What follows belongs to an exercise in optimizing a design on an open flow for small area and a short achievable clock period; a production flow would make more cautious choices.
RTL that was checked went through simulation tests only; none was proved equivalent to the original.
The series may have gaps, and a smaller design here may also do less where the tests do not look.
No functional check of the RTL was part of runs 3 to 8.

Fig. 1: run 1, power grid
(2 px per um) Pins as bars on the die edge.
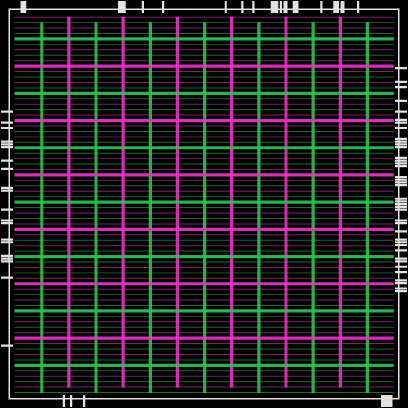
Fig. 2: run 1, placed cells, one color a class
(3 px per um)
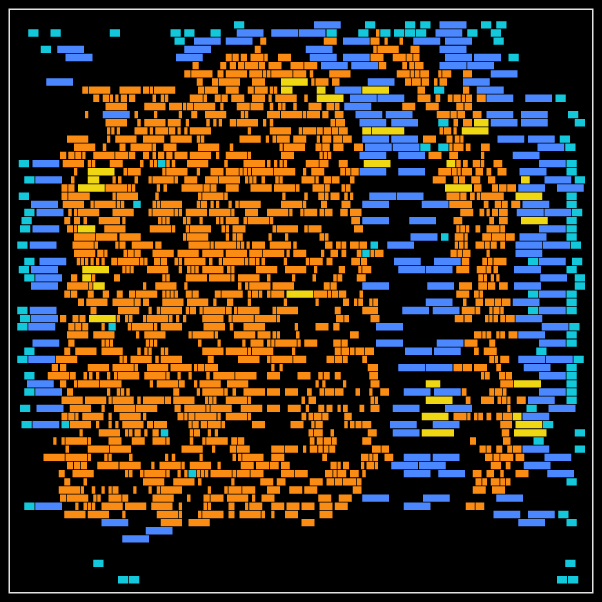
Fig. 3: run 1, clock distribution
(2 px per um)
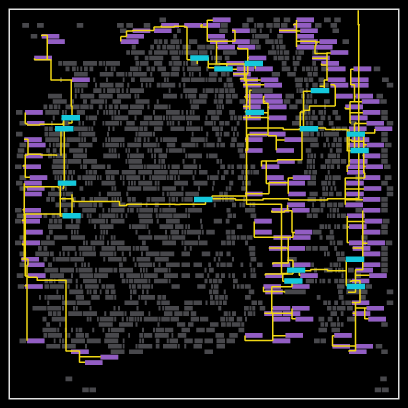
===== flow/config.mk =====
export PLATFORM = sky130hd
export DESIGN_NAME = mac
export DESIGN_NICKNAME = mac
export VERILOG_FILES = /design/flow/design.v
export SDC_FILE = /design/flow/constraint.sdc
export NUM_CORES = 4
export LEC_CHECK = 0
export CAP_MARGIN = 20
export CORE_MARGIN = 2
export CORE_UTILIZATION = 40
export SLEW_MARGIN = 20

===== flow/constraint.sdc =====
create_clock -name core_clock -period 6.5 [get_ports {clk}]
set_input_delay 1.3000 -clock core_clock [delete_from_list [all_inputs] [get_ports {clk}]]
set_output_delay 1.3000 -clock core_clock [all_outputs]
set_load 0.01 [all_outputs]

===== flow/design.v =====
`timescale 1ns/1ps
module d_flip_flop (
    input clk,              
    input rst,              
    input d,                
    output reg q            
);
    always @(posedge clk or posedge rst) begin
        if (rst)
            q <= 1'b0;
        else
            q <= d;
    end
endmodule
module register #(parameter WIDTH = 16) (
    input clk,              
    input rst,              
    input [WIDTH-1:0] d,    
    output [WIDTH-1:0] q    
);
    genvar i;
    generate
        for (i = 0; i < WIDTH; i = i + 1) begin : dff_array
            d_flip_flop dff (
                .clk(clk),
                .rst(rst),
                .d(d[i]),
                .q(q[i])
            );
        end
    endgenerate
endmodule
module mac (
    input clk,               
    input rst,               
    input [15:0] a,          
    input [15:0] b,          
    input [31:0] acc_in,     
    output [31:0] acc_out    
);
    wire [15:0] a_reg1, b_reg1;
    wire [31:0] mul_reg1, mul_reg2;
    wire [31:0] acc_reg1, acc_reg2;
    register #(16) reg_a (.clk(clk), .rst(rst), .d(a), .q(a_reg1));
    register #(16) reg_b (.clk(clk), .rst(rst), .d(b), .q(b_reg1));
    wire [31:0] mul_result = a_reg1 * b_reg1;
    register #(32) reg_mul1 (.clk(clk), .rst(rst), .d(mul_result), .q(mul_reg1));
    register #(32) reg_mul2 (.clk(clk), .rst(rst), .d(mul_reg1), .q(mul_reg2));
    wire [31:0] acc_result = mul_reg2 + acc_in;
    register #(32) reg_acc1 (.clk(clk), .rst(rst), .d(acc_result), .q(acc_reg1));
    register #(32) reg_acc2 (.clk(clk), .rst(rst), .d(acc_reg1), .q(acc_reg2));
    assign acc_out = acc_reg2;
endmodule

===== flow/run.sh =====
#!/bin/bash
# synth_recipe.tcl (not shown) runs the flow's synth.tcl, then flattens the netlist and writes it again
# the make line also repeats each setting of config.mk as NAME=value (left out here)
make -C /OpenROAD-flow-scripts/flow DESIGN_CONFIG=/design/flow/config.mk WORK_HOME=/design/flow/orfs CLKGATE_MAP_FILE= SYNTH_SCRIPT=/design/flow/synth_recipe.tcl finish

==> flow_summary.toml, run 1 <==
[cells_and_area]
final_common_cell = "inv_1"
final_cell_mix = "227 x inv_1, 195 x fa_1, 183 x nand2_1"

[grt]
use_met3 = 0.03253
antenna_found_initial = 0

[critical_path]
cp.arrival_ns = 6.44
cp_max_fo = 16
worst-r2r-cell-count = 19
cp.required_ns = 6.86
cp_common_cell = "fa_1"
cp-end-kind = "register"
max_stage_delay_ns = 0.68
cp.depth = 19

[synth]
seq_area_frac_synth = 0.2773
yosysUniqueCellTypes = 63
ys.flop_type = "dfrtp_1"
netlist_area_sq_um = 14440
synth.top_cell.area_share = 0.2773
synth_top_area_cell = "dfrtp_1"

[die]
pin_count = 98
initial_core_util = 0.4059

[sta]
fin_crit_ns = 6.087
worstMarginPinSlew_ns = 0.8440
setup_violations = 0
relSlewSlack = 0.4373
final_max_slew_viol_count = 0
hold_violations = 0
rsz0062_at_grt = "no"

[detailed_routing]
wl_met1_um = 14830
drc = 0
drt_iter0_markers = 479
ant_nets = 0

[hold_path]
min_path_type = "register to register"
hold_path_end = "reg_mul2.dff_array[5].dff.q"
hp-start = "reg_mul1.dff_array[5].dff.q"
hold_depth = 0

[clock_tree]
clk_pin_slew_worst_paths_ns = 0.06
cts.sinks = 160
cts-root-buf = "clkbuf_16"
cts_max_level = 4
clock_latency_ns = 0.45

[status]
status = "no timing/DRC/antenna violations"
About Fig. 1:
VSS -> green
VDD -> magenta
signal pins = 98
met1 rails = 70
met4 straps = 13
met5 straps = 13
Die Height: 194.0 um
DIE WIDTH: 194.0 um
core box area: 35,570 sq um

About Fig. 2:
remaining buffers and delay cells -> cyan  # cells 106, share of their area 6.6%
registers -> blue  # cells 160, share of their area 25%
remaining logic cells -> orange  # cells 1,177, share of their area 64%
clock drivers and dummy loads -> yellow  # cells 32, share of their area 4.1%
final core occ: 0.4581
Core Rows: 69

About Fig. 3:
clock wires -> yellow  # length 2,130 um
flip-flops -> purple  # count 160
clock-net drivers -> cyan  # count 17
flops lie = spread over the die

-- run 1: flip-flops by register name (all words and copies together), names as in the netlist --
register,count
reg_mul2.dff_array.dff.q,32
reg_b.dff_array.dff.q,16
reg_a.dff_array.dff.q,16
reg_mul1.dff_array.dff.q,32
reg_acc2.dff_array.dff.q,32
reg_acc1.dff_array.dff.q,32
-- run 1: cell type report --
cell class,count,area [sq um]
clock buffers,19,452.9
clock inverters,13,192.7
fillers,3435,19270
inverters,228,860.8
multi-input cells,949,9169
flip-flops and latches,160,4004
well taps,461,576.8
repair buffers,106,1039
-- run 1: per-stage QoR --
step                      cell area [sq um]  utilization  hold WS (ns)
final                                 16290       0.4581        0.3459
after global routing                  16290       0.4581        0.3457
after CTS                             16290       0.4581        0.3447
after detailed placement              15650       0.4400        0.3347
after global placement                15650       0.4400        0.3313
after floorplan                       14440            -        0.3312
-- run 1: cell families after synthesis --
logic type,after synthesis,synth area share
flip-flops,160,0.2773
AO/OA/AOI/OAI,171,0.07790
XOR/XNOR,60,0.03639
buffers and inverters,304,0.08769
adder cells (fa/ha/maj),330,0.3873
AND/OR/NAND/NOR,388,0.1334
==> run 2, diff against run 1 <==
--- a/flow/config.mk
+++ b/flow/config.mk
@@ -8,4 +8,5 @@
 export CAP_MARGIN = 20
 export CORE_MARGIN = 2
 export CORE_UTILIZATION = 40
+export SETUP_SLACK_MARGIN = 2.5
 export SLEW_MARGIN = 20
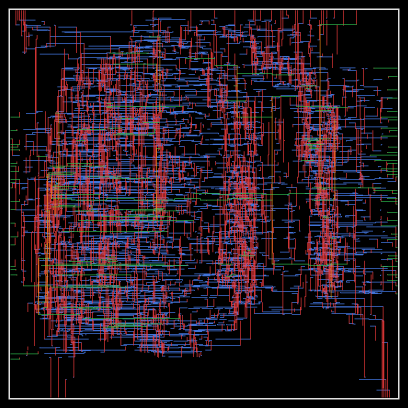
Fig. 4. Routed metal, one color a layer (run 2).
(2 px per um)
M2 -> red  # wire length 15,200 um
M4 -> orange  # wire length 558 um
M3 -> green  # wire length 1,800 um
M1 -> blue  # wire length 15,300 um
DR WL/cell: 16.36 um
final WL: 32,850 um
GRT Total Usage: 0.1836

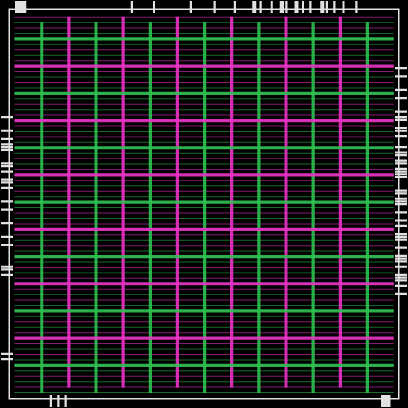
Fig. 5. Power grid (run 2).
(2 px per um) Pins as bars on the die edge.
VSS -> green
VDD -> magenta
met4 straps = 13
met1 rails = 70

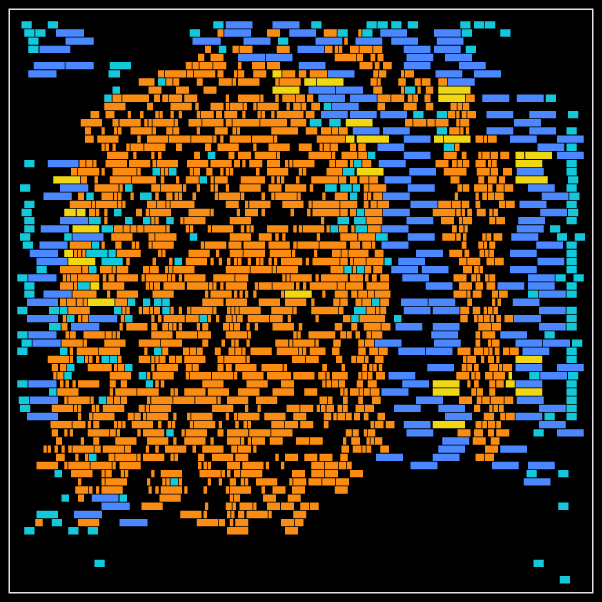
Fig. 6. Placed cells, one color a class (run 2).
(3 px per um)
clock drivers and dummy loads -> yellow  # cells 32, share of their area 3.8%
registers -> blue  # cells 160, share of their area 24%
remaining logic cells -> orange  # cells 1,177, share of their area 62%
remaining buffers and delay cells -> cyan  # cells 178, share of their area 9.9%
Final Cell Area: 17,560 sq um
Seq/total area: 0.2313
final core occ: 0.4936

==> run 2 against run 1 <==
Net effect:
- critical path depth rose by 1
- register-to-register slack improved by 0.52 ns
- sequential share of layout area fell by 1.4 points
- still clean on timing, DRC and antenna
- clock-buffer cell count fell by 1
- critical endpoint unchanged
==> flow_summary.toml, run 2 <==
[status]
status = "no timing/DRC/antenna violations"

[synth]
ys.flop_type = "dfrtp_1"
synth.top_cell.area_share = 0.2773
seq_area_frac_synth = 0.2773
synth_top_family_by_area = "adder cells"
netlist_area_sq_um = 14440
synth_adder_area_share = 0.3873
synthSimpleGateAreaFrac = 0.1334
synth-xor-area-share = 0.03640
synth_compound_area_frac = 0.07790
yosysUniqueCellTypes = 63

[die]
core-area_sq_um = 35570
std_cell_rows = 69
initial_core_util = 0.4059
pin_count = 98
die_w_um = 194.0
fp.dieH_um = 194.0

[critical_path]
cp.arrival_ns = 5.93
cp-end-kind = "register"
worst-r2r-cell-count = 20
cp_max_fo = 8
cp.required_ns = 6.86

[cells_and_area]
multiInputGateArea_sq_um = 9729
final_cell_mix = "217 x inv_1, 185 x fa_1, 169 x nand2_1"

[sta]
hold_violations = 0
worstMarginPinSlew_ns = 1.089
fin_crit_ns = 5.570
rsz0062_at_grt = "yes"
relSlewSlack = 0.2738
final_max_slew_viol_count = 0

[hold_path]
hp-start = "reg_mul1.dff_array[8].dff.q"
min_path_type = "register to register"
hold_path_end = "reg_mul2.dff_array[8].dff.q"
hold_depth = 0

[clock_tree]
cts-root-buf = "clkbuf_16"
clk_pin_slew_worst_paths_ns = 0.06
cts.sinks = 160
cts_max_level = 4

[grt]
antenna_found_initial = 0

[detailed_routing]
drc = 0
## run 2: cell counts after synthesis
Identical to the previous run, type by type.
## run 2: through the flow
stage               hold slack, ns  area (sq um)
finish                      0.3446         17560
global route                0.3527         17560
CTS                         0.3447         17340
detailed placement          0.3347         15950
global placement            0.3320         15950
floorplan                   0.3312         14920
## run 2: cell type report
class	count	share of cell area
sequential	160	0.2313
clock buffer	18	0.02444
tap	461	0.03285
inverter	228	0.04896
timing repair buffer	178	0.09620
clock inverter	14	0.01211
multi-input combinational	949	0.5541
## run 2: per-layer routing
| layer | global-route usage | up-vias | routed length [um] |
|---|---|---|---|
| met1 | 0.2609 | 4911 | 15320 |
| li1 | - | 4651 | - |
| met4 | 0.05359 | 0 | 558 |
| met2 | 0.2876 | 265 | 15170 |
| met5 | 0 | - | 0 |
| met3 | 0.03409 | 38 | 1804 |
==> run 3: a larger rewrite; changed files in full <==
==> flow/design.v <==
`timescale 1ns/1ps
module mac (
    input clk,
    input rst,
    input [15:0] a,
    input [15:0] b,
    input [31:0] acc_in,
    output [31:0] acc_out
);
reg [15:0] ar, br;
reg [61:0] e2;
wire bp_0_0;
wire bp_0_1;
wire bp_0_2;
wire bp_0_3;
wire bp_0_4;
wire bp_0_5;
wire bp_0_6;
wire bp_0_7;
wire bp_0_8;
wire bp_0_9;
wire bp_0_10;
wire bp_0_11;
wire bp_0_12;
wire bp_0_13;
wire bp_0_14;
wire bp_0_15;
wire bp_0_16;
wire ns_0;
wire bp_1_0;
wire bp_1_1;
wire bp_1_2;
wire bp_1_3;
wire bp_1_4;
wire bp_1_5;
wire bp_1_6;
wire bp_1_7;
wire bp_1_8;
wire bp_1_9;
wire bp_1_10;
wire bp_1_11;
wire bp_1_12;
wire bp_1_13;
wire bp_1_14;
wire bp_1_15;
wire bp_1_16;
wire ns_1;
wire bp_2_0;
wire bp_2_1;
wire bp_2_2;
wire bp_2_3;
wire bp_2_4;
wire bp_2_5;
wire bp_2_6;
wire bp_2_7;
wire bp_2_8;
wire bp_2_9;
wire bp_2_10;
wire bp_2_11;
wire bp_2_12;
wire bp_2_13;
wire bp_2_14;
wire bp_2_15;
wire bp_2_16;
wire ns_2;
wire bp_3_0;
wire bp_3_1;
wire bp_3_2;
wire bp_3_3;
wire bp_3_4;
wire bp_3_5;
wire bp_3_6;
wire bp_3_7;
wire bp_3_8;
wire bp_3_9;
wire bp_3_10;
wire bp_3_11;
wire bp_3_12;
wire bp_3_13;
wire bp_3_14;
wire bp_3_15;
wire bp_3_16;
wire ns_3;
wire bp_4_0;
wire bp_4_1;
wire bp_4_2;
wire bp_4_3;
wire bp_4_4;
wire bp_4_5;
wire bp_4_6;
wire bp_4_7;
wire bp_4_8;
wire bp_4_9;
wire bp_4_10;
wire bp_4_11;
wire bp_4_12;
wire bp_4_13;
wire bp_4_14;
wire bp_4_15;
wire bp_4_16;
wire ns_4;
wire bp_5_0;
wire bp_5_1;
wire bp_5_2;
wire bp_5_3;
wire bp_5_4;
wire bp_5_5;
wire bp_5_6;
wire bp_5_7;
wire bp_5_8;
wire bp_5_9;
wire bp_5_10;
wire bp_5_11;
wire bp_5_12;
wire bp_5_13;
wire bp_5_14;
wire bp_5_15;
wire bp_5_16;
wire ns_5;
wire bp_6_0;
wire bp_6_1;
wire bp_6_2;
wire bp_6_3;
wire bp_6_4;
wire bp_6_5;
wire bp_6_6;
wire bp_6_7;
wire bp_6_8;
wire bp_6_9;
wire bp_6_10;
wire bp_6_11;
wire bp_6_12;
wire bp_6_13;
wire bp_6_14;
wire bp_6_15;
wire bp_6_16;
wire ns_6;
wire bp_7_0;
wire bp_7_1;
wire bp_7_2;
wire bp_7_3;
wire bp_7_4;
wire bp_7_5;
wire bp_7_6;
wire bp_7_7;
wire bp_7_8;
wire bp_7_9;
wire bp_7_10;
wire bp_7_11;
wire bp_7_12;
wire bp_7_13;
wire bp_7_14;
wire bp_7_15;
wire bp_7_16;
wire ns_7;
wire bp_8_0;
wire bp_8_1;
wire bp_8_2;
wire bp_8_3;
wire bp_8_4;
wire bp_8_5;
wire bp_8_6;
wire bp_8_7;
wire bp_8_8;
wire bp_8_9;
wire bp_8_10;
wire bp_8_11;
wire bp_8_12;
wire bp_8_13;
wire bp_8_14;
wire bp_8_15;
wire s_1;
wire c_2;
wire s_3;
wire c_4;
wire s_5;
wire c_6;
wire s_7;
wire c_8;
wire s_9;
wire c_10;
wire s_11;
wire c_12;
wire s_13;
wire c_14;
wire s_15;
wire c_16;
wire s_17;
wire c_18;
wire s_19;
wire c_20;
wire s_21;
wire c_22;
wire s_23;
wire c_24;
wire s_25;
wire c_26;
wire s_27;
wire c_28;
wire s_29;
wire c_30;
wire s_31;
wire c_32;
wire s_33;
wire c_34;
wire s_35;
wire c_36;
wire s_37;
wire c_38;
wire s_39;
wire c_40;
wire s_41;
wire c_42;
wire s_43;
wire c_44;
wire s_45;
wire c_46;
wire s_47;
wire c_48;
wire s_49;
wire c_50;
wire s_51;
wire c_52;
wire s_53;
wire c_54;
wire s_55;
wire c_56;
wire s_57;
wire c_58;
wire s_59;
wire c_60;
wire s_61;
wire c_62;
wire s_63;
wire c_64;
wire s_65;
wire c_66;
wire s_67;
wire c_68;
wire s_69;
wire c_70;
wire s_71;
wire c_72;
wire s_73;
wire c_74;
wire s_75;
wire c_76;
wire s_77;
wire c_78;
wire s_79;
wire c_80;
wire s_81;
wire c_82;
wire s_83;
wire c_84;
wire s_85;
wire c_86;
wire s_87;
wire c_88;
wire s_89;
wire c_90;
wire s_91;
wire c_92;
wire s_93;
wire c_94;
wire s_95;
wire c_96;
wire s_97;
wire c_98;
wire s_99;
wire c_100;
wire s_101;
wire c_102;
wire s_103;
wire c_104;
wire s_105;
wire c_106;
wire s_107;
wire c_108;
wire s_109;
wire c_110;
wire s_111;
wire c_112;
wire s_113;
wire c_114;
wire s_115;
wire c_116;
wire s_117;
wire c_118;
wire s_119;
wire c_120;
wire s_121;
wire c_122;
wire s_123;
wire c_124;
wire s_125;
wire c_126;
wire s_127;
wire c_128;
wire s_129;
wire c_130;
wire s_131;
wire c_132;
wire s_133;
wire c_134;
wire s_135;
wire c_136;
wire s_137;
wire c_138;
wire s_139;
wire c_140;
wire s_141;
wire c_142;
wire s_143;
wire c_144;
wire s_145;
wire c_146;
wire s_147;
wire c_148;
wire s_149;
wire c_150;
wire s_151;
wire c_152;
wire s_153;
wire c_154;
wire s_155;
wire c_156;
wire s_157;
wire c_158;
wire s_159;
wire c_160;
wire s_161;
wire c_162;
wire s_163;
wire c_164;
wire s_165;
wire c_166;
wire s_167;
wire c_168;
wire s_169;
wire c_170;
wire s_171;
wire c_172;
wire s_173;
wire c_174;
wire s_175;
wire c_176;
wire s_177;
wire c_178;
wire s_179;
wire c_180;
wire s_181;
wire c_182;
wire s_183;
wire c_184;
wire s_185;
wire c_186;
wire s_187;
wire c_188;
wire s_189;
wire c_190;
wire s_191;
wire c_192;
wire s_193;
wire c_194;
wire s_195;
wire c_196;
wire s_197;
wire c_198;
wire s_199;
wire c_200;
wire s_201;
wire c_202;
wire s_203;
wire c_204;
wire s_205;
wire c_206;
wire s_207;
wire c_208;
wire s_209;
wire c_210;
wire s_211;
wire c_212;
wire s_213;
wire c_214;
wire s_215;
wire c_216;
wire s_217;
wire c_218;
wire s_219;
wire c_220;
wire s_221;
wire c_222;
wire s_223;
wire c_224;
wire s_225;
wire c_226;
wire one0 = br[0] ^ 1'b0;
wire two0 = (br[1] & ~br[0] & ~1'b0) | (~br[1] & br[0] & 1'b0);
wire neg0 = br[1];
assign bp_0_0 = ((one0 & ar[0]) | (two0 & 1'b0)) ^ neg0;
assign bp_0_1 = ((one0 & ar[1]) | (two0 & ar[0])) ^ neg0;
assign bp_0_2 = ((one0 & ar[2]) | (two0 & ar[1])) ^ neg0;
assign bp_0_3 = ((one0 & ar[3]) | (two0 & ar[2])) ^ neg0;
assign bp_0_4 = ((one0 & ar[4]) | (two0 & ar[3])) ^ neg0;
assign bp_0_5 = ((one0 & ar[5]) | (two0 & ar[4])) ^ neg0;
assign bp_0_6 = ((one0 & ar[6]) | (two0 & ar[5])) ^ neg0;
assign bp_0_7 = ((one0 & ar[7]) | (two0 & ar[6])) ^ neg0;
assign bp_0_8 = ((one0 & ar[8]) | (two0 & ar[7])) ^ neg0;
assign bp_0_9 = ((one0 & ar[9]) | (two0 & ar[8])) ^ neg0;
assign bp_0_10 = ((one0 & ar[10]) | (two0 & ar[9])) ^ neg0;
assign bp_0_11 = ((one0 & ar[11]) | (two0 & ar[10])) ^ neg0;
assign bp_0_12 = ((one0 & ar[12]) | (two0 & ar[11])) ^ neg0;
assign bp_0_13 = ((one0 & ar[13]) | (two0 & ar[12])) ^ neg0;
assign bp_0_14 = ((one0 & ar[14]) | (two0 & ar[13])) ^ neg0;
assign bp_0_15 = ((one0 & ar[15]) | (two0 & ar[14])) ^ neg0;
assign bp_0_16 = ((one0 & 1'b0) | (two0 & ar[15])) ^ neg0;
assign ns_0 = ~neg0;
wire one1 = br[2] ^ br[1];
wire two1 = (br[3] & ~br[2] & ~br[1]) | (~br[3] & br[2] & br[1]);
wire neg1 = br[3];
assign bp_1_0 = ((one1 & ar[0]) | (two1 & 1'b0)) ^ neg1;
assign bp_1_1 = ((one1 & ar[1]) | (two1 & ar[0])) ^ neg1;
assign bp_1_2 = ((one1 & ar[2]) | (two1 & ar[1])) ^ neg1;
assign bp_1_3 = ((one1 & ar[3]) | (two1 & ar[2])) ^ neg1;
assign bp_1_4 = ((one1 & ar[4]) | (two1 & ar[3])) ^ neg1;
assign bp_1_5 = ((one1 & ar[5]) | (two1 & ar[4])) ^ neg1;
assign bp_1_6 = ((one1 & ar[6]) | (two1 & ar[5])) ^ neg1;
assign bp_1_7 = ((one1 & ar[7]) | (two1 & ar[6])) ^ neg1;
assign bp_1_8 = ((one1 & ar[8]) | (two1 & ar[7])) ^ neg1;
assign bp_1_9 = ((one1 & ar[9]) | (two1 & ar[8])) ^ neg1;
assign bp_1_10 = ((one1 & ar[10]) | (two1 & ar[9])) ^ neg1;
assign bp_1_11 = ((one1 & ar[11]) | (two1 & ar[10])) ^ neg1;
assign bp_1_12 = ((one1 & ar[12]) | (two1 & ar[11])) ^ neg1;
assign bp_1_13 = ((one1 & ar[13]) | (two1 & ar[12])) ^ neg1;
assign bp_1_14 = ((one1 & ar[14]) | (two1 & ar[13])) ^ neg1;
assign bp_1_15 = ((one1 & ar[15]) | (two1 & ar[14])) ^ neg1;
assign bp_1_16 = ((one1 & 1'b0) | (two1 & ar[15])) ^ neg1;
assign ns_1 = ~neg1;
wire one2 = br[4] ^ br[3];
wire two2 = (br[5] & ~br[4] & ~br[3]) | (~br[5] & br[4] & br[3]);
wire neg2 = br[5];
assign bp_2_0 = ((one2 & ar[0]) | (two2 & 1'b0)) ^ neg2;
assign bp_2_1 = ((one2 & ar[1]) | (two2 & ar[0])) ^ neg2;
assign bp_2_2 = ((one2 & ar[2]) | (two2 & ar[1])) ^ neg2;
assign bp_2_3 = ((one2 & ar[3]) | (two2 & ar[2])) ^ neg2;
assign bp_2_4 = ((one2 & ar[4]) | (two2 & ar[3])) ^ neg2;
assign bp_2_5 = ((one2 & ar[5]) | (two2 & ar[4])) ^ neg2;
assign bp_2_6 = ((one2 & ar[6]) | (two2 & ar[5])) ^ neg2;
assign bp_2_7 = ((one2 & ar[7]) | (two2 & ar[6])) ^ neg2;
assign bp_2_8 = ((one2 & ar[8]) | (two2 & ar[7])) ^ neg2;
assign bp_2_9 = ((one2 & ar[9]) | (two2 & ar[8])) ^ neg2;
assign bp_2_10 = ((one2 & ar[10]) | (two2 & ar[9])) ^ neg2;
assign bp_2_11 = ((one2 & ar[11]) | (two2 & ar[10])) ^ neg2;
assign bp_2_12 = ((one2 & ar[12]) | (two2 & ar[11])) ^ neg2;
assign bp_2_13 = ((one2 & ar[13]) | (two2 & ar[12])) ^ neg2;
assign bp_2_14 = ((one2 & ar[14]) | (two2 & ar[13])) ^ neg2;
assign bp_2_15 = ((one2 & ar[15]) | (two2 & ar[14])) ^ neg2;
assign bp_2_16 = ((one2 & 1'b0) | (two2 & ar[15])) ^ neg2;
assign ns_2 = ~neg2;
wire one3 = br[6] ^ br[5];
wire two3 = (br[7] & ~br[6] & ~br[5]) | (~br[7] & br[6] & br[5]);
wire neg3 = br[7];
assign bp_3_0 = ((one3 & ar[0]) | (two3 & 1'b0)) ^ neg3;
assign bp_3_1 = ((one3 & ar[1]) | (two3 & ar[0])) ^ neg3;
assign bp_3_2 = ((one3 & ar[2]) | (two3 & ar[1])) ^ neg3;
assign bp_3_3 = ((one3 & ar[3]) | (two3 & ar[2])) ^ neg3;
assign bp_3_4 = ((one3 & ar[4]) | (two3 & ar[3])) ^ neg3;
assign bp_3_5 = ((one3 & ar[5]) | (two3 & ar[4])) ^ neg3;
assign bp_3_6 = ((one3 & ar[6]) | (two3 & ar[5])) ^ neg3;
assign bp_3_7 = ((one3 & ar[7]) | (two3 & ar[6])) ^ neg3;
assign bp_3_8 = ((one3 & ar[8]) | (two3 & ar[7])) ^ neg3;
assign bp_3_9 = ((one3 & ar[9]) | (two3 & ar[8])) ^ neg3;
assign bp_3_10 = ((one3 & ar[10]) | (two3 & ar[9])) ^ neg3;
assign bp_3_11 = ((one3 & ar[11]) | (two3 & ar[10])) ^ neg3;
assign bp_3_12 = ((one3 & ar[12]) | (two3 & ar[11])) ^ neg3;
assign bp_3_13 = ((one3 & ar[13]) | (two3 & ar[12])) ^ neg3;
assign bp_3_14 = ((one3 & ar[14]) | (two3 & ar[13])) ^ neg3;
assign bp_3_15 = ((one3 & ar[15]) | (two3 & ar[14])) ^ neg3;
assign bp_3_16 = ((one3 & 1'b0) | (two3 & ar[15])) ^ neg3;
assign ns_3 = ~neg3;
wire one4 = br[8] ^ br[7];
wire two4 = (br[9] & ~br[8] & ~br[7]) | (~br[9] & br[8] & br[7]);
wire neg4 = br[9];
assign bp_4_0 = ((one4 & ar[0]) | (two4 & 1'b0)) ^ neg4;
assign bp_4_1 = ((one4 & ar[1]) | (two4 & ar[0])) ^ neg4;
assign bp_4_2 = ((one4 & ar[2]) | (two4 & ar[1])) ^ neg4;
assign bp_4_3 = ((one4 & ar[3]) | (two4 & ar[2])) ^ neg4;
assign bp_4_4 = ((one4 & ar[4]) | (two4 & ar[3])) ^ neg4;
assign bp_4_5 = ((one4 & ar[5]) | (two4 & ar[4])) ^ neg4;
assign bp_4_6 = ((one4 & ar[6]) | (two4 & ar[5])) ^ neg4;
assign bp_4_7 = ((one4 & ar[7]) | (two4 & ar[6])) ^ neg4;
assign bp_4_8 = ((one4 & ar[8]) | (two4 & ar[7])) ^ neg4;
assign bp_4_9 = ((one4 & ar[9]) | (two4 & ar[8])) ^ neg4;
assign bp_4_10 = ((one4 & ar[10]) | (two4 & ar[9])) ^ neg4;
assign bp_4_11 = ((one4 & ar[11]) | (two4 & ar[10])) ^ neg4;
assign bp_4_12 = ((one4 & ar[12]) | (two4 & ar[11])) ^ neg4;
assign bp_4_13 = ((one4 & ar[13]) | (two4 & ar[12])) ^ neg4;
assign bp_4_14 = ((one4 & ar[14]) | (two4 & ar[13])) ^ neg4;
assign bp_4_15 = ((one4 & ar[15]) | (two4 & ar[14])) ^ neg4;
assign bp_4_16 = ((one4 & 1'b0) | (two4 & ar[15])) ^ neg4;
assign ns_4 = ~neg4;
wire one5 = br[10] ^ br[9];
wire two5 = (br[11] & ~br[10] & ~br[9]) | (~br[11] & br[10] & br[9]);
wire neg5 = br[11];
assign bp_5_0 = ((one5 & ar[0]) | (two5 & 1'b0)) ^ neg5;
assign bp_5_1 = ((one5 & ar[1]) | (two5 & ar[0])) ^ neg5;
assign bp_5_2 = ((one5 & ar[2]) | (two5 & ar[1])) ^ neg5;
assign bp_5_3 = ((one5 & ar[3]) | (two5 & ar[2])) ^ neg5;
assign bp_5_4 = ((one5 & ar[4]) | (two5 & ar[3])) ^ neg5;
assign bp_5_5 = ((one5 & ar[5]) | (two5 & ar[4])) ^ neg5;
assign bp_5_6 = ((one5 & ar[6]) | (two5 & ar[5])) ^ neg5;
assign bp_5_7 = ((one5 & ar[7]) | (two5 & ar[6])) ^ neg5;
assign bp_5_8 = ((one5 & ar[8]) | (two5 & ar[7])) ^ neg5;
assign bp_5_9 = ((one5 & ar[9]) | (two5 & ar[8])) ^ neg5;
assign bp_5_10 = ((one5 & ar[10]) | (two5 & ar[9])) ^ neg5;
assign bp_5_11 = ((one5 & ar[11]) | (two5 & ar[10])) ^ neg5;
assign bp_5_12 = ((one5 & ar[12]) | (two5 & ar[11])) ^ neg5;
assign bp_5_13 = ((one5 & ar[13]) | (two5 & ar[12])) ^ neg5;
assign bp_5_14 = ((one5 & ar[14]) | (two5 & ar[13])) ^ neg5;
assign bp_5_15 = ((one5 & ar[15]) | (two5 & ar[14])) ^ neg5;
assign bp_5_16 = ((one5 & 1'b0) | (two5 & ar[15])) ^ neg5;
assign ns_5 = ~neg5;
wire one6 = br[12] ^ br[11];
wire two6 = (br[13] & ~br[12] & ~br[11]) | (~br[13] & br[12] & br[11]);
wire neg6 = br[13];
assign bp_6_0 = ((one6 & ar[0]) | (two6 & 1'b0)) ^ neg6;
assign bp_6_1 = ((one6 & ar[1]) | (two6 & ar[0])) ^ neg6;
assign bp_6_2 = ((one6 & ar[2]) | (two6 & ar[1])) ^ neg6;
assign bp_6_3 = ((one6 & ar[3]) | (two6 & ar[2])) ^ neg6;
assign bp_6_4 = ((one6 & ar[4]) | (two6 & ar[3])) ^ neg6;
assign bp_6_5 = ((one6 & ar[5]) | (two6 & ar[4])) ^ neg6;
assign bp_6_6 = ((one6 & ar[6]) | (two6 & ar[5])) ^ neg6;
assign bp_6_7 = ((one6 & ar[7]) | (two6 & ar[6])) ^ neg6;
assign bp_6_8 = ((one6 & ar[8]) | (two6 & ar[7])) ^ neg6;
assign bp_6_9 = ((one6 & ar[9]) | (two6 & ar[8])) ^ neg6;
assign bp_6_10 = ((one6 & ar[10]) | (two6 & ar[9])) ^ neg6;
assign bp_6_11 = ((one6 & ar[11]) | (two6 & ar[10])) ^ neg6;
assign bp_6_12 = ((one6 & ar[12]) | (two6 & ar[11])) ^ neg6;
assign bp_6_13 = ((one6 & ar[13]) | (two6 & ar[12])) ^ neg6;
assign bp_6_14 = ((one6 & ar[14]) | (two6 & ar[13])) ^ neg6;
assign bp_6_15 = ((one6 & ar[15]) | (two6 & ar[14])) ^ neg6;
assign bp_6_16 = ((one6 & 1'b0) | (two6 & ar[15])) ^ neg6;
assign ns_6 = ~neg6;
wire one7 = br[14] ^ br[13];
wire two7 = (br[15] & ~br[14] & ~br[13]) | (~br[15] & br[14] & br[13]);
wire neg7 = br[15];
assign bp_7_0 = ((one7 & ar[0]) | (two7 & 1'b0)) ^ neg7;
assign bp_7_1 = ((one7 & ar[1]) | (two7 & ar[0])) ^ neg7;
assign bp_7_2 = ((one7 & ar[2]) | (two7 & ar[1])) ^ neg7;
assign bp_7_3 = ((one7 & ar[3]) | (two7 & ar[2])) ^ neg7;
assign bp_7_4 = ((one7 & ar[4]) | (two7 & ar[3])) ^ neg7;
assign bp_7_5 = ((one7 & ar[5]) | (two7 & ar[4])) ^ neg7;
assign bp_7_6 = ((one7 & ar[6]) | (two7 & ar[5])) ^ neg7;
assign bp_7_7 = ((one7 & ar[7]) | (two7 & ar[6])) ^ neg7;
assign bp_7_8 = ((one7 & ar[8]) | (two7 & ar[7])) ^ neg7;
assign bp_7_9 = ((one7 & ar[9]) | (two7 & ar[8])) ^ neg7;
assign bp_7_10 = ((one7 & ar[10]) | (two7 & ar[9])) ^ neg7;
assign bp_7_11 = ((one7 & ar[11]) | (two7 & ar[10])) ^ neg7;
assign bp_7_12 = ((one7 & ar[12]) | (two7 & ar[11])) ^ neg7;
assign bp_7_13 = ((one7 & ar[13]) | (two7 & ar[12])) ^ neg7;
assign bp_7_14 = ((one7 & ar[14]) | (two7 & ar[13])) ^ neg7;
assign bp_7_15 = ((one7 & ar[15]) | (two7 & ar[14])) ^ neg7;
assign bp_7_16 = ((one7 & 1'b0) | (two7 & ar[15])) ^ neg7;
assign ns_7 = ~neg7;
assign bp_8_0 = ar[0] & br[15];
assign bp_8_1 = ar[1] & br[15];
assign bp_8_2 = ar[2] & br[15];
assign bp_8_3 = ar[3] & br[15];
assign bp_8_4 = ar[4] & br[15];
assign bp_8_5 = ar[5] & br[15];
assign bp_8_6 = ar[6] & br[15];
assign bp_8_7 = ar[7] & br[15];
assign bp_8_8 = ar[8] & br[15];
assign bp_8_9 = ar[9] & br[15];
assign bp_8_10 = ar[10] & br[15];
assign bp_8_11 = ar[11] & br[15];
assign bp_8_12 = ar[12] & br[15];
assign bp_8_13 = ar[13] & br[15];
assign bp_8_14 = ar[14] & br[15];
assign bp_8_15 = ar[15] & br[15];
assign s_1 = neg1 ^ bp_0_2 ^ bp_1_0;
assign c_2 = (neg1 & bp_0_2) | (neg1 & bp_1_0) | (bp_0_2 & bp_1_0);
assign s_3 = bp_0_3 ^ bp_1_1 ^ c_2;
assign c_4 = (bp_0_3 & bp_1_1) | (bp_0_3 & c_2) | (bp_1_1 & c_2);
assign s_5 = neg2 ^ bp_0_4 ^ bp_1_2;
assign c_6 = (neg2 & bp_0_4) | (neg2 & bp_1_2) | (bp_0_4 & bp_1_2);
assign s_7 = bp_2_0 ^ s_5 ^ c_4;
assign c_8 = (bp_2_0 & s_5) | (bp_2_0 & c_4) | (s_5 & c_4);
assign s_9 = bp_0_5 ^ bp_1_3 ^ bp_2_1;
assign c_10 = (bp_0_5 & bp_1_3) | (bp_0_5 & bp_2_1) | (bp_1_3 & bp_2_1);
assign s_11 = c_6 ^ s_9 ^ c_8;
assign c_12 = (c_6 & s_9) | (c_6 & c_8) | (s_9 & c_8);
assign s_13 = neg3 ^ bp_0_6 ^ bp_1_4;
assign c_14 = (neg3 & bp_0_6) | (neg3 & bp_1_4) | (bp_0_6 & bp_1_4);
assign s_15 = bp_2_2 ^ bp_3_0 ^ c_10;
assign c_16 = (bp_2_2 & bp_3_0) | (bp_2_2 & c_10) | (bp_3_0 & c_10);
assign s_17 = bp_0_7 ^ bp_1_5 ^ bp_2_3;
assign c_18 = (bp_0_7 & bp_1_5) | (bp_0_7 & bp_2_3) | (bp_1_5 & bp_2_3);
assign s_19 = bp_3_1 ^ c_14 ^ s_17;
assign c_20 = (bp_3_1 & c_14) | (bp_3_1 & s_17) | (c_14 & s_17);
assign s_21 = neg4 ^ bp_0_8 ^ bp_1_6;
assign c_22 = (neg4 & bp_0_8) | (neg4 & bp_1_6) | (bp_0_8 & bp_1_6);
assign s_23 = bp_2_4 ^ bp_3_2 ^ bp_4_0;
assign c_24 = (bp_2_4 & bp_3_2) | (bp_2_4 & bp_4_0) | (bp_3_2 & bp_4_0);
assign s_25 = c_18 ^ s_21 ^ s_23;
assign c_26 = (c_18 & s_21) | (c_18 & s_23) | (s_21 & s_23);
assign s_27 = bp_0_9 ^ bp_1_7 ^ bp_2_5;
assign c_28 = (bp_0_9 & bp_1_7) | (bp_0_9 & bp_2_5) | (bp_1_7 & bp_2_5);
assign s_29 = bp_3_3 ^ bp_4_1 ^ c_22;
assign c_30 = (bp_3_3 & bp_4_1) | (bp_3_3 & c_22) | (bp_4_1 & c_22);
assign s_31 = c_24 ^ s_27 ^ c_26;
assign c_32 = (c_24 & s_27) | (c_24 & c_26) | (s_27 & c_26);
assign s_33 = neg5 ^ bp_0_10 ^ bp_1_8;
assign c_34 = (neg5 & bp_0_10) | (neg5 & bp_1_8) | (bp_0_10 & bp_1_8);
assign s_35 = bp_2_6 ^ bp_3_4 ^ bp_4_2;
assign c_36 = (bp_2_6 & bp_3_4) | (bp_2_6 & bp_4_2) | (bp_3_4 & bp_4_2);
assign s_37 = bp_5_0 ^ c_28 ^ s_33;
assign c_38 = (bp_5_0 & c_28) | (bp_5_0 & s_33) | (c_28 & s_33);
assign s_39 = s_35 ^ c_30 ^ s_37;
assign c_40 = (s_35 & c_30) | (s_35 & s_37) | (c_30 & s_37);
assign s_41 = bp_0_11 ^ bp_1_9 ^ bp_2_7;
assign c_42 = (bp_0_11 & bp_1_9) | (bp_0_11 & bp_2_7) | (bp_1_9 & bp_2_7);
assign s_43 = bp_3_5 ^ bp_4_3 ^ bp_5_1;
assign c_44 = (bp_3_5 & bp_4_3) | (bp_3_5 & bp_5_1) | (bp_4_3 & bp_5_1);
assign s_45 = c_34 ^ c_36 ^ s_41;
assign c_46 = (c_34 & c_36) | (c_34 & s_41) | (c_36 & s_41);
assign s_47 = s_43 ^ c_38 ^ s_45;
assign c_48 = (s_43 & c_38) | (s_43 & s_45) | (c_38 & s_45);
assign s_49 = neg6 ^ bp_0_12 ^ bp_1_10;
assign c_50 = (neg6 & bp_0_12) | (neg6 & bp_1_10) | (bp_0_12 & bp_1_10);
assign s_51 = bp_2_8 ^ bp_3_6 ^ bp_4_4;
assign c_52 = (bp_2_8 & bp_3_6) | (bp_2_8 & bp_4_4) | (bp_3_6 & bp_4_4);
assign s_53 = bp_5_2 ^ bp_6_0 ^ c_42;
assign c_54 = (bp_5_2 & bp_6_0) | (bp_5_2 & c_42) | (bp_6_0 & c_42);
assign s_55 = c_44 ^ s_49 ^ s_51;
assign c_56 = (c_44 & s_49) | (c_44 & s_51) | (s_49 & s_51);
assign s_57 = c_46 ^ s_53 ^ s_55;
assign c_58 = (c_46 & s_53) | (c_46 & s_55) | (s_53 & s_55);
assign s_59 = bp_0_13 ^ bp_1_11 ^ bp_2_9;
assign c_60 = (bp_0_13 & bp_1_11) | (bp_0_13 & bp_2_9) | (bp_1_11 & bp_2_9);
assign s_61 = bp_3_7 ^ bp_4_5 ^ bp_5_3;
assign c_62 = (bp_3_7 & bp_4_5) | (bp_3_7 & bp_5_3) | (bp_4_5 & bp_5_3);
assign s_63 = bp_6_1 ^ c_50 ^ c_52;
assign c_64 = (bp_6_1 & c_50) | (bp_6_1 & c_52) | (c_50 & c_52);
assign s_65 = s_59 ^ s_61 ^ c_54;
assign c_66 = (s_59 & s_61) | (s_59 & c_54) | (s_61 & c_54);
assign s_67 = c_56 ^ s_63 ^ s_65;
assign c_68 = (c_56 & s_63) | (c_56 & s_65) | (s_63 & s_65);
assign s_69 = neg7 ^ bp_0_14 ^ bp_1_12;
assign c_70 = (neg7 & bp_0_14) | (neg7 & bp_1_12) | (bp_0_14 & bp_1_12);
assign s_71 = bp_2_10 ^ bp_3_8 ^ bp_4_6;
assign c_72 = (bp_2_10 & bp_3_8) | (bp_2_10 & bp_4_6) | (bp_3_8 & bp_4_6);
assign s_73 = bp_5_4 ^ bp_6_2 ^ bp_7_0;
assign c_74 = (bp_5_4 & bp_6_2) | (bp_5_4 & bp_7_0) | (bp_6_2 & bp_7_0);
assign s_75 = c_60 ^ c_62 ^ s_69;
assign c_76 = (c_60 & c_62) | (c_60 & s_69) | (c_62 & s_69);
assign s_77 = s_71 ^ s_73 ^ c_64;
assign c_78 = (s_71 & s_73) | (s_71 & c_64) | (s_73 & c_64);
assign s_79 = s_75 ^ c_66 ^ s_77;
assign c_80 = (s_75 & c_66) | (s_75 & s_77) | (c_66 & s_77);
assign s_81 = bp_0_15 ^ bp_1_13 ^ bp_2_11;
assign c_82 = (bp_0_15 & bp_1_13) | (bp_0_15 & bp_2_11) | (bp_1_13 & bp_2_11);
assign s_83 = bp_3_9 ^ bp_4_7 ^ bp_5_5;
assign c_84 = (bp_3_9 & bp_4_7) | (bp_3_9 & bp_5_5) | (bp_4_7 & bp_5_5);
assign s_85 = bp_6_3 ^ bp_7_1 ^ c_70;
assign c_86 = (bp_6_3 & bp_7_1) | (bp_6_3 & c_70) | (bp_7_1 & c_70);
assign s_87 = c_72 ^ c_74 ^ s_81;
assign c_88 = (c_72 & c_74) | (c_72 & s_81) | (c_74 & s_81);
assign s_89 = s_83 ^ c_76 ^ s_85;
assign c_90 = (s_83 & c_76) | (s_83 & s_85) | (c_76 & s_85);
assign s_91 = s_87 ^ c_78 ^ s_89;
assign c_92 = (s_87 & c_78) | (s_87 & s_89) | (c_78 & s_89);
assign s_93 = bp_8_0 ^ bp_0_16 ^ bp_1_14;
assign c_94 = (bp_8_0 & bp_0_16) | (bp_8_0 & bp_1_14) | (bp_0_16 & bp_1_14);
assign s_95 = bp_2_12 ^ bp_3_10 ^ bp_4_8;
assign c_96 = (bp_2_12 & bp_3_10) | (bp_2_12 & bp_4_8) | (bp_3_10 & bp_4_8);
assign s_97 = bp_5_6 ^ bp_6_4 ^ bp_7_2;
assign c_98 = (bp_5_6 & bp_6_4) | (bp_5_6 & bp_7_2) | (bp_6_4 & bp_7_2);
assign s_99 = c_82 ^ c_84 ^ s_93;
assign c_100 = (c_82 & c_84) | (c_82 & s_93) | (c_84 & s_93);
assign s_101 = s_95 ^ s_97 ^ c_86;
assign c_102 = (s_95 & s_97) | (s_95 & c_86) | (s_97 & c_86);
assign s_103 = c_88 ^ s_99 ^ c_90;
assign c_104 = (c_88 & s_99) | (c_88 & c_90) | (s_99 & c_90);
assign s_105 = ~(bp_8_1 ^ ns_0);
assign c_106 = bp_8_1 | ns_0;
assign s_107 = bp_1_15 ^ bp_2_13 ^ bp_3_11;
assign c_108 = (bp_1_15 & bp_2_13) | (bp_1_15 & bp_3_11) | (bp_2_13 & bp_3_11);
assign s_109 = bp_4_9 ^ bp_5_7 ^ bp_6_5;
assign c_110 = (bp_4_9 & bp_5_7) | (bp_4_9 & bp_6_5) | (bp_5_7 & bp_6_5);
assign s_111 = bp_7_3 ^ s_105 ^ c_94;
assign c_112 = (bp_7_3 & s_105) | (bp_7_3 & c_94) | (s_105 & c_94);
assign s_113 = c_96 ^ c_98 ^ s_107;
assign c_114 = (c_96 & c_98) | (c_96 & s_107) | (c_98 & s_107);
assign s_115 = s_109 ^ c_100 ^ s_111;
assign c_116 = (s_109 & c_100) | (s_109 & s_111) | (c_100 & s_111);
assign s_117 = s_113 ^ c_102 ^ s_115;
assign c_118 = (s_113 & c_102) | (s_113 & s_115) | (c_102 & s_115);
assign s_119 = ~(bp_8_2 ^ bp_1_16);
assign c_120 = bp_8_2 | bp_1_16;
assign s_121 = bp_2_14 ^ bp_3_12 ^ bp_4_10;
assign c_122 = (bp_2_14 & bp_3_12) | (bp_2_14 & bp_4_10) | (bp_3_12 & bp_4_10);
assign s_123 = bp_5_8 ^ bp_6_6 ^ bp_7_4;
assign c_124 = (bp_5_8 & bp_6_6) | (bp_5_8 & bp_7_4) | (bp_6_6 & bp_7_4);
assign s_125 = c_106 ^ c_108 ^ c_110;
assign c_126 = (c_106 & c_108) | (c_106 & c_110) | (c_108 & c_110);
assign s_127 = s_119 ^ s_121 ^ s_123;
assign c_128 = (s_119 & s_121) | (s_119 & s_123) | (s_121 & s_123);
assign s_129 = c_112 ^ c_114 ^ s_125;
assign c_130 = (c_112 & c_114) | (c_112 & s_125) | (c_114 & s_125);
assign s_131 = s_127 ^ c_116 ^ s_129;
assign c_132 = (s_127 & c_116) | (s_127 & s_129) | (c_116 & s_129);
assign s_133 = bp_8_3 ^ ns_1 ^ bp_2_15;
assign c_134 = (bp_8_3 & ns_1) | (bp_8_3 & bp_2_15) | (ns_1 & bp_2_15);
assign s_135 = bp_3_13 ^ bp_4_11 ^ bp_5_9;
assign c_136 = (bp_3_13 & bp_4_11) | (bp_3_13 & bp_5_9) | (bp_4_11 & bp_5_9);
assign s_137 = bp_6_7 ^ bp_7_5 ^ c_120;
assign c_138 = (bp_6_7 & bp_7_5) | (bp_6_7 & c_120) | (bp_7_5 & c_120);
assign s_139 = c_122 ^ c_124 ^ s_133;
assign c_140 = (c_122 & c_124) | (c_122 & s_133) | (c_124 & s_133);
assign s_141 = s_135 ^ c_126 ^ c_128;
assign c_142 = (s_135 & c_126) | (s_135 & c_128) | (c_126 & c_128);
assign s_143 = s_137 ^ s_139 ^ c_130;
assign c_144 = (s_137 & s_139) | (s_137 & c_130) | (s_139 & c_130);
assign s_145 = ~(bp_8_4 ^ bp_2_16);
assign c_146 = bp_8_4 | bp_2_16;
assign s_147 = bp_3_14 ^ bp_4_12 ^ bp_5_10;
assign c_148 = (bp_3_14 & bp_4_12) | (bp_3_14 & bp_5_10) | (bp_4_12 & bp_5_10);
assign s_149 = bp_6_8 ^ bp_7_6 ^ c_134;
assign c_150 = (bp_6_8 & bp_7_6) | (bp_6_8 & c_134) | (bp_7_6 & c_134);
assign s_151 = c_136 ^ s_145 ^ s_147;
assign c_152 = (c_136 & s_145) | (c_136 & s_147) | (s_145 & s_147);
assign s_153 = c_138 ^ c_140 ^ s_149;
assign c_154 = (c_138 & c_140) | (c_138 & s_149) | (c_140 & s_149);
assign s_155 = s_151 ^ c_142 ^ s_153;
assign c_156 = (s_151 & c_142) | (s_151 & s_153) | (c_142 & s_153);
assign s_157 = bp_8_5 ^ ns_2 ^ bp_3_15;
assign c_158 = (bp_8_5 & ns_2) | (bp_8_5 & bp_3_15) | (ns_2 & bp_3_15);
assign s_159 = bp_4_13 ^ bp_5_11 ^ bp_6_9;
assign c_160 = (bp_4_13 & bp_5_11) | (bp_4_13 & bp_6_9) | (bp_5_11 & bp_6_9);
assign s_161 = bp_7_7 ^ c_146 ^ c_148;
assign c_162 = (bp_7_7 & c_146) | (bp_7_7 & c_148) | (c_146 & c_148);
assign s_163 = s_157 ^ s_159 ^ c_150;
assign c_164 = (s_157 & s_159) | (s_157 & c_150) | (s_159 & c_150);
assign s_165 = c_152 ^ s_161 ^ c_154;
assign c_166 = (c_152 & s_161) | (c_152 & c_154) | (s_161 & c_154);
assign s_167 = ~(bp_8_6 ^ bp_3_16);
assign c_168 = bp_8_6 | bp_3_16;
assign s_169 = bp_4_14 ^ bp_5_12 ^ bp_6_10;
assign c_170 = (bp_4_14 & bp_5_12) | (bp_4_14 & bp_6_10) | (bp_5_12 & bp_6_10);
assign s_171 = bp_7_8 ^ c_158 ^ c_160;
assign c_172 = (bp_7_8 & c_158) | (bp_7_8 & c_160) | (c_158 & c_160);
assign s_173 = s_167 ^ s_169 ^ c_162;
assign c_174 = (s_167 & s_169) | (s_167 & c_162) | (s_169 & c_162);
assign s_175 = s_171 ^ c_164 ^ s_173;
assign c_176 = (s_171 & c_164) | (s_171 & s_173) | (c_164 & s_173);
assign s_177 = bp_8_7 ^ ns_3 ^ bp_4_15;
assign c_178 = (bp_8_7 & ns_3) | (bp_8_7 & bp_4_15) | (ns_3 & bp_4_15);
assign s_179 = bp_5_13 ^ bp_6_11 ^ bp_7_9;
assign c_180 = (bp_5_13 & bp_6_11) | (bp_5_13 & bp_7_9) | (bp_6_11 & bp_7_9);
assign s_181 = c_168 ^ c_170 ^ s_177;
assign c_182 = (c_168 & c_170) | (c_168 & s_177) | (c_170 & s_177);
assign s_183 = s_179 ^ c_172 ^ s_181;
assign c_184 = (s_179 & c_172) | (s_179 & s_181) | (c_172 & s_181);
assign s_185 = ~(bp_8_8 ^ bp_4_16);
assign c_186 = bp_8_8 | bp_4_16;
assign s_187 = bp_5_14 ^ bp_6_12 ^ bp_7_10;
assign c_188 = (bp_5_14 & bp_6_12) | (bp_5_14 & bp_7_10) | (bp_6_12 & bp_7_10);
assign s_189 = c_178 ^ c_180 ^ s_185;
assign c_190 = (c_178 & c_180) | (c_178 & s_185) | (c_180 & s_185);
assign s_191 = s_187 ^ c_182 ^ s_189;
assign c_192 = (s_187 & c_182) | (s_187 & s_189) | (c_182 & s_189);
assign s_193 = bp_8_9 ^ ns_4 ^ bp_5_15;
assign c_194 = (bp_8_9 & ns_4) | (bp_8_9 & bp_5_15) | (ns_4 & bp_5_15);
assign s_195 = bp_6_13 ^ bp_7_11 ^ c_186;
assign c_196 = (bp_6_13 & bp_7_11) | (bp_6_13 & c_186) | (bp_7_11 & c_186);
assign s_197 = c_188 ^ s_193 ^ c_190;
assign c_198 = (c_188 & s_193) | (c_188 & c_190) | (s_193 & c_190);
assign s_199 = s_195 ^ c_192 ^ s_197;
assign c_200 = (s_195 & c_192) | (s_195 & s_197) | (c_192 & s_197);
assign s_201 = ~(bp_8_10 ^ bp_5_16);
assign c_202 = bp_8_10 | bp_5_16;
assign s_203 = bp_6_14 ^ bp_7_12 ^ c_194;
assign c_204 = (bp_6_14 & bp_7_12) | (bp_6_14 & c_194) | (bp_7_12 & c_194);
assign s_205 = s_201 ^ c_196 ^ s_203;
assign c_206 = (s_201 & c_196) | (s_201 & s_203) | (c_196 & s_203);
assign s_207 = bp_8_11 ^ ns_5 ^ bp_6_15;
assign c_208 = (bp_8_11 & ns_5) | (bp_8_11 & bp_6_15) | (ns_5 & bp_6_15);
assign s_209 = bp_7_13 ^ c_202 ^ s_207;
assign c_210 = (bp_7_13 & c_202) | (bp_7_13 & s_207) | (c_202 & s_207);
assign s_211 = c_204 ^ s_209 ^ c_206;
assign c_212 = (c_204 & s_209) | (c_204 & c_206) | (s_209 & c_206);
assign s_213 = ~(bp_8_12 ^ bp_6_16);
assign c_214 = bp_8_12 | bp_6_16;
assign s_215 = bp_7_14 ^ c_208 ^ s_213;
assign c_216 = (bp_7_14 & c_208) | (bp_7_14 & s_213) | (c_208 & s_213);
assign s_217 = bp_8_13 ^ ns_6 ^ bp_7_15;
assign c_218 = (bp_8_13 & ns_6) | (bp_8_13 & bp_7_15) | (ns_6 & bp_7_15);
assign s_219 = c_214 ^ s_217 ^ c_216;
assign c_220 = (c_214 & s_217) | (c_214 & c_216) | (s_217 & c_216);
assign s_221 = ~(bp_8_14 ^ bp_7_16);
assign c_222 = bp_8_14 | bp_7_16;
assign s_223 = c_218 ^ s_221 ^ c_220;
assign c_224 = (c_218 & s_221) | (c_218 & c_220) | (s_221 & c_220);
assign s_225 = bp_8_15 ^ ns_7 ^ c_222;
assign c_226 = (bp_8_15 & ns_7) | (bp_8_15 & c_222) | (ns_7 & c_222);
wire [61:0] e2_d;
assign e2_d[0] = bp_0_0;
assign e2_d[1] = neg0;
assign e2_d[2] = bp_0_1;
assign e2_d[3] = s_1;
assign e2_d[4] = s_3;
assign e2_d[5] = s_7;
assign e2_d[6] = s_11;
assign e2_d[7] = s_13;
assign e2_d[8] = c_12;
assign e2_d[9] = s_15;
assign e2_d[10] = c_16;
assign e2_d[11] = s_19;
assign e2_d[12] = c_20;
assign e2_d[13] = s_25;
assign e2_d[14] = s_29;
assign e2_d[15] = s_31;
assign e2_d[16] = c_32;
assign e2_d[17] = s_39;
assign e2_d[18] = c_40;
assign e2_d[19] = s_47;
assign e2_d[20] = c_48;
assign e2_d[21] = s_57;
assign e2_d[22] = c_58;
assign e2_d[23] = s_67;
assign e2_d[24] = c_68;
assign e2_d[25] = s_79;
assign e2_d[26] = c_80;
assign e2_d[27] = s_91;
assign e2_d[28] = s_101;
assign e2_d[29] = c_92;
assign e2_d[30] = s_103;
assign e2_d[31] = c_104;
assign e2_d[32] = s_117;
assign e2_d[33] = c_118;
assign e2_d[34] = s_131;
assign e2_d[35] = s_141;
assign e2_d[36] = c_132;
assign e2_d[37] = s_143;
assign e2_d[38] = c_144;
assign e2_d[39] = s_155;
assign e2_d[40] = s_163;
assign e2_d[41] = c_156;
assign e2_d[42] = s_165;
assign e2_d[43] = c_166;
assign e2_d[44] = s_175;
assign e2_d[45] = c_174;
assign e2_d[46] = c_176;
assign e2_d[47] = s_183;
assign e2_d[48] = c_184;
assign e2_d[49] = s_191;
assign e2_d[50] = s_199;
assign e2_d[51] = c_198;
assign e2_d[52] = c_200;
assign e2_d[53] = s_205;
assign e2_d[54] = s_211;
assign e2_d[55] = c_210;
assign e2_d[56] = c_212;
assign e2_d[57] = s_215;
assign e2_d[58] = s_219;
assign e2_d[59] = s_223;
assign e2_d[60] = c_224;
assign e2_d[61] = s_225;
reg [31:0] pr;
wire [31:0] row0 = {e2[60], e2[59], e2[58], e2[55], e2[54], e2[51], e2[50], e2[48], e2[45], e2[43], e2[40], e2[38], e2[35], e2[33], e2[31], e2[28], e2[26], e2[24], e2[22], e2[20], e2[18], e2[16], e2[14], e2[12], e2[10], e2[7], e2[6], e2[5], e2[4], e2[3], e2[2], e2[0]};
wire [31:0] row1 = {e2[61], 1'b0, 1'b0, e2[56], 1'b0, e2[52], 1'b0, e2[49], e2[46], e2[44], e2[41], e2[39], e2[36], e2[34], e2[32], e2[29], e2[27], e2[25], e2[23], e2[21], e2[19], e2[17], e2[15], e2[13], e2[11], e2[8], 1'b0, 1'b0, 1'b0, 1'b0, 1'b0, e2[1]};
wire [31:0] row2 = {1'b0, 1'b0, 1'b0, e2[57], 1'b0, e2[53], 1'b0, 1'b0, e2[47], 1'b0, e2[42], 1'b0, e2[37], 1'b0, 1'b0, e2[30], 1'b0, 1'b0, 1'b0, 1'b0, 1'b0, 1'b0, 1'b0, 1'b0, 1'b0, e2[9], 1'b0, 1'b0, 1'b0, 1'b0, 1'b0, 1'b0};
wire [31:0] prod = row0 + row1 + row2;
reg [31:0] s4, s5;
always @(posedge clk or posedge rst) begin
  if (rst) begin
    ar <= 16'd0; br <= 16'd0; e2 <= 0; pr <= 32'd0; s4 <= 32'd0; s5 <= 32'd0;
  end else begin
    ar <= a; br <= b; e2 <= e2_d; pr <= prod; s4 <= pr + acc_in; s5 <= s4;
  end
end
assign acc_out = s5;
endmodule
==> flow/config.mk <==
export PLATFORM = sky130hd
export DESIGN_NAME = mac
export DESIGN_NICKNAME = mac
export VERILOG_FILES = /design/flow/design.v
export SDC_FILE = /design/flow/constraint.sdc
export NUM_CORES = 4
export LEC_CHECK = 0
export CAP_MARGIN = 20
export CORE_MARGIN = 2
export CORE_UTILIZATION = 40
export SLEW_MARGIN = 20
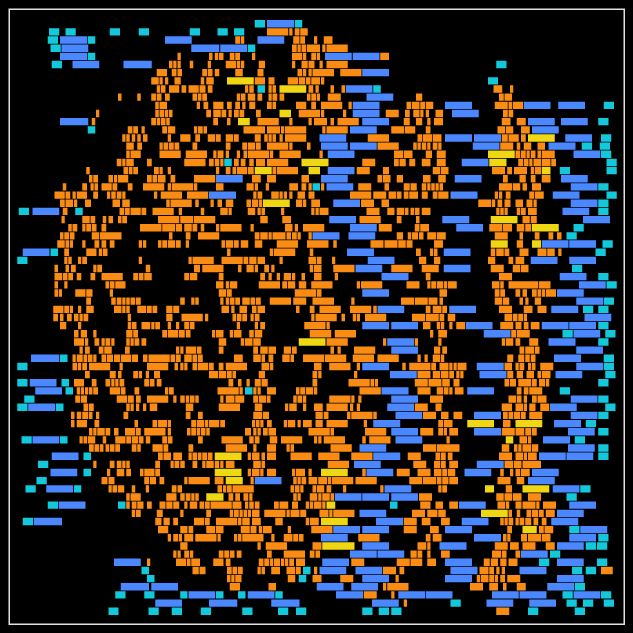
Fig. 7. Placed cells, one color a class (run 3).
(3 px per um)
registers -> blue  # cells 190, share of their area 28%
remaining buffers and delay cells -> cyan  # cells 127, share of their area 6.9%
clock drivers and dummy loads -> yellow  # cells 32, share of their area 3.6%
remaining logic cells -> orange  # cells 1,539, share of their area 62%
final core occ: 0.4511
Seq/total area: 0.2658

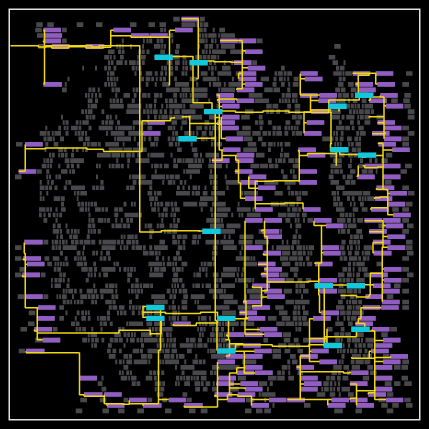
Fig. 8. Clock distribution (run 3).
(2 px per um)
clock wires -> yellow  # length 2,700 um
clock-net drivers -> cyan  # count 17
flip-flops -> purple  # count 190
flops lie = spread over the die
routed clock nets = 18
Clock Skews: 0.01282 ns
Clock Latency Late Sink: 0.47 ns

==> run 3 against run 2 <==
Net effect:
- still clean
- final area increased by 2.1%
- wire length increased by 27%
- via count grew 34%
- final cell count is 20% higher
- first-iteration DRC count increased by 120%
- synthesized cell count is 35% higher
- global-route usage up 2.0 points
- core utilization shrank 4.2 points
- clock-buffer cell count unchanged
==> flow_summary.toml, run 3 <==
[sta]
final_max_slew_viol_count = 0
rsz0062_at_grt = "no"
fin_crit_ns = 4.021
hold_ws_ns = 0.3495
worstMarginPinSlew_ns = 1.025
relSlewSlack = 0.3111
hold_violations = 0

[critical_path]
cp-end-kind = "register"
cp.arrival_ns = 4.37
cp.required_ns = 6.85
cp_max_fo = 24

[detailed_routing]
drc = 0
wl_met1_um = 19310
dr_wl_met3_um = 2573
drt_wl_total_um = 41780
top_layer_used = "met4"
via_per_inst = 5.484
wire_per_inst_um = 17.31
route.met2.wl_um = 19020

[clock_tree]
cts_max_level = 4
cts-root-buf = "clkbuf_16"
clk_pin_slew_worst_paths_ns = 0.08
cts.sinks = 190

[cells_and_area]
area_delta_synth_final_pct = 11.48
final_cell_mix = "197 x nand2_1, 182 x o21ai_0, 182 x dfrtp_1"
final_area_sq_um = 17920

[die]
pin_count = 98
initial_core_util = 0.4047
core-area_sq_um = 39730
die_w_um = 204.5
fp.dieH_um = 204.5
std_cell_rows = 73

[synth]
ys.flop_type = "dfrtp_1"
netlist_area_sq_um = 16080
seq_area_frac_synth = 0.2957
synth.top_cell.area_share = 0.2957
syn_avg_cell_area_sq_um = 8.458
yosysUniqueCellTypes = 71

[grt]
use_met2 = 0.3220
use_met3 = 0.03961
antenna_found_initial = 0
grt_util_met1 = 0.2811
top_usage_layer = "met2"

[placement]
post_dp_cell_area_sq_um = 17290

[hold_path]
min_path_type = "register to register"

[status]
status = "no timing/DRC/antenna violations"
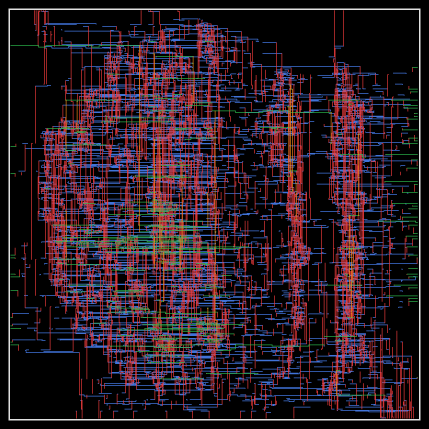
Fig. 9. Routed metal, one color a layer (run 3).
(2 px per um)
M1 -> blue  # wire length 19,300 um
M4 -> orange  # wire length 886 um
M3 -> green  # wire length 2,570 um
M2 -> red  # wire length 19,000 um
GRT Total Usage: 0.2039
total number of vias: 13,230

## run 3: cell types whose count changed after synthesis, sizes merged, moves of 42 or more
cell    previous run  this run
nor2              30       157
ha               135        77
fa               195       111
and2             123        15
a21oi             48       176
o21ai             29       183
inv              228       131
clkbuf            41       131
maj3               0        42
## run 3: worst paths after layout
path,end,cells after the start,from,slack [ns]
min reg2reg,s5[15],0,s4[15],0.35
max,e2[32],12,ar[13],2.48
max in group asynchronous,br[10],3,rst,4.02
min in group asynchronous,s5[5],2,rst,1.33
min,s5[15],0,s4[15],0.35
max reg2reg,e2[32],12,ar[13],2.48
## run 3: area by class of cell
| class | count | area, sq um |
|---|---|---|
| clock buffers | 18 | 439.2 |
| clock inverters | 14 | 187.7 |
| fillers | 3789 | 21810 |
| inverters | 134 | 510.5 |
| multi-input cells | 1405 | 10170 |
| flip-flops and latches | 190 | 4765 |
| well taps | 525 | 656.9 |
| repair buffers | 127 | 1196 |
## run 3: kinds of logic after synthesis
logic type | synth area share
buffers and inverters | 0.07198
multiplexers | 0.0006225
AO/OA/AOI/OAI | 0.2285
flip-flops | 0.2957
adder cells (fa/ha/maj) | 0.2243
AND/OR/NAND/NOR | 0.1327
XOR/XNOR | 0.04630
==> run 4, diff against run 3 <==
--- a/flow/config.mk
+++ b/flow/config.mk
@@ -8,4 +8,5 @@
 export CAP_MARGIN = 20
 export CORE_MARGIN = 2
 export CORE_UTILIZATION = 40
+export SETUP_SLACK_MARGIN = 3.5
 export SLEW_MARGIN = 20
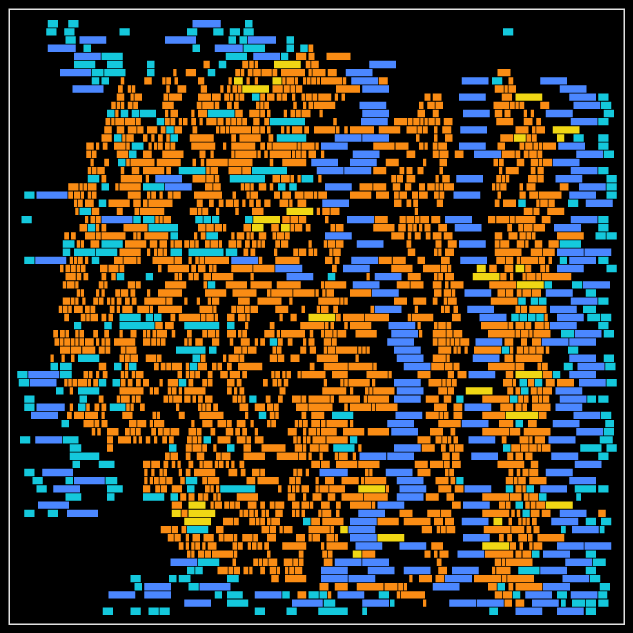
Fig. 10. Placed cells, one color a class (run 4).
(3 px per um)
clock drivers and dummy loads -> yellow  # cells 31, share of their area 2.9%
registers -> blue  # cells 190, share of their area 24%
remaining logic cells -> orange  # cells 1,540, share of their area 58%
remaining buffers and delay cells -> cyan  # cells 267, share of their area 15%
Seq/total area: 0.2332
core box area: 39,730 sq um
final core occ: 0.5191

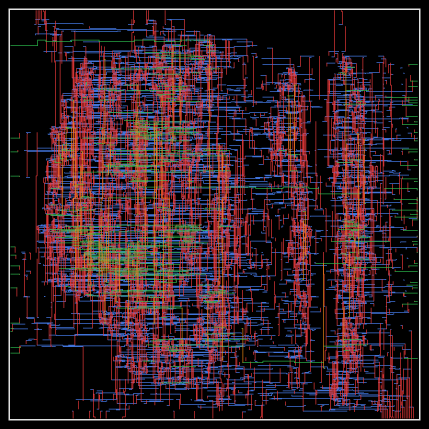
Fig. 11. Routed metal, one color a layer (run 4).
(2 px per um)
M2 -> red  # wire length 22.6 mm
M3 -> green  # wire length 3,350 um
M4 -> orange  # wire length 2,130 um
M1 -> blue  # wire length 21.0 mm
final WL: 49,130 um
GRT Total Usage: 0.2346
total number of vias: 14,570
DR WL/cell: 19.24 um

==> run 4 against run 3 <==
Net effect:
- synthesized area is the same
- hold slack lost 0.0019 ns
- critical path depth grew 1
==> flow_summary.toml, run 4 <==
[status]
status = "no timing/DRC/antenna violations"

[critical_path]
r2r_slack_ns = 3.27
worst-r2r-cell-count = 13
rr_startpoint = "br[3]"
cp-endpoint = "e2[32]"
r2r-end = "e2[32]"
cp.depth = 13
cp.arrival_ns = 3.58
cp-end-kind = "register"

[cells_and_area]
multi_input_area_share = 0.5367
buffer_area_frac = 0.1425
largest_class = "multi-input gates"
inv_count = 134
clk_share = 0.02809
nFillCells = 3656
clock_buffers = 17
num-multi-input-gates = 1406
nNonClkBuffers = 267

[sta]
fin_skew_ns = 0.01292
rsz0062_at_grt = "yes"
fin_crit_ns = 3.235
relSlewSlack = 0.4687
final_max_slew_viol_count = 0
worstMarginPinSlew_ns = 0.7970

[die]
fp.dieH_um = 204.5
std_cell_rows = 73
taps = 525
initial_core_util = 0.4047

[hold_path]
min_path_type = "register to register"
hold_depth = 0
hold_path_end = "s5[5]"

[synth]
seq_area_frac_synth = 0.2957
yosysUniqueCellTypes = 71
synth.top_cell.area_share = 0.2957
ys.flop_type = "dfrtp_1"

[detailed_routing]
via_per_inst = 5.707
drc = 0

[clock_tree]
clock_latency_ns = 0.47
cts-root-buf = "clkbuf_16"
cts_max_level = 4

[grt]
antenna_found_initial = 0
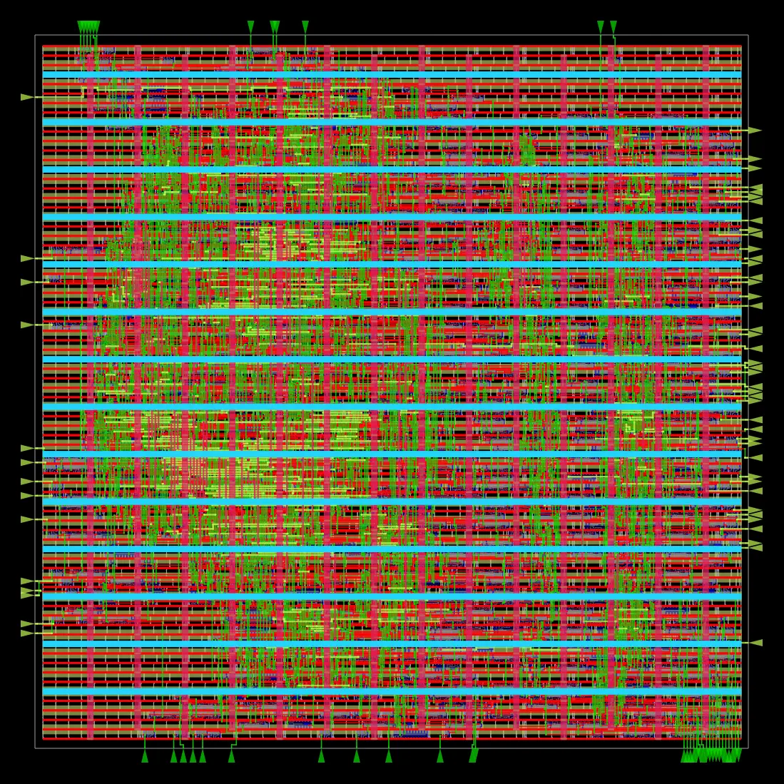
Fig. 12. The whole layout, all layers (run 4).
Final Cell Area: 20,630 sq um
count of non-filler cells in the finished layout: 2,553
die footprint: 41,820 sq um
I/O pin cnt: 98

## run 4: cell counts after synthesis
No cell type changed its count.
## run 4: kinds of logic (layout without fill, tap and decap cells)
family | after synthesis | in the layout | share of synthesized area
fa+ha+maj | 230 | 230 | 0.2243
compound gates | 601 | 601 | 0.2285
flops | 190 | 190 | 0.2957
simple gates | 488 | 489 | 0.1327
xor+xnor | 85 | 85 | 0.04630
mux | 1 | 1 | 0.0006225
buf+inv | 306 | 432 | 0.07198
## run 4: what timing repair did
| item | in CTS | in global routing |
|---|---|---|
| pin swaps | 50 | 48 |
| endpoints found under the hold margin | 0 | 0 |
| endpoints found under the setup margin | 71 | 67 |
| gates resized for setup | 225 | 128 |
| setup buffers | 94 | 36 |
| gates cloned | 10 | 3 |
## run 4: layer usage
| layer | track usage | routed length, um |
|---|---|---|
| met1 | 0.3098 | 21010 |
| met2 | 0.3772 | 22630 |
| met3 | 0.04073 | 3348 |
| met4 | 0.1048 | 2134 |
| met5 | 0 | 0 |
Fig. 13: run 4, power grid
(2 px per um) Pins as bars on the die edge.
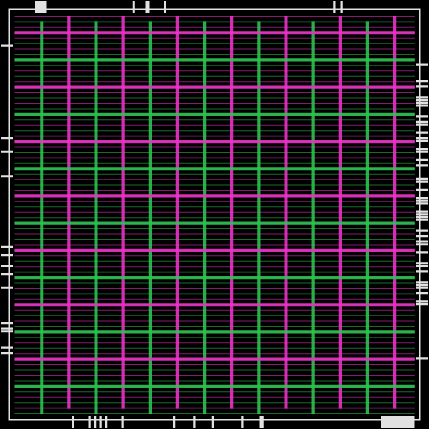

--- run 5: outline of the changes from run 4 ---
flow/design.v: 885 -> 573 lines; modules unchanged: 0
  mac: edited, 884 -> 572 lines
--- a/flow/config.mk
+++ b/flow/config.mk
@@ -9,4 +9,4 @@
 export CORE_MARGIN = 2
 export CORE_UTILIZATION = 40
-export SETUP_SLACK_MARGIN = 3.5
+export SETUP_SLACK_MARGIN = 3
 export SLEW_MARGIN = 20
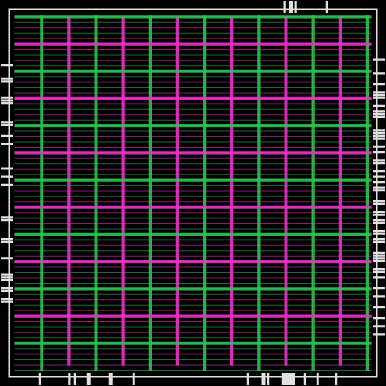
Fig. 14. Power grid (run 5).
(2 px per um) Pins as bars on the die edge.
VSS -> green
VDD -> magenta
met4 straps = 13
met5 straps = 13
met1 rails = 66
DIE WIDTH: 182.9 um
Die Height: 182.9 um
core box area: 31,560 sq um

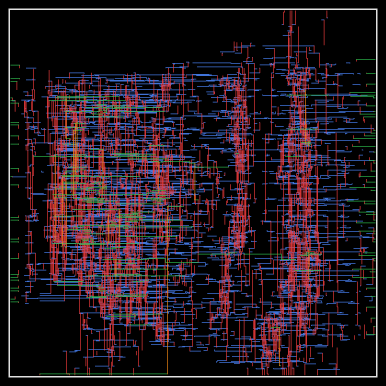
Fig. 15. Routed metal, one color a layer (run 5).
(2 px per um)
M3 -> green  # wire length 1,890 um
M4 -> orange  # wire length 456 um
M2 -> red  # wire length 12,900 um
M1 -> blue  # wire length 13,600 um
final WL: 28,800 um
GRT Total Usage: 0.1774
DR WL/cell: 16.65 um
total number of vias: 8,873

==> run 5 against run 4 <==
Net effect:
- sequential cell count is the same
- synthesized area fell by 20%
- clock-buffer cell count grew 2
- hold slack got worse by 0.0041 ns
==> flow_summary.toml, run 5 <==
[sta]
fin_crit_ns = 3.392
hold_violations = 0
final_max_slew_viol_count = 0
final.setup.worst_slack_ns = 3.108
rsz0062_at_grt = "yes"
relSlewSlack = 0.4536
hold_ws_ns = 0.3436
setup_violations = 0
fin_skew_ns = 0.01370
worstMarginPinSlew_ns = 0.8197

[critical_path]
cp_max_fo = 6
cp.required_ns = 6.87
rr_startpoint = "ar[14]"
cp-endpoint = "s4[31]"
path_cells = "clkdlybuf4s50_1 > ha_1 > a21oi_2 > o21ai_0 > a31oi_2 > a211oi_1 > or4b_1 > a31oi_1 > xnor2_1"
cp-end-kind = "register"
worst-r2r-cell-count = 10
cp.arrival_ns = 3.77
r2r-end = "e2[29]"
r2r_slack_ns = 3.13
max_stage_delay_ns = 0.49
start_kind = "input pin"

[cells_and_area]
final_util = 0.4770
final_common_cell = "xnor2_1"
antenna_cells = 0
final_cell_mix = "147 x xnor2_1, 120 x inv_1, 117 x a22oi_1"
drive_above_1_share = 0.1108
final_area_sq_um = 15050
fin_cells = 1729
area_delta_synth_final_pct = 17.51
top_register = "e2"

[synth]
ys_top_cells_by_area = "dfxtp_1 19%, fa_1 18%, dfrtp_1 13%, xnor2_1 10%, a22oi_1 7.0%"
seq_area_frac_synth = 0.3231
netlist_area_sq_um = 12810
syn_avg_cell_area_sq_um = 10.23
synth_compound_area_frac = 0.1518
muxShareOfSynthArea = 0.0008792
synth.top_cell.area_share = 0.1922
synth-xor-area-share = 0.1381
synth_adder_area_share = 0.2462
yosys-top-cells-count = "147 x xnor2_1, 123 x dfxtp_1, 122 x inv_1"
synth_top_area_cell = "dfxtp_1"
ys.flop_type = "dfxtp_1"
yosysUniqueCellTypes = 59
synth_top_family_by_area = "adder cells"
syn_inst = 1252
synthSimpleGateAreaFrac = 0.07561
yosysMostFrequentCell = "xnor2_1"

[placement]
gp_congestion = 0.8960
dp_hpwl_um = 20350
io_buffers = 97
place_ws_ns = 2.218
post_dp_cell_area_sq_um = 13990
dpl.cell_count = 1668

[detailed_routing]
drt_iter0_markers = 754
wl_met1_um = 13560
route.met2.wl_um = 12890
drc = 0
via_per_inst = 5.132
top_layer_used = "met4"
dr_wl_met3_um = 1885
ant_nets = 0
firstDrtPassIters = 7

[grt]
top_usage_layer = "met2"
grt_pass1_wl_um = 47310
grt_util_met1 = 0.2494
use_met3 = 0.03634
use_met2 = 0.2785
antenna_found_initial = 0

[clock_tree]
hold_buffers = 0
cts_setup_buffers = 5
cts.sinks = 190
cts_inserted_buffers = 17
cts_tree = "built"
cts_resized = 51
cts_max_level = 4
cts-root-buf = "clkbuf_16"
clockBufferDepth = 2

[run]
maxCapViolCount = 0

[die]
initial_core_util = 0.4059
std_cell_rows = 65
pin_count = 98
dieArea_sq_um = 33470

[status]
status = "no timing/DRC/antenna violations"

[hold_path]
hold_depth = 0
min_path_type = "register to register"

[pwr]
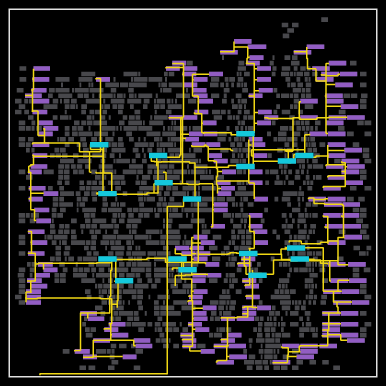
Fig. 16. Clock distribution (run 5).
(2 px per um)
flip-flops -> purple  # count 190
clock-net drivers -> cyan  # count 17
clock wires -> yellow  # length 2,520 um
flops lie = spread over the die
Clock Latency Late Sink: 0.44 ns

run 5: worst max-delay path, delay by kind of cell:
family	cells	cell delay, ns
AOI/OAI and AO/OA	5	1.02
xor gates and xnor gates	1	0.13
adders and majority gates	1	0.39
buffers and inverters	1	0.43
and+or+nand+nor	1	0.49
run 5: cell type report:
cell class | instances | area, sq um
well taps | 402 | 503.0
multi-input cells | 846 | 7956
fillers | 2955 | 16500
flip-flops and latches | 190 | 4228
clock buffers | 19 | 432.9
clock inverters | 13 | 148.9
inverters | 127 | 499.2
repair buffers | 132 | 1284
run 5: worst min path at each step:
stage / end / slack, ns
floorplan: s5[0] / 0.33
CTS: s5[22] / 0.34
global placement: s5[9] / 0.33
detailed placement: s5[10] / 0.33
finish: s5[22] / 0.34
global route: s5[10] / 0.35
==> run 6: too many edits to list; what changed since run 5 <==
flow/design.v: 573 -> 565 lines; modules unchanged: 0
  mac: edited, 572 -> 564 lines
--- a/flow/config.mk
+++ b/flow/config.mk
@@ -9,4 +9,4 @@
 export CORE_MARGIN = 2
 export CORE_UTILIZATION = 40
-export SETUP_SLACK_MARGIN = 3
+export SETUP_SLACK_MARGIN = 3.5
 export SLEW_MARGIN = 20
==> run 6 against run 5 <==
Net effect:
- still clean on timing, DRC and antenna
- critical path depth up 2
- critical path type unchanged
- final area is 7.0% higher
- wire length rose by 5.5%
- clock skew up 0.0083 ns
- sequential cell count up 9
- clock-buffer cell count down 1
- synthesized area up 2.8%
- first-iteration DRC count is 22% lower
- global-route usage grew 0.62 points
- hold slack gained 0.0030 ns
==> flow_summary.toml, run 6 <==
[critical_path]
critPathKind = "input pin to register"
r2r_slack_ns = 3.57
start_kind = "input pin"
worst-r2r-cell-count = 11
cp-end-kind = "register"
cp-endpoint = "s4[29]"
r2r-end = "s4[29]"
rr_startpoint = "v3"
cp_max_fo = 5
cp.required_ns = 6.84
cp.arrival_ns = 3.38

[synth]
synth_adder_area_share = 0.2537
netlist_area_sq_um = 13170
synth_top_area_cell = "dfxtp_1"
ys.flop_type = "dfxtp_1"
ys_top_cells_by_area = "dfxtp_1 20%, fa_1 17%, dfrtp_1 13%, xnor2_1 10%, ha_1 8.6%"
synthSimpleGateAreaFrac = 0.07972
synth_top_family_by_area = "adder cells"
synth_compound_area_frac = 0.1482
syn_avg_cell_area_sq_um = 10.24
seq_area_frac_synth = 0.3280
yosysUniqueCellTypes = 63
synth-xor-area-share = 0.1310
syn_inst = 1286
muxShareOfSynthArea = 0.0008552
yosys-top-cells-count = "153 x xnor2_1, 132 x dfxtp_1, 121 x a22oi_1"
yosysMostFrequentCell = "xnor2_1"
synth.top_cell.area_share = 0.2007

[detailed_routing]
top_layer_used = "met4"
wl_met1_um = 13730
firstDrtPassIters = 5
via_per_inst = 5.086
drt_wl_total_um = 30370
drt_iter0_markers = 586
drc = 0
route.met2.wl_um = 13830
dr_wl_met3_um = 2292
wire_per_inst_um = 16.47
ant_nets = 0

[hold_path]
hold_depth = 0
hold_path_end = "s5[3]"
min_path_type = "register to register"

[die]
core-area_sq_um = 32450
dieArea_sq_um = 34390
fp.dieH_um = 185.4
std_cell_rows = 66
initial_core_util = 0.4057
pin_count = 98
die_w_um = 185.4

[sta]
hold_ws_ns = 0.3465
hold_violations = 0
relSlewSlack = 0.4487
fin_crit_ns = 3.047
worstMarginPinSlew_ns = 0.8270
final.setup.worst_slack_ns = 3.453
setup_violations = 0
rsz0062_at_grt = "yes"
final_max_slew_viol_count = 0

[status]
status = "no timing/DRC/antenna violations"

[grt]
grt_util_met1 = 0.2496
use_met2 = 0.2930
grt_overflow = 0
top_usage_layer = "met2"
use_met3 = 0.04168
grt_pass1_wl_um = 49580

[cells_and_area]
area_delta_synth_final_pct = 22.34
antenna_cells = 0
final_area_sq_um = 16110
nFillCells = 2927
final_cell_mix = "153 x xnor2_1, 118 x a22oi_1, 113 x inv_1"
final_common_cell = "xnor2_1"
top_register = "e2"
drive_above_1_share = 0.1648

[placement]
io_buffers = 97
dp_hpwl_um = 20850
dpl.cell_count = 1742
post_dp_cell_area_sq_um = 14510
place_ws_ns = 2.495
gp_congestion = 0.8681

[clock_tree]
clock_latency_ns = 0.44
hold_buffers = 0
cts.sinks = 199
cts_tree = "built"
cts_inserted_buffers = 17
cts-root-buf = "clkbuf_16"
clockBufferDepth = 2

[run]
maxCapViolCount = 0
## run 6: cells by family (layout without fill, tap and decap cells)
| group | count (synthesis) | count (layout) |
|---|---|---|
| xor+xnor | 197 | 197 |
| other cells | 1 | 1 |
| buf+inv | 204 | 320 |
| simple gates | 201 | 201 |
| compound gates | 282 | 282 |
| fa+ha+maj | 201 | 201 |
| mux | 1 | 1 |
| flops | 199 | 199 |
## run 6: critical path, cell delays in order
cell and delay [ns]:
dlygate4sd2_1 0.26, ha_4 0.18, a21oi_1 0.08, o21ai_2 0.17, a21oi_2 0.08, or2_1 0.24
nand4_1 0.20, nand4_1 0.21, a31oi_4 0.28, nor4_2 0.07, a311o_1 0.31
## run 6: final cells by class
class / count / area [sq um] / share of cell area
flip-flops and latches: 199 / 4463 / 0.2770
multi-input cells: 883 / 8526 / 0.5292
clock buffers: 18 / 439.2 / 0.02726
inverters: 119 / 462.9 / 0.02874
well taps: 442 / 553.0 / 0.03433
repair buffers: 169 / 1490 / 0.09250
clock inverters: 14 / 175.2 / 0.01087
## run 6: repair_timing
action | in CTS | in global routing
hold endpoints to repair | 0 | 0
buffers inserted | 25 | 45
endpoints found under the setup margin | 63 | 30
gates resized for setup | 119 | 63
pin swaps | 41 | 43
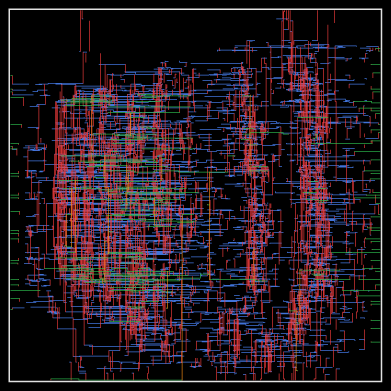
Fig. 17. Routed metal, one color a layer (run 6).
(2 px per um)
M4 -> orange  # wire length 521 um
M2 -> red  # wire length 13,800 um
M3 -> green  # wire length 2,290 um
M1 -> blue  # wire length 13,700 um
total number of vias: 9,379
GRT Total Usage: 0.1835

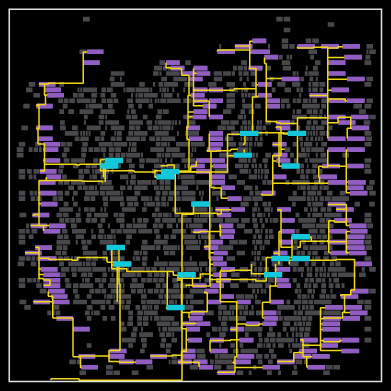
Fig. 18. Clock distribution (run 6).
(2 px per um)
clock-net drivers -> cyan  # count 17
clock wires -> yellow  # length 2,500 um
flip-flops -> purple  # count 199
routed clock nets = 18
Clock Skews: 0.02199 ns

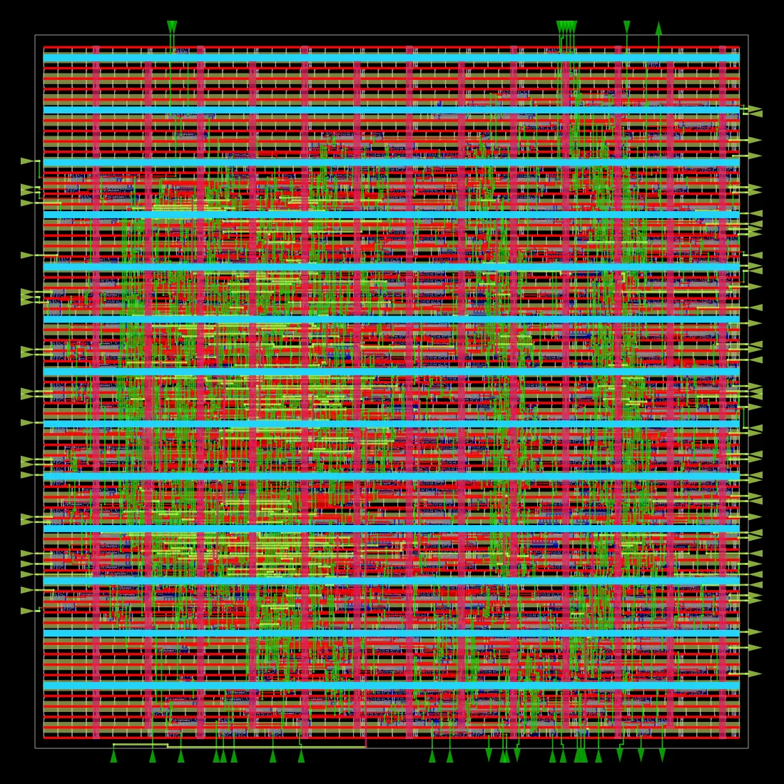
Fig. 19. The whole layout, all layers (run 6).
count of non-filler cells in the finished layout: 1,844
final core occ: 0.4964

Fig. 20: run 6, power grid
(2 px per um) Pins as bars on the die edge.
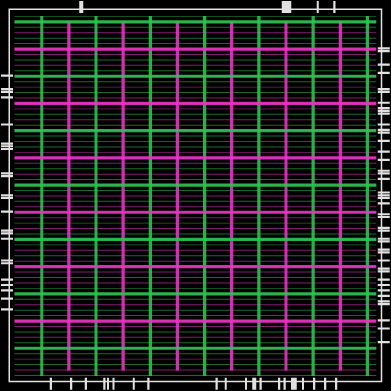

## Run 7: large edit since run 6, in outline
flow/design.v: 565 -> 514 lines; modules unchanged: 0
  mac: edited, 564 -> 513 lines
--- a/flow/config.mk
+++ b/flow/config.mk
@@ -9,4 +9,4 @@
 export CORE_MARGIN = 2
 export CORE_UTILIZATION = 40
-export SETUP_SLACK_MARGIN = 3.5
+export SETUP_SLACK_MARGIN = 4
 export SLEW_MARGIN = 20
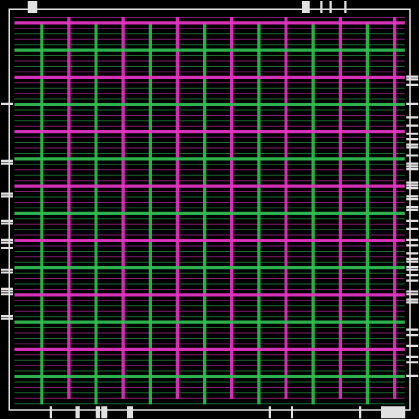
Fig. 21. Power grid (run 7).
(2 px per um) Pins as bars on the die edge.
VDD -> magenta
VSS -> green
met5 straps = 14
signal pins = 98
met1 rails = 72
core box area: 37,670 sq um
DIE WIDTH: 199.6 um
Die Height: 199.6 um

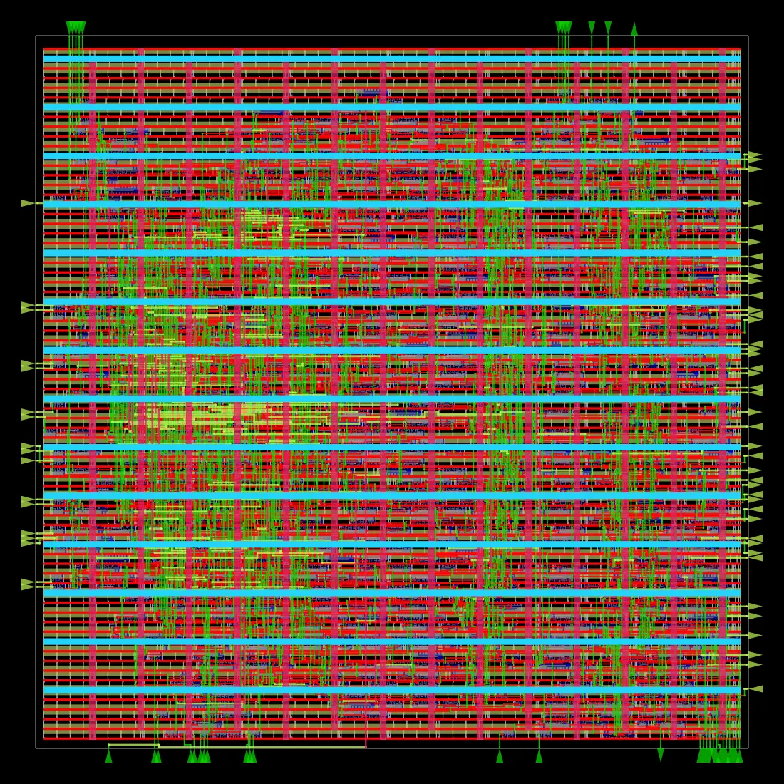
Fig. 22. The whole layout, all layers (run 7).
Core Rows: 71
count of non-filler cells in the finished layout: 2,019

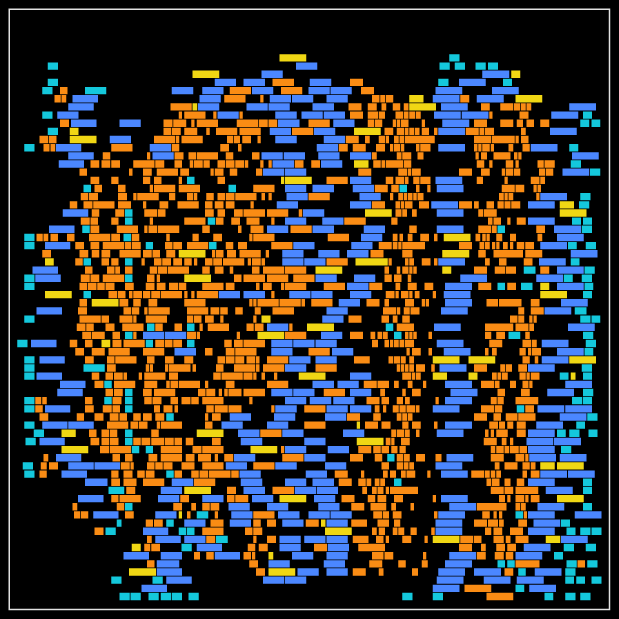
Fig. 23. Placed cells, one color a class (run 7).
(3 px per um)
remaining logic cells -> orange  # cells 1,002, share of their area 49%
clock drivers and dummy loads -> yellow  # cells 59, share of their area 6.2%
remaining buffers and delay cells -> cyan  # cells 153, share of their area 7.9%
registers -> blue  # cells 294, share of their area 36%
Final Cell Area: 18,500 sq um
final core occ: 0.4910

==> run 7 against run 6 <==
Net effect:
- non-clock buffer count fell by 16
- first-iteration DRC count rose by 21%
- clock skew rose by 0.0018 ns
- core utilization fell by 0.53 points
- sequential share of layout area rose by 7.5 points
- global-route usage fell by 0.26 points
- final cell count rose by 9.5%
- register-to-register slack improved by 0.21 ns
- via count rose by 9.5%
==> flow_summary.toml, run 7 <==
[status]
status = "no timing/DRC/antenna violations"

[clock_tree]
cts-root-buf = "clkbuf_16"
cts_tree = "built"
hold_buffers = 0
cts_setup_buffers = 11
clock_latency_ns = 0.53
clockBufferDepth = 3
cts_max_level = 2
cts.sinks = 294
cts_resized = 105
cts_inserted_buffers = 34

[grt]
top_usage_layer = "met2"
track_usage = 0.1809
grt_overflow = 0
use_met2 = 0.2838
grt_pass1_wl_um = 56340
grt_util_met1 = 0.2530
use_met3 = 0.03004

[synth]
yosysUniqueCellTypes = 67
syn_avg_cell_area_sq_um = 11.02
yosys-top-cells-count = "195 x dfxtp_1, 169 x xnor2_1, 120 x a22oi_1"
ys_warn_count = 1
syn_inst = 1388
yosysMostFrequentCell = "dfxtp_1"
seq_area_frac_synth = 0.4170
ys.flop_type = "dfxtp_1"
synth_top_area_cell = "dfxtp_1"
synth.top_cell.area_share = 0.2551
netlist_area_sq_um = 15300
async_flop_share = 0.3367
ys_top_cells_by_area = "dfxtp_1 26%, dfrtp_1 16%, fa_1 14%, xnor2_1 9.7%, ha_1 6.7%"

[critical_path]
worstSetupStartpoint = "p4[1]"
critPathKind = "register to register"
cp-endpoint = "s5[25]"
cp_max_fo = 4
worst-r2r-cell-count = 8
start_kind = "register"
r2r_slack_ns = 3.78
rr_startpoint = "p4[1]"
cp-end-kind = "register"
cp.required_ns = 6.89
cp.arrival_ns = 3.10
r2r-end = "s5[25]"

[detailed_routing]
wl_met1_um = 16500
drt_wl_total_um = 35710
drt_iter0_markers = 710
wire_per_inst_um = 17.69
dr_wl_met3_um = 2538
vias = 10270
drc = 0
ant_nets = 0
route.met2.wl_um = 15770
top_layer_used = "met4"
firstDrtPassIters = 5
via_per_inst = 5.087

[cells_and_area]
antenna_cells = 0
final_cell_mix = "167 x xnor2_1, 158 x dfxtp_1, 119 x a22oi_1"
area_delta_synth_final_pct = 20.88
final_common_cell = "xnor2_1"
top_register = "t0"
nFillCells = 3508

[sta]
fin_setup_tns_ns = 0
final_max_slew_viol_count = 0
fin_crit_ns = 2.718
setup_violations = 0
final.setup.worst_slack_ns = 3.782
relSlewSlack = 0.5273
rsz0062_at_grt = "yes"
hold_violations = 0
hold_ws_ns = 0.3250
fin_skew_ns = 0.02378
worstMarginPinSlew_ns = 0.7076

[placement]
place_ws_ns = 3.376
dp_hpwl_um = 24880
post_dp_cell_area_sq_um = 16620
dpl.cell_count = 1909
gp_congestion = 0.8467
io_buffers = 97

[die]
initial_core_util = 0.4062
dieArea_sq_um = 39830
pin_count = 98

[hold_path]
hold_path_end = "t_cs[32]"
hold_depth = 0
min_path_type = "register to register"

[run]
maxCapViolCount = 0
==> run 7: worst max-delay path, cell delays in order (launching register included) <==
cell	delay, ns
dfrtp_1	0.40
ha_1	0.32
a211o_1	0.35
a2111oi_4	0.37
o21ai_1	0.11
or3_4	0.41
a41o_4	0.25
a2111oi_4	0.31
nor3_2	0.08
==> run 7: layout make-up <==
| class | count | area (sq um) | area share |
|---|---|---|---|
| Inverter | 80 | 312.8 | 0.01691 |
| Timing Repair Buffer | 153 | 1406 | 0.07604 |
| Sequential cell | 294 | 6515 | 0.3523 |
| Tap cell | 511 | 639.4 | 0.03457 |
| Clock inverter | 15 | 132.6 | 0.007171 |
| Clock buffer | 44 | 979.7 | 0.05297 |
| Multi-Input combinational cell | 922 | 8509 | 0.4601 |
==> run 7: cells by family (layout without fill, tap and decap cells) <==
family,after synthesis,count (layout),synth area share
fa+ha+maj,191,191,0.2097
compound gates,312,312,0.1450
xor+xnor,196,196,0.1122
other cells,1,1,0.0002451
buf+inv,172,292,0.04244
simple gates,218,218,0.07081
mux,4,4,0.002617
flops,294,294,0.4170
Fig. 24: run 7, clock distribution
(2 px per um)
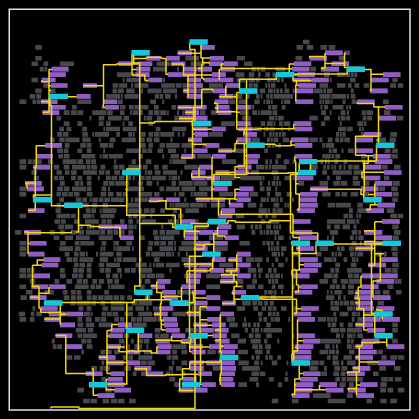

==> run 8, diff against run 7 <==
--- a/flow/design.v
+++ b/flow/design.v
@@ -11,7 +11,6 @@
 reg [7:0] one_r, two_r, neg_r;
 reg b15r;
 reg [91:0] t0;
-reg [62:0] t_cs;
 reg [2:0] v;
 wire one_d0 = b[0] ^ 1'b0;
 wire two_d0 = (b[1] & ~b[0] & ~1'b0) | (~b[1] & b[0] & 1'b0);
@@ -485,8 +484,8 @@
 wire c_262 = (t0[86] & t0[87]) | (t0[86] & t0[88]) | (t0[87] & t0[88]);
 wire s_263 = t0[89] ^ t0[90] ^ t0[91];
 wire c_264 = (t0[89] & t0[90]) | (t0[89] & t0[91]) | (t0[90] & t0[91]);
-wire [31:0] row0 = {t_cs[31], t_cs[30], t_cs[29], t_cs[28], t_cs[27], t_cs[26], t_cs[25], t_cs[24], t_cs[23], t_cs[22], t_cs[21], t_cs[20], t_cs[19], t_cs[18], t_cs[17], t_cs[16], t_cs[15], t_cs[14], t_cs[13], t_cs[12], t_cs[11], t_cs[10], t_cs[9], t_cs[8], t_cs[7], t_cs[6], t_cs[5], t_cs[4], t_cs[3], t_cs[2], t_cs[1], t_cs[0]};
-wire [31:0] row1 = {t_cs[62], t_cs[61], t_cs[60], t_cs[59], t_cs[58], t_cs[57], t_cs[56], t_cs[55], t_cs[54], t_cs[53], t_cs[52], t_cs[51], t_cs[50], t_cs[49], t_cs[48], t_cs[47], t_cs[46], t_cs[45], t_cs[44], t_cs[43], t_cs[42], t_cs[41], t_cs[40], t_cs[39], t_cs[38], t_cs[37], t_cs[36], t_cs[35], t_cs[34], t_cs[33], 1'b0, t_cs[32]};
+wire [31:0] row0 = {c_262, c_260, c_258, c_256, c_254, c_252, c_250, c_248, c_246, c_244, c_242, c_240, c_238, c_236, c_234, c_232, c_230, c_228, c_226, c_224, c_222, c_220, c_218, c_216, c_214, c_212, c_210, c_208, c_206, s_205, t0[2], t0[0]};
+wire [31:0] row1 = {s_263, s_261, s_259, s_257, s_255, s_253, s_251, s_249, s_247, s_245, s_243, s_241, s_239, s_237, s_235, s_233, s_231, s_229, s_227, s_225, s_223, s_221, s_219, s_217, s_215, s_213, s_211, s_209, s_207, t0[5], 1'b0, t0[1]};
 wire [31:0] prod = row0 + row1;
 always @(posedge clk) begin
     ar <= a;
@@ -495,13 +494,14 @@
     neg_r <= {neg_d7, neg_d6, neg_d5, neg_d4, neg_d3, neg_d2, neg_d1, neg_d0};
     b15r <= b[15];
     t0 <= {pp8_15, nsg7, c_204, pp7_16, s_203, c_202, pp7_15, s_201, c_200, c_148, s_199, c_198, s_147, s_197, c_196, c_142, s_195, c_194, c_138, s_193, c_192, s_137, s_191, c_190, s_133, s_189, c_188, s_129, s_187, c_186, s_125, s_185, c_184, s_121, s_183, c_182, s_117, s_181, c_180, s_113, s_179, c_178, s_109, s_177, c_176, s_105, s_175, c_174, s_101, s_173, c_172, s_97, s_171, c_170, s_93, s_169, c_168, s_89, s_167, c_166, s_85, s_165, c_164, s_81, s_163, c_162, s_75, s_161, c_160, s_71, s_159, c_158, s_69, s_157, c_156, s_67, s_155, c_154, pp2_1, s_153, c_152, pp2_0, pp1_2, s_151, pp1_1, pp0_3, pp1_0, pp0_2, neg1, pp0_1, pp0_0, neg0};
-    t_cs <= {s_263, s_261, s_259, s_257, s_255, s_253, s_251, s_249, s_247, s_245, s_243, s_241, s_239, s_237, s_235, s_233, s_231, s_229, s_227, s_225, s_223, s_221, s_219, s_217, s_215, s_213, s_211, s_209, s_207, t0[5], t0[1], c_262, c_260, c_258, c_256, c_254, c_252, c_250, c_248, c_246, c_244, c_242, c_240, c_238, c_236, c_234, c_232, c_230, c_228, c_226, c_224, c_222, c_220, c_218, c_216, c_214, c_212, c_210, c_208, c_206, s_205, t0[2], t0[0]};
 end
 always @(posedge clk or posedge rst) begin
   if (rst) v <= 3'd0;
   else v <= {v[1:0], 1'b1};
 end
-wire [31:0] pg = prod & {32{v[2]}};
+reg [31:0] pr;
+always @(posedge clk) pr <= prod;
+wire [31:0] pg = pr & {32{v[2]}};
 reg [31:0] p4, q4, s5;
 always @(posedge clk or posedge rst) begin
   if (rst) begin
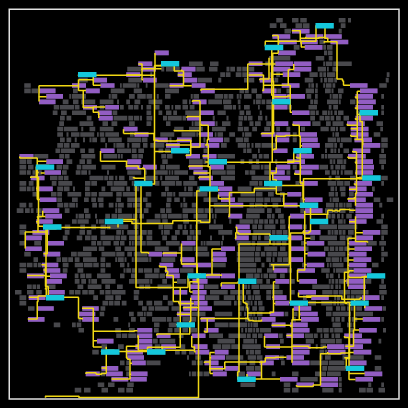
Fig. 25. Clock distribution (run 8).
(2 px per um)
clock wires -> yellow  # length 3,430 um
flip-flops -> purple  # count 263
clock-net drivers -> cyan  # count 30
flops lie = spread over the die
routed clock nets = 31
Clock Latency Late Sink: 0.59 ns

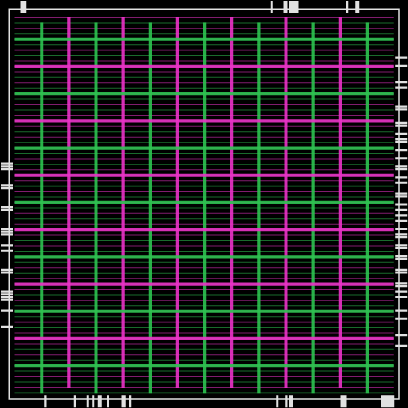
Fig. 26. Power grid (run 8).
(2 px per um) Pins as bars on the die edge.
VSS -> green
VDD -> magenta
met4 straps = 13
rows = 69
met1 rails = 70
Die Height: 194.2 um
DIE WIDTH: 194.2 um
core box area: 35,570 sq um

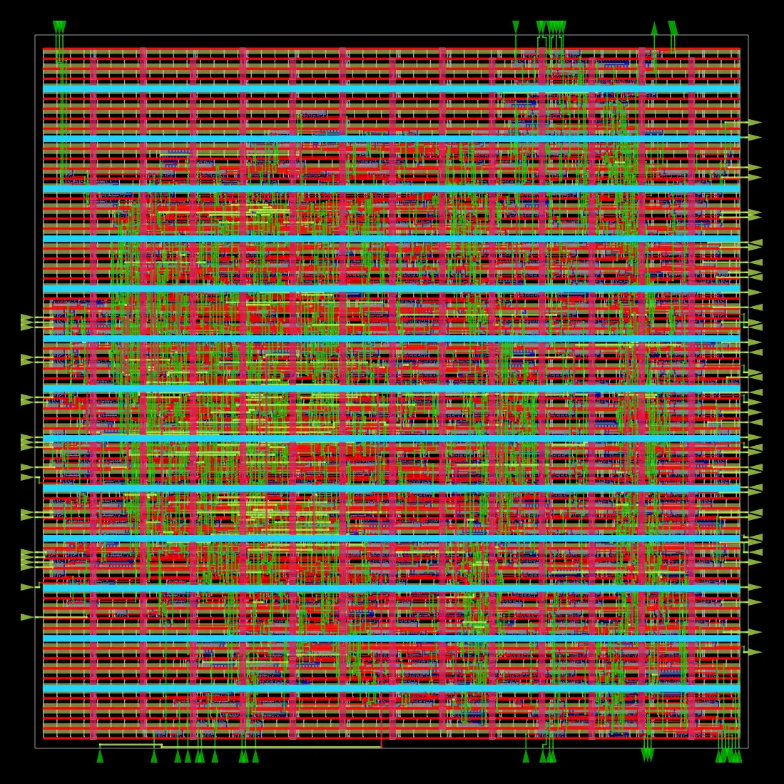
Fig. 27. The whole layout, all layers (run 8).
final WL: 32,960 um
final core occ: 0.5069
Core Rows: 69

==> run 8 against run 7 <==
Net effect:
- still clean on timing, DRC and antenna
- core utilization up 1.6 points
- maximum frequency is 3.6% lower
- register-to-register slack lost 0.10 ns
- critical path type unchanged
- largest cell class unchanged
==> flow_summary.toml, run 8 <==
[status]
status = "no timing/DRC/antenna violations"

[grt]
use_met2 = 0.2674
track_usage = 0.1743
grt_pass1_wl_um = 52990
top_usage_layer = "met2"

[cells_and_area]
final_common_cell = "xnor2_1"
num-multi-input-gates = 879
clock_buffers = 37
inv_count = 80
seq_area_sq_um = 5902
nFillCells = 3175
design.seq.count = 263
fin_cells = 1894
multiInputGateArea_sq_um = 8828
final_area_sq_um = 18030
antenna_cells = 0
area_delta_synth_final_pct = 24.66
seq_share = 0.3274
largest_class = "multi-input gates"

[detailed_routing]
via_per_inst = 5.034
vias = 9535
ant_nets = 0
firstDrtPassIters = 6

[sta]
fin_skew_ns = 0.01461
hold_violations = 0
relSlewSlack = 0.4475
setup_violations = 0
rsz0062_at_grt = "yes"
fin_setup_tns_ns = 0
fin_crit_ns = 2.818
hold_ws_ns = 0.3496
worstMarginPinSlew_ns = 0.8270
final.setup.worst_slack_ns = 3.682
final_max_slew_viol_count = 0

[synth]
ys_warn_count = 1
yosysMostFrequentCell = "xnor2_1"
synth_top_family_by_area = "adder cells"
yosysUniqueCellTypes = 66
async_flop_share = 0.3764
synth.top_cell.area_share = 0.2270
synthSimpleGateAreaFrac = 0.06670
netlist_area_sq_um = 14460
seq_area_frac_synth = 0.3983
yosys-top-cells-count = "166 x xnor2_1, 164 x dfxtp_1, 121 x a22oi_1"
synth_adder_area_share = 0.2218

[clock_tree]
cts.sinks = 263
cts_resized = 180
cts_max_level = 1
hold_buffers = 0
cts_tree = "built"
cts_inserted_buffers = 30
clockBufferDepth = 3
cts_setup_buffers = 17

[critical_path]
worst-r2r-cell-count = 10
critPathKind = "register to register"
cp.required_ns = 6.97
cp_max_fo = 5
start_kind = "register"

[placement]
gp_congestion = 0.8665
place_ws_ns = 3.409
dpl.cell_count = 1786
io_buffers = 97
post_dp_cell_area_sq_um = 15930

[die]
taps = 461
dieArea_sq_um = 37690
pin_count = 98
initial_core_util = 0.4066

[hold_path]
min_path_type = "register to register"
-- run 8: cell count changes after synthesis, moves of 7 or more --
cell,before,now
xor2_1,27,38
nor2_1,43,28
a21o_1,26,33
and2_1,17,44
o211ai_1,9,2
a21oi_1,59,51
nand2_1,68,53
dfxtp_1,195,164
and3_1,17,3
-- run 8: worst paths after layout --
| path | endpoint | start | slack, ns |
|---|---|---|---|
| max in group asynchronous | s5[29] | rst | 4.34 |
| max reg2reg | pr[30] | t0[29] | 3.68 |
| max | pr[30] | t0[29] | 3.68 |
| min in group asynchronous | q4[31] | rst | 1.22 |
| min reg2reg | v[2] | v[1] | 0.35 |
| min | v[2] | v[1] | 0.35 |
-- run 8: critical path: stages, from the launching register on --
cell and delay (ns):
dfxtp_1 0.31, fa_1 0.60, ha_4 0.25, a21oi_2 0.20, or2_2 0.15, a21o_1 0.15
o41ai_4 0.11, o2111a_2 0.31, o21ba_2 0.23, o221a_2 0.25, xor2_1 0.13
-- run 8: layer usage --
metal | vias up | wire [um] | part of all wire
met2 | 289 | 14580 | 0.44
met5 | - | 0 | 0
met4 | 0 | 1100 | 0.033
met1 | 4564 | 15330 | 0.47
li1 | 4604 | - | -
met3 | 78 | 1943 | 0.059
==> run 9, diff against run 8 <==
--- a/flow/design.v
+++ b/flow/design.v
@@ -11,7 +11,11 @@
 reg [7:0] one_r, two_r, neg_r;
 reg b15r;
 reg [91:0] t0;
-reg [2:0] v;
+reg [31:0] pr;           
+reg [2:0] v;             
+reg [31:0] t4;           
+reg [2:0] g4;            
+reg [31:0] s5;           
 wire one_d0 = b[0] ^ 1'b0;
 wire two_d0 = (b[1] & ~b[0] & ~1'b0) | (~b[1] & b[0] & 1'b0);
 wire neg_d0 = b[1];
@@ -487,6 +491,16 @@
 wire [31:0] row0 = {c_262, c_260, c_258, c_256, c_254, c_252, c_250, c_248, c_246, c_244, c_242, c_240, c_238, c_236, c_234, c_232, c_230, c_228, c_226, c_224, c_222, c_220, c_218, c_216, c_214, c_212, c_210, c_208, c_206, s_205, t0[2], t0[0]};
 wire [31:0] row1 = {s_263, s_261, s_259, s_257, s_255, s_253, s_251, s_249, s_247, s_245, s_243, s_241, s_239, s_237, s_235, s_233, s_231, s_229, s_227, s_225, s_223, s_221, s_219, s_217, s_215, s_213, s_211, s_209, s_207, t0[5], 1'b0, t0[1]};
 wire [31:0] prod = row0 + row1;
+wire [31:0] pg = pr & {32{v[2]}};
+wire [8:0] bs_0 = {1'b0, pg[7:0]} + {1'b0, acc_in[7:0]};
+wire [8:0] bs_1 = {1'b0, pg[15:8]} + {1'b0, acc_in[15:8]};
+wire [8:0] bs_2 = {1'b0, pg[23:16]} + {1'b0, acc_in[23:16]};
+wire [8:0] bs_3 = {1'b0, pg[31:24]} + {1'b0, acc_in[31:24]};
+wire rc_0 = 1'b0;
+wire rc_1 = g4[0] | (rc_0 & (&t4[7:0]));
+wire rc_2 = g4[1] | (rc_1 & (&t4[15:8]));
+wire rc_3 = g4[2] | (rc_2 & (&t4[23:16]));
+wire [31:0] sum = {(t4[31:24] + {7'd0, rc_3}), (t4[23:16] + {7'd0, rc_2}), (t4[15:8] + {7'd0, rc_1}), (t4[7:0] + {7'd0, rc_0})};
 always @(posedge clk) begin
     ar <= a;
     one_r <= {one_d7, one_d6, one_d5, one_d4, one_d3, one_d2, one_d1, one_d0};
@@ -494,20 +508,19 @@
     neg_r <= {neg_d7, neg_d6, neg_d5, neg_d4, neg_d3, neg_d2, neg_d1, neg_d0};
     b15r <= b[15];
     t0 <= {pp8_15, nsg7, c_204, pp7_16, s_203, c_202, pp7_15, s_201, c_200, c_148, s_199, c_198, s_147, s_197, c_196, c_142, s_195, c_194, c_138, s_193, c_192, s_137, s_191, c_190, s_133, s_189, c_188, s_129, s_187, c_186, s_125, s_185, c_184, s_121, s_183, c_182, s_117, s_181, c_180, s_113, s_179, c_178, s_109, s_177, c_176, s_105, s_175, c_174, s_101, s_173, c_172, s_97, s_171, c_170, s_93, s_169, c_168, s_89, s_167, c_166, s_85, s_165, c_164, s_81, s_163, c_162, s_75, s_161, c_160, s_71, s_159, c_158, s_69, s_157, c_156, s_67, s_155, c_154, pp2_1, s_153, c_152, pp2_0, pp1_2, s_151, pp1_1, pp0_3, pp1_0, pp0_2, neg1, pp0_1, pp0_0, neg0};
+    pr <= prod;
 end
 always @(posedge clk or posedge rst) begin
   if (rst) v <= 3'd0;
   else v <= {v[1:0], 1'b1};
 end
-reg [31:0] pr;
-always @(posedge clk) pr <= prod;
-wire [31:0] pg = pr & {32{v[2]}};
-reg [31:0] p4, q4, s5;
 always @(posedge clk or posedge rst) begin
   if (rst) begin
-    p4 <= 32'd0; q4 <= 32'd0; s5 <= 32'd0;
+    t4 <= 32'd0; g4 <= 3'd0; s5 <= 32'd0;
   end else begin
-    p4 <= pg; q4 <= acc_in; s5 <= p4 + q4;
+    t4 <= {bs_3[7:0], bs_2[7:0], bs_1[7:0], bs_0[7:0]};
+    g4 <= {bs_2[8], bs_1[8], bs_0[8]};
+    s5 <= sum;
   end
 end
 assign acc_out = s5;
--- a/flow/config.mk
+++ b/flow/config.mk
@@ -8,5 +8,5 @@
 export CAP_MARGIN = 20
 export CORE_MARGIN = 2
 export CORE_UTILIZATION = 40
-export SETUP_SLACK_MARGIN = 4
+export SETUP_SLACK_MARGIN = 3.5
 export SLEW_MARGIN = 20
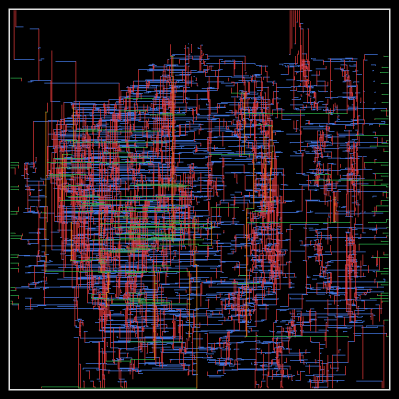
Fig. 28. Routed metal, one color a layer (run 9).
(2 px per um)
M4 -> orange  # wire length 666 um
M3 -> green  # wire length 1,950 um
M1 -> blue  # wire length 14,400 um
M2 -> red  # wire length 12,900 um
total number of vias: 9,071
DR WL/cell: 16.66 um
final WL: 29,930 um

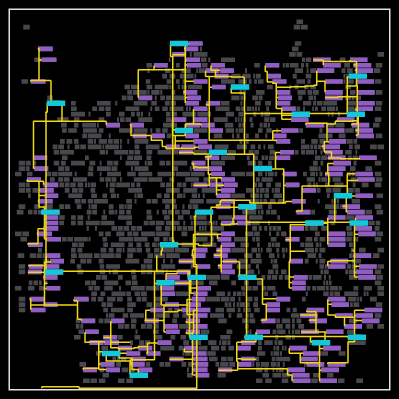
Fig. 29. Clock distribution (run 9).
(2 px per um)
clock wires -> yellow  # length 2,940 um
flip-flops -> purple  # count 234
clock-net drivers -> cyan  # count 26
flops lie = spread over the die
Clock Skews: 0.02099 ns
Clock Latency Late Sink: 0.54 ns

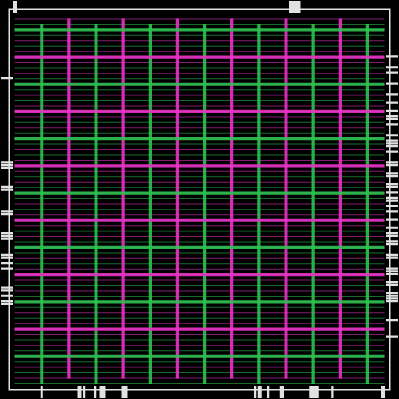
Fig. 30. Power grid (run 9).
(2 px per um) Pins as bars on the die edge.
VSS -> green
VDD -> magenta
met5 straps = 13
signal pins = 98
rows = 67
met1 rails = 68
Die Height: 189.5 um

==> run 9 against run 8 <==
Net effect:
- still clean on timing, DRC and antenna
- global-route usage is 0.46 points lower
- core utilization fell by 3.3 points
- via count is 4.9% lower
- clock skew increased by 0.0064 ns
- final area is 11% lower
- maximum frequency decreased by 3.9%
- critical path depth down 4
==> flow_summary.toml, run 9 <==
[detailed_routing]
via_per_inst = 5.051
firstDrtPassIters = 5
ant_nets = 0
drt_iter0_markers = 530
drc = 0

[grt]
track_usage = 0.1697
grt_start_max_net_pins = 71
grt_overflow = 0
antenna_found_initial = 0
grt_pass1_wl_um = 49070

[clock_tree]
clk_pin_slew_worst_paths_ns = 0.06
cts_setup_buffers = 0
cts_max_level = 1
cts_tree = "built"
clockBufferDepth = 3
cts_inserted_buffers = 26
cts.sinks = 234

[placement]
gp_congestion = 0.8458
io_buffers = 97
post_dp_cell_area_sq_um = 15000
dpl.cell_count = 1749
place_ws_ns = 3.125

[cells_and_area]
seq_area_sq_um = 5054
largest_class = "multi-input gates"
area_delta_synth_final_pct = 16.04
inv_count = 96
design.seq.count = 234
final_area_sq_um = 15960
seq_share = 0.3166
fin_cells = 1796
antenna_cells = 0
nNonClkBuffers = 102
final_cell_mix = "180 x xnor2_1, 150 x dfxtp_1, 121 x a22oi_1"
finalNetCount = 1595
largest_reg_flops = 92
multiInputGateArea_sq_um = 8084
nFillCells = 3141
final_common_cell = "xnor2_1"
clock_buffers = 40
final_util = 0.4737
clk_share = 0.05596
num-multi-input-gates = 869

[die]
dieArea_sq_um = 35890
std_cell_rows = 67
taps = 448
pin_count = 98
core-area_sq_um = 33700
initial_core_util = 0.4082
die_w_um = 189.5

[critical_path]
cp_max_fo = 17
path_delay_family = "adder cells"
slowest_stage = "dfxtp_1"
cp-end-kind = "register"
cp_common_cell = "fa_1"
cp.arrival_ns = 3.33
critPathKind = "register to register"
start_kind = "register"
cp.required_ns = 6.90
max_stage_delay_ns = 0.85
path_cells = "a22oi_1 > xor2_1 > fa_1 > inv_1 > fa_1 > fa_1"
cp_num_buf_inv = 1

[sta]
final_max_slew_viol_count = 0
hold_ws_ns = 0.3429
fin_crit_ns = 2.932
hold_violations = 0
relSlewSlack = 0.4327
rsz0062_at_grt = "yes"
worstMarginPinSlew_ns = 0.8498
setup_violations = 0
final.setup.worst_slack_ns = 3.568
fin_setup_tns_ns = 0

[synth]
synth_adder_area_share = 0.2430
netlist_area_sq_um = 13760
seq_area_frac_synth = 0.3660
yosys-top-cells-count = "180 x xnor2_1, 164 x dfxtp_1, 122 x a22oi_1"
async_flop_share = 0.2991
yosysMostFrequentCell = "xnor2_1"
ys_warn_count = 1
yosysUniqueCellTypes = 49
synth.top_cell.area_share = 0.2387
syn_inst = 1287
synth_top_area_cell = "dfxtp_1"
synth_top_family_by_area = "adder cells"
synthesis.nets = 1553
synth_compound_area_frac = 0.1357
synthSimpleGateAreaFrac = 0.06921

[run]
maxCapViolCount = 0

[status]
status = "no timing/DRC/antenna violations"

[hold_path]
min_path_type = "register to register"
## run 9: cell types whose count changed after synthesis, moves of 6 or more
cell,before,now
o21ai_0,32,40
a211oi_1,3,10
a21oi_1,51,40
xnor2_1,166,180
inv_1,75,91
dfrtp_1,99,70
and3_1,3,9
ha_1,82,88
nand3_1,7,14
a21o_1,33,18
nor3_1,12,1
## run 9: path summary, 6_finish.rpt
| kind | start | end | slack (ns) | cells after the start |
|---|---|---|---|---|
| setup / recovery | ar[9] | t0[48] | 3.57 | 6 |
| hold / removal | v[1] | v[2] | 0.34 | 0 |
| setup reg to reg | ar[9] | t0[48] | 3.57 | 6 |
| hold reg to reg | v[1] | v[2] | 0.34 | 0 |
| max in group asynchronous | rst | v[2] | 4.52 | 3 |
| min in group asynchronous | rst | s5[15] | 1.41 | 3 |
## run 9: repair_timing
item                       in CTS  in global routing
setup endpoints to repair       9                 18
gates resized for setup         6                 22
hold buffers                    0                  0
## run 9: metal layers
metal,vias to the layer above,track usage,wire length [um],part of all wire
met5,-,0,0,0
met4,0,0.05098,665,0.022
met3,45,0.02817,1948,0.065
met2,282,0.2625,12930,0.43
met1,4356,0.2438,14390,0.48
li1,4388,-,-,-

==> notes/layouts.md <==
Pictures saved along the way, in no particular order.

The whole layout, all layers.
Plate I
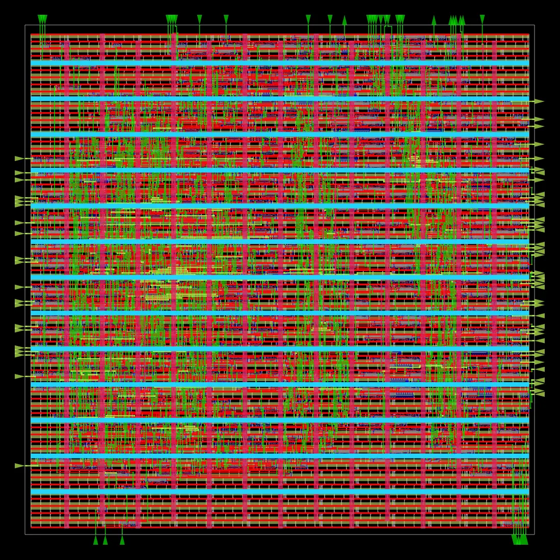
Plate II
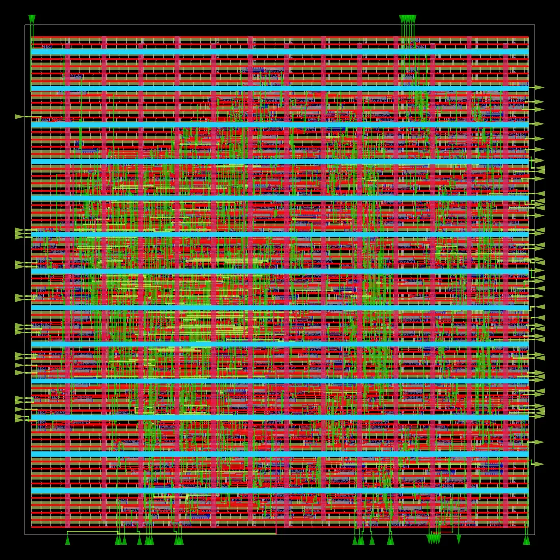
Plate III
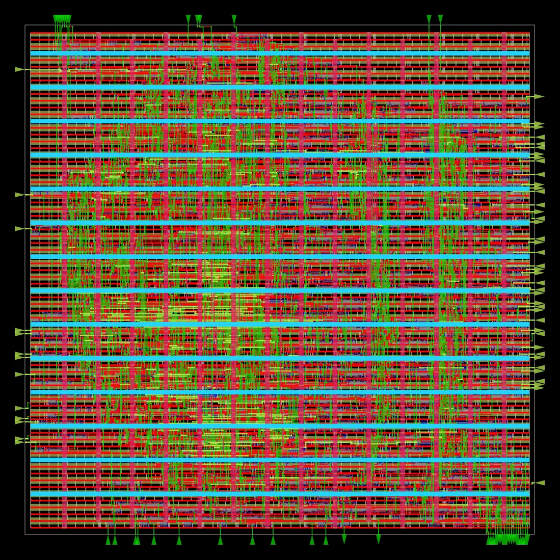
- most cells: Plate III
| picture | from |
|---|---|
| Plate I | run 1 |
| Plate III | run 3 |
| Plate II | run 9 |

[port drivers added, routing unchanged]
In the flow no input, the clock included, has a driving cell. The finished layouts below were timed again as built, in two steps.
Step 1 sets driving cells, clkbuf_16 on the clock port and buf_2 on the other inputs (assumed; they add their load-dependent delay and slew).
Step 2, shift: input delay + t, output delay - t, t = (earliest + latest rising clock arrival at the registers) / 2. This alone moves slack from input paths to output paths.
Slacks: ideal ports / drivers / drivers and shift; pairs: ideal ports / drivers.
run	t, ns	slack for setup (ns)	worst setup path after step 2	worst slew at a driven data input, ns	cell pins on the clock port's net
run 1	0.489	0.413 / 0.413 / 0.413	register to register	0.06	1
run 2	0.490	0.930 / 0.930 / 0.930	register to register	0.05	1
run 3	0.514	2.479 / 2.479 / 2.264	input to register	0.05	1
run 4	0.520	3.265 / 3.265 / 2.986	input to register	0.05	1
run 5	0.482	3.108 / 3.124 / 2.642	input to register	0.04	1
run 6	0.480	3.453 / 3.474 / 2.994	input to register	0.04	1
run 7	0.559	3.782 / 3.782 / 3.736	input, reset recovery	0.04	1
run 8	0.625	3.682 / 3.682 / 3.682	register to register	0.05	1
run 9	0.574	3.568 / 3.568 / 3.146	input to register	0.06	1
After both steps setup and hold are still met in every run listed. For run 5, which loses most, drivers alone change the setup slack by +0.016 ns; drivers and shift together by -0.466 ns. Setup slack includes reset recovery checks.
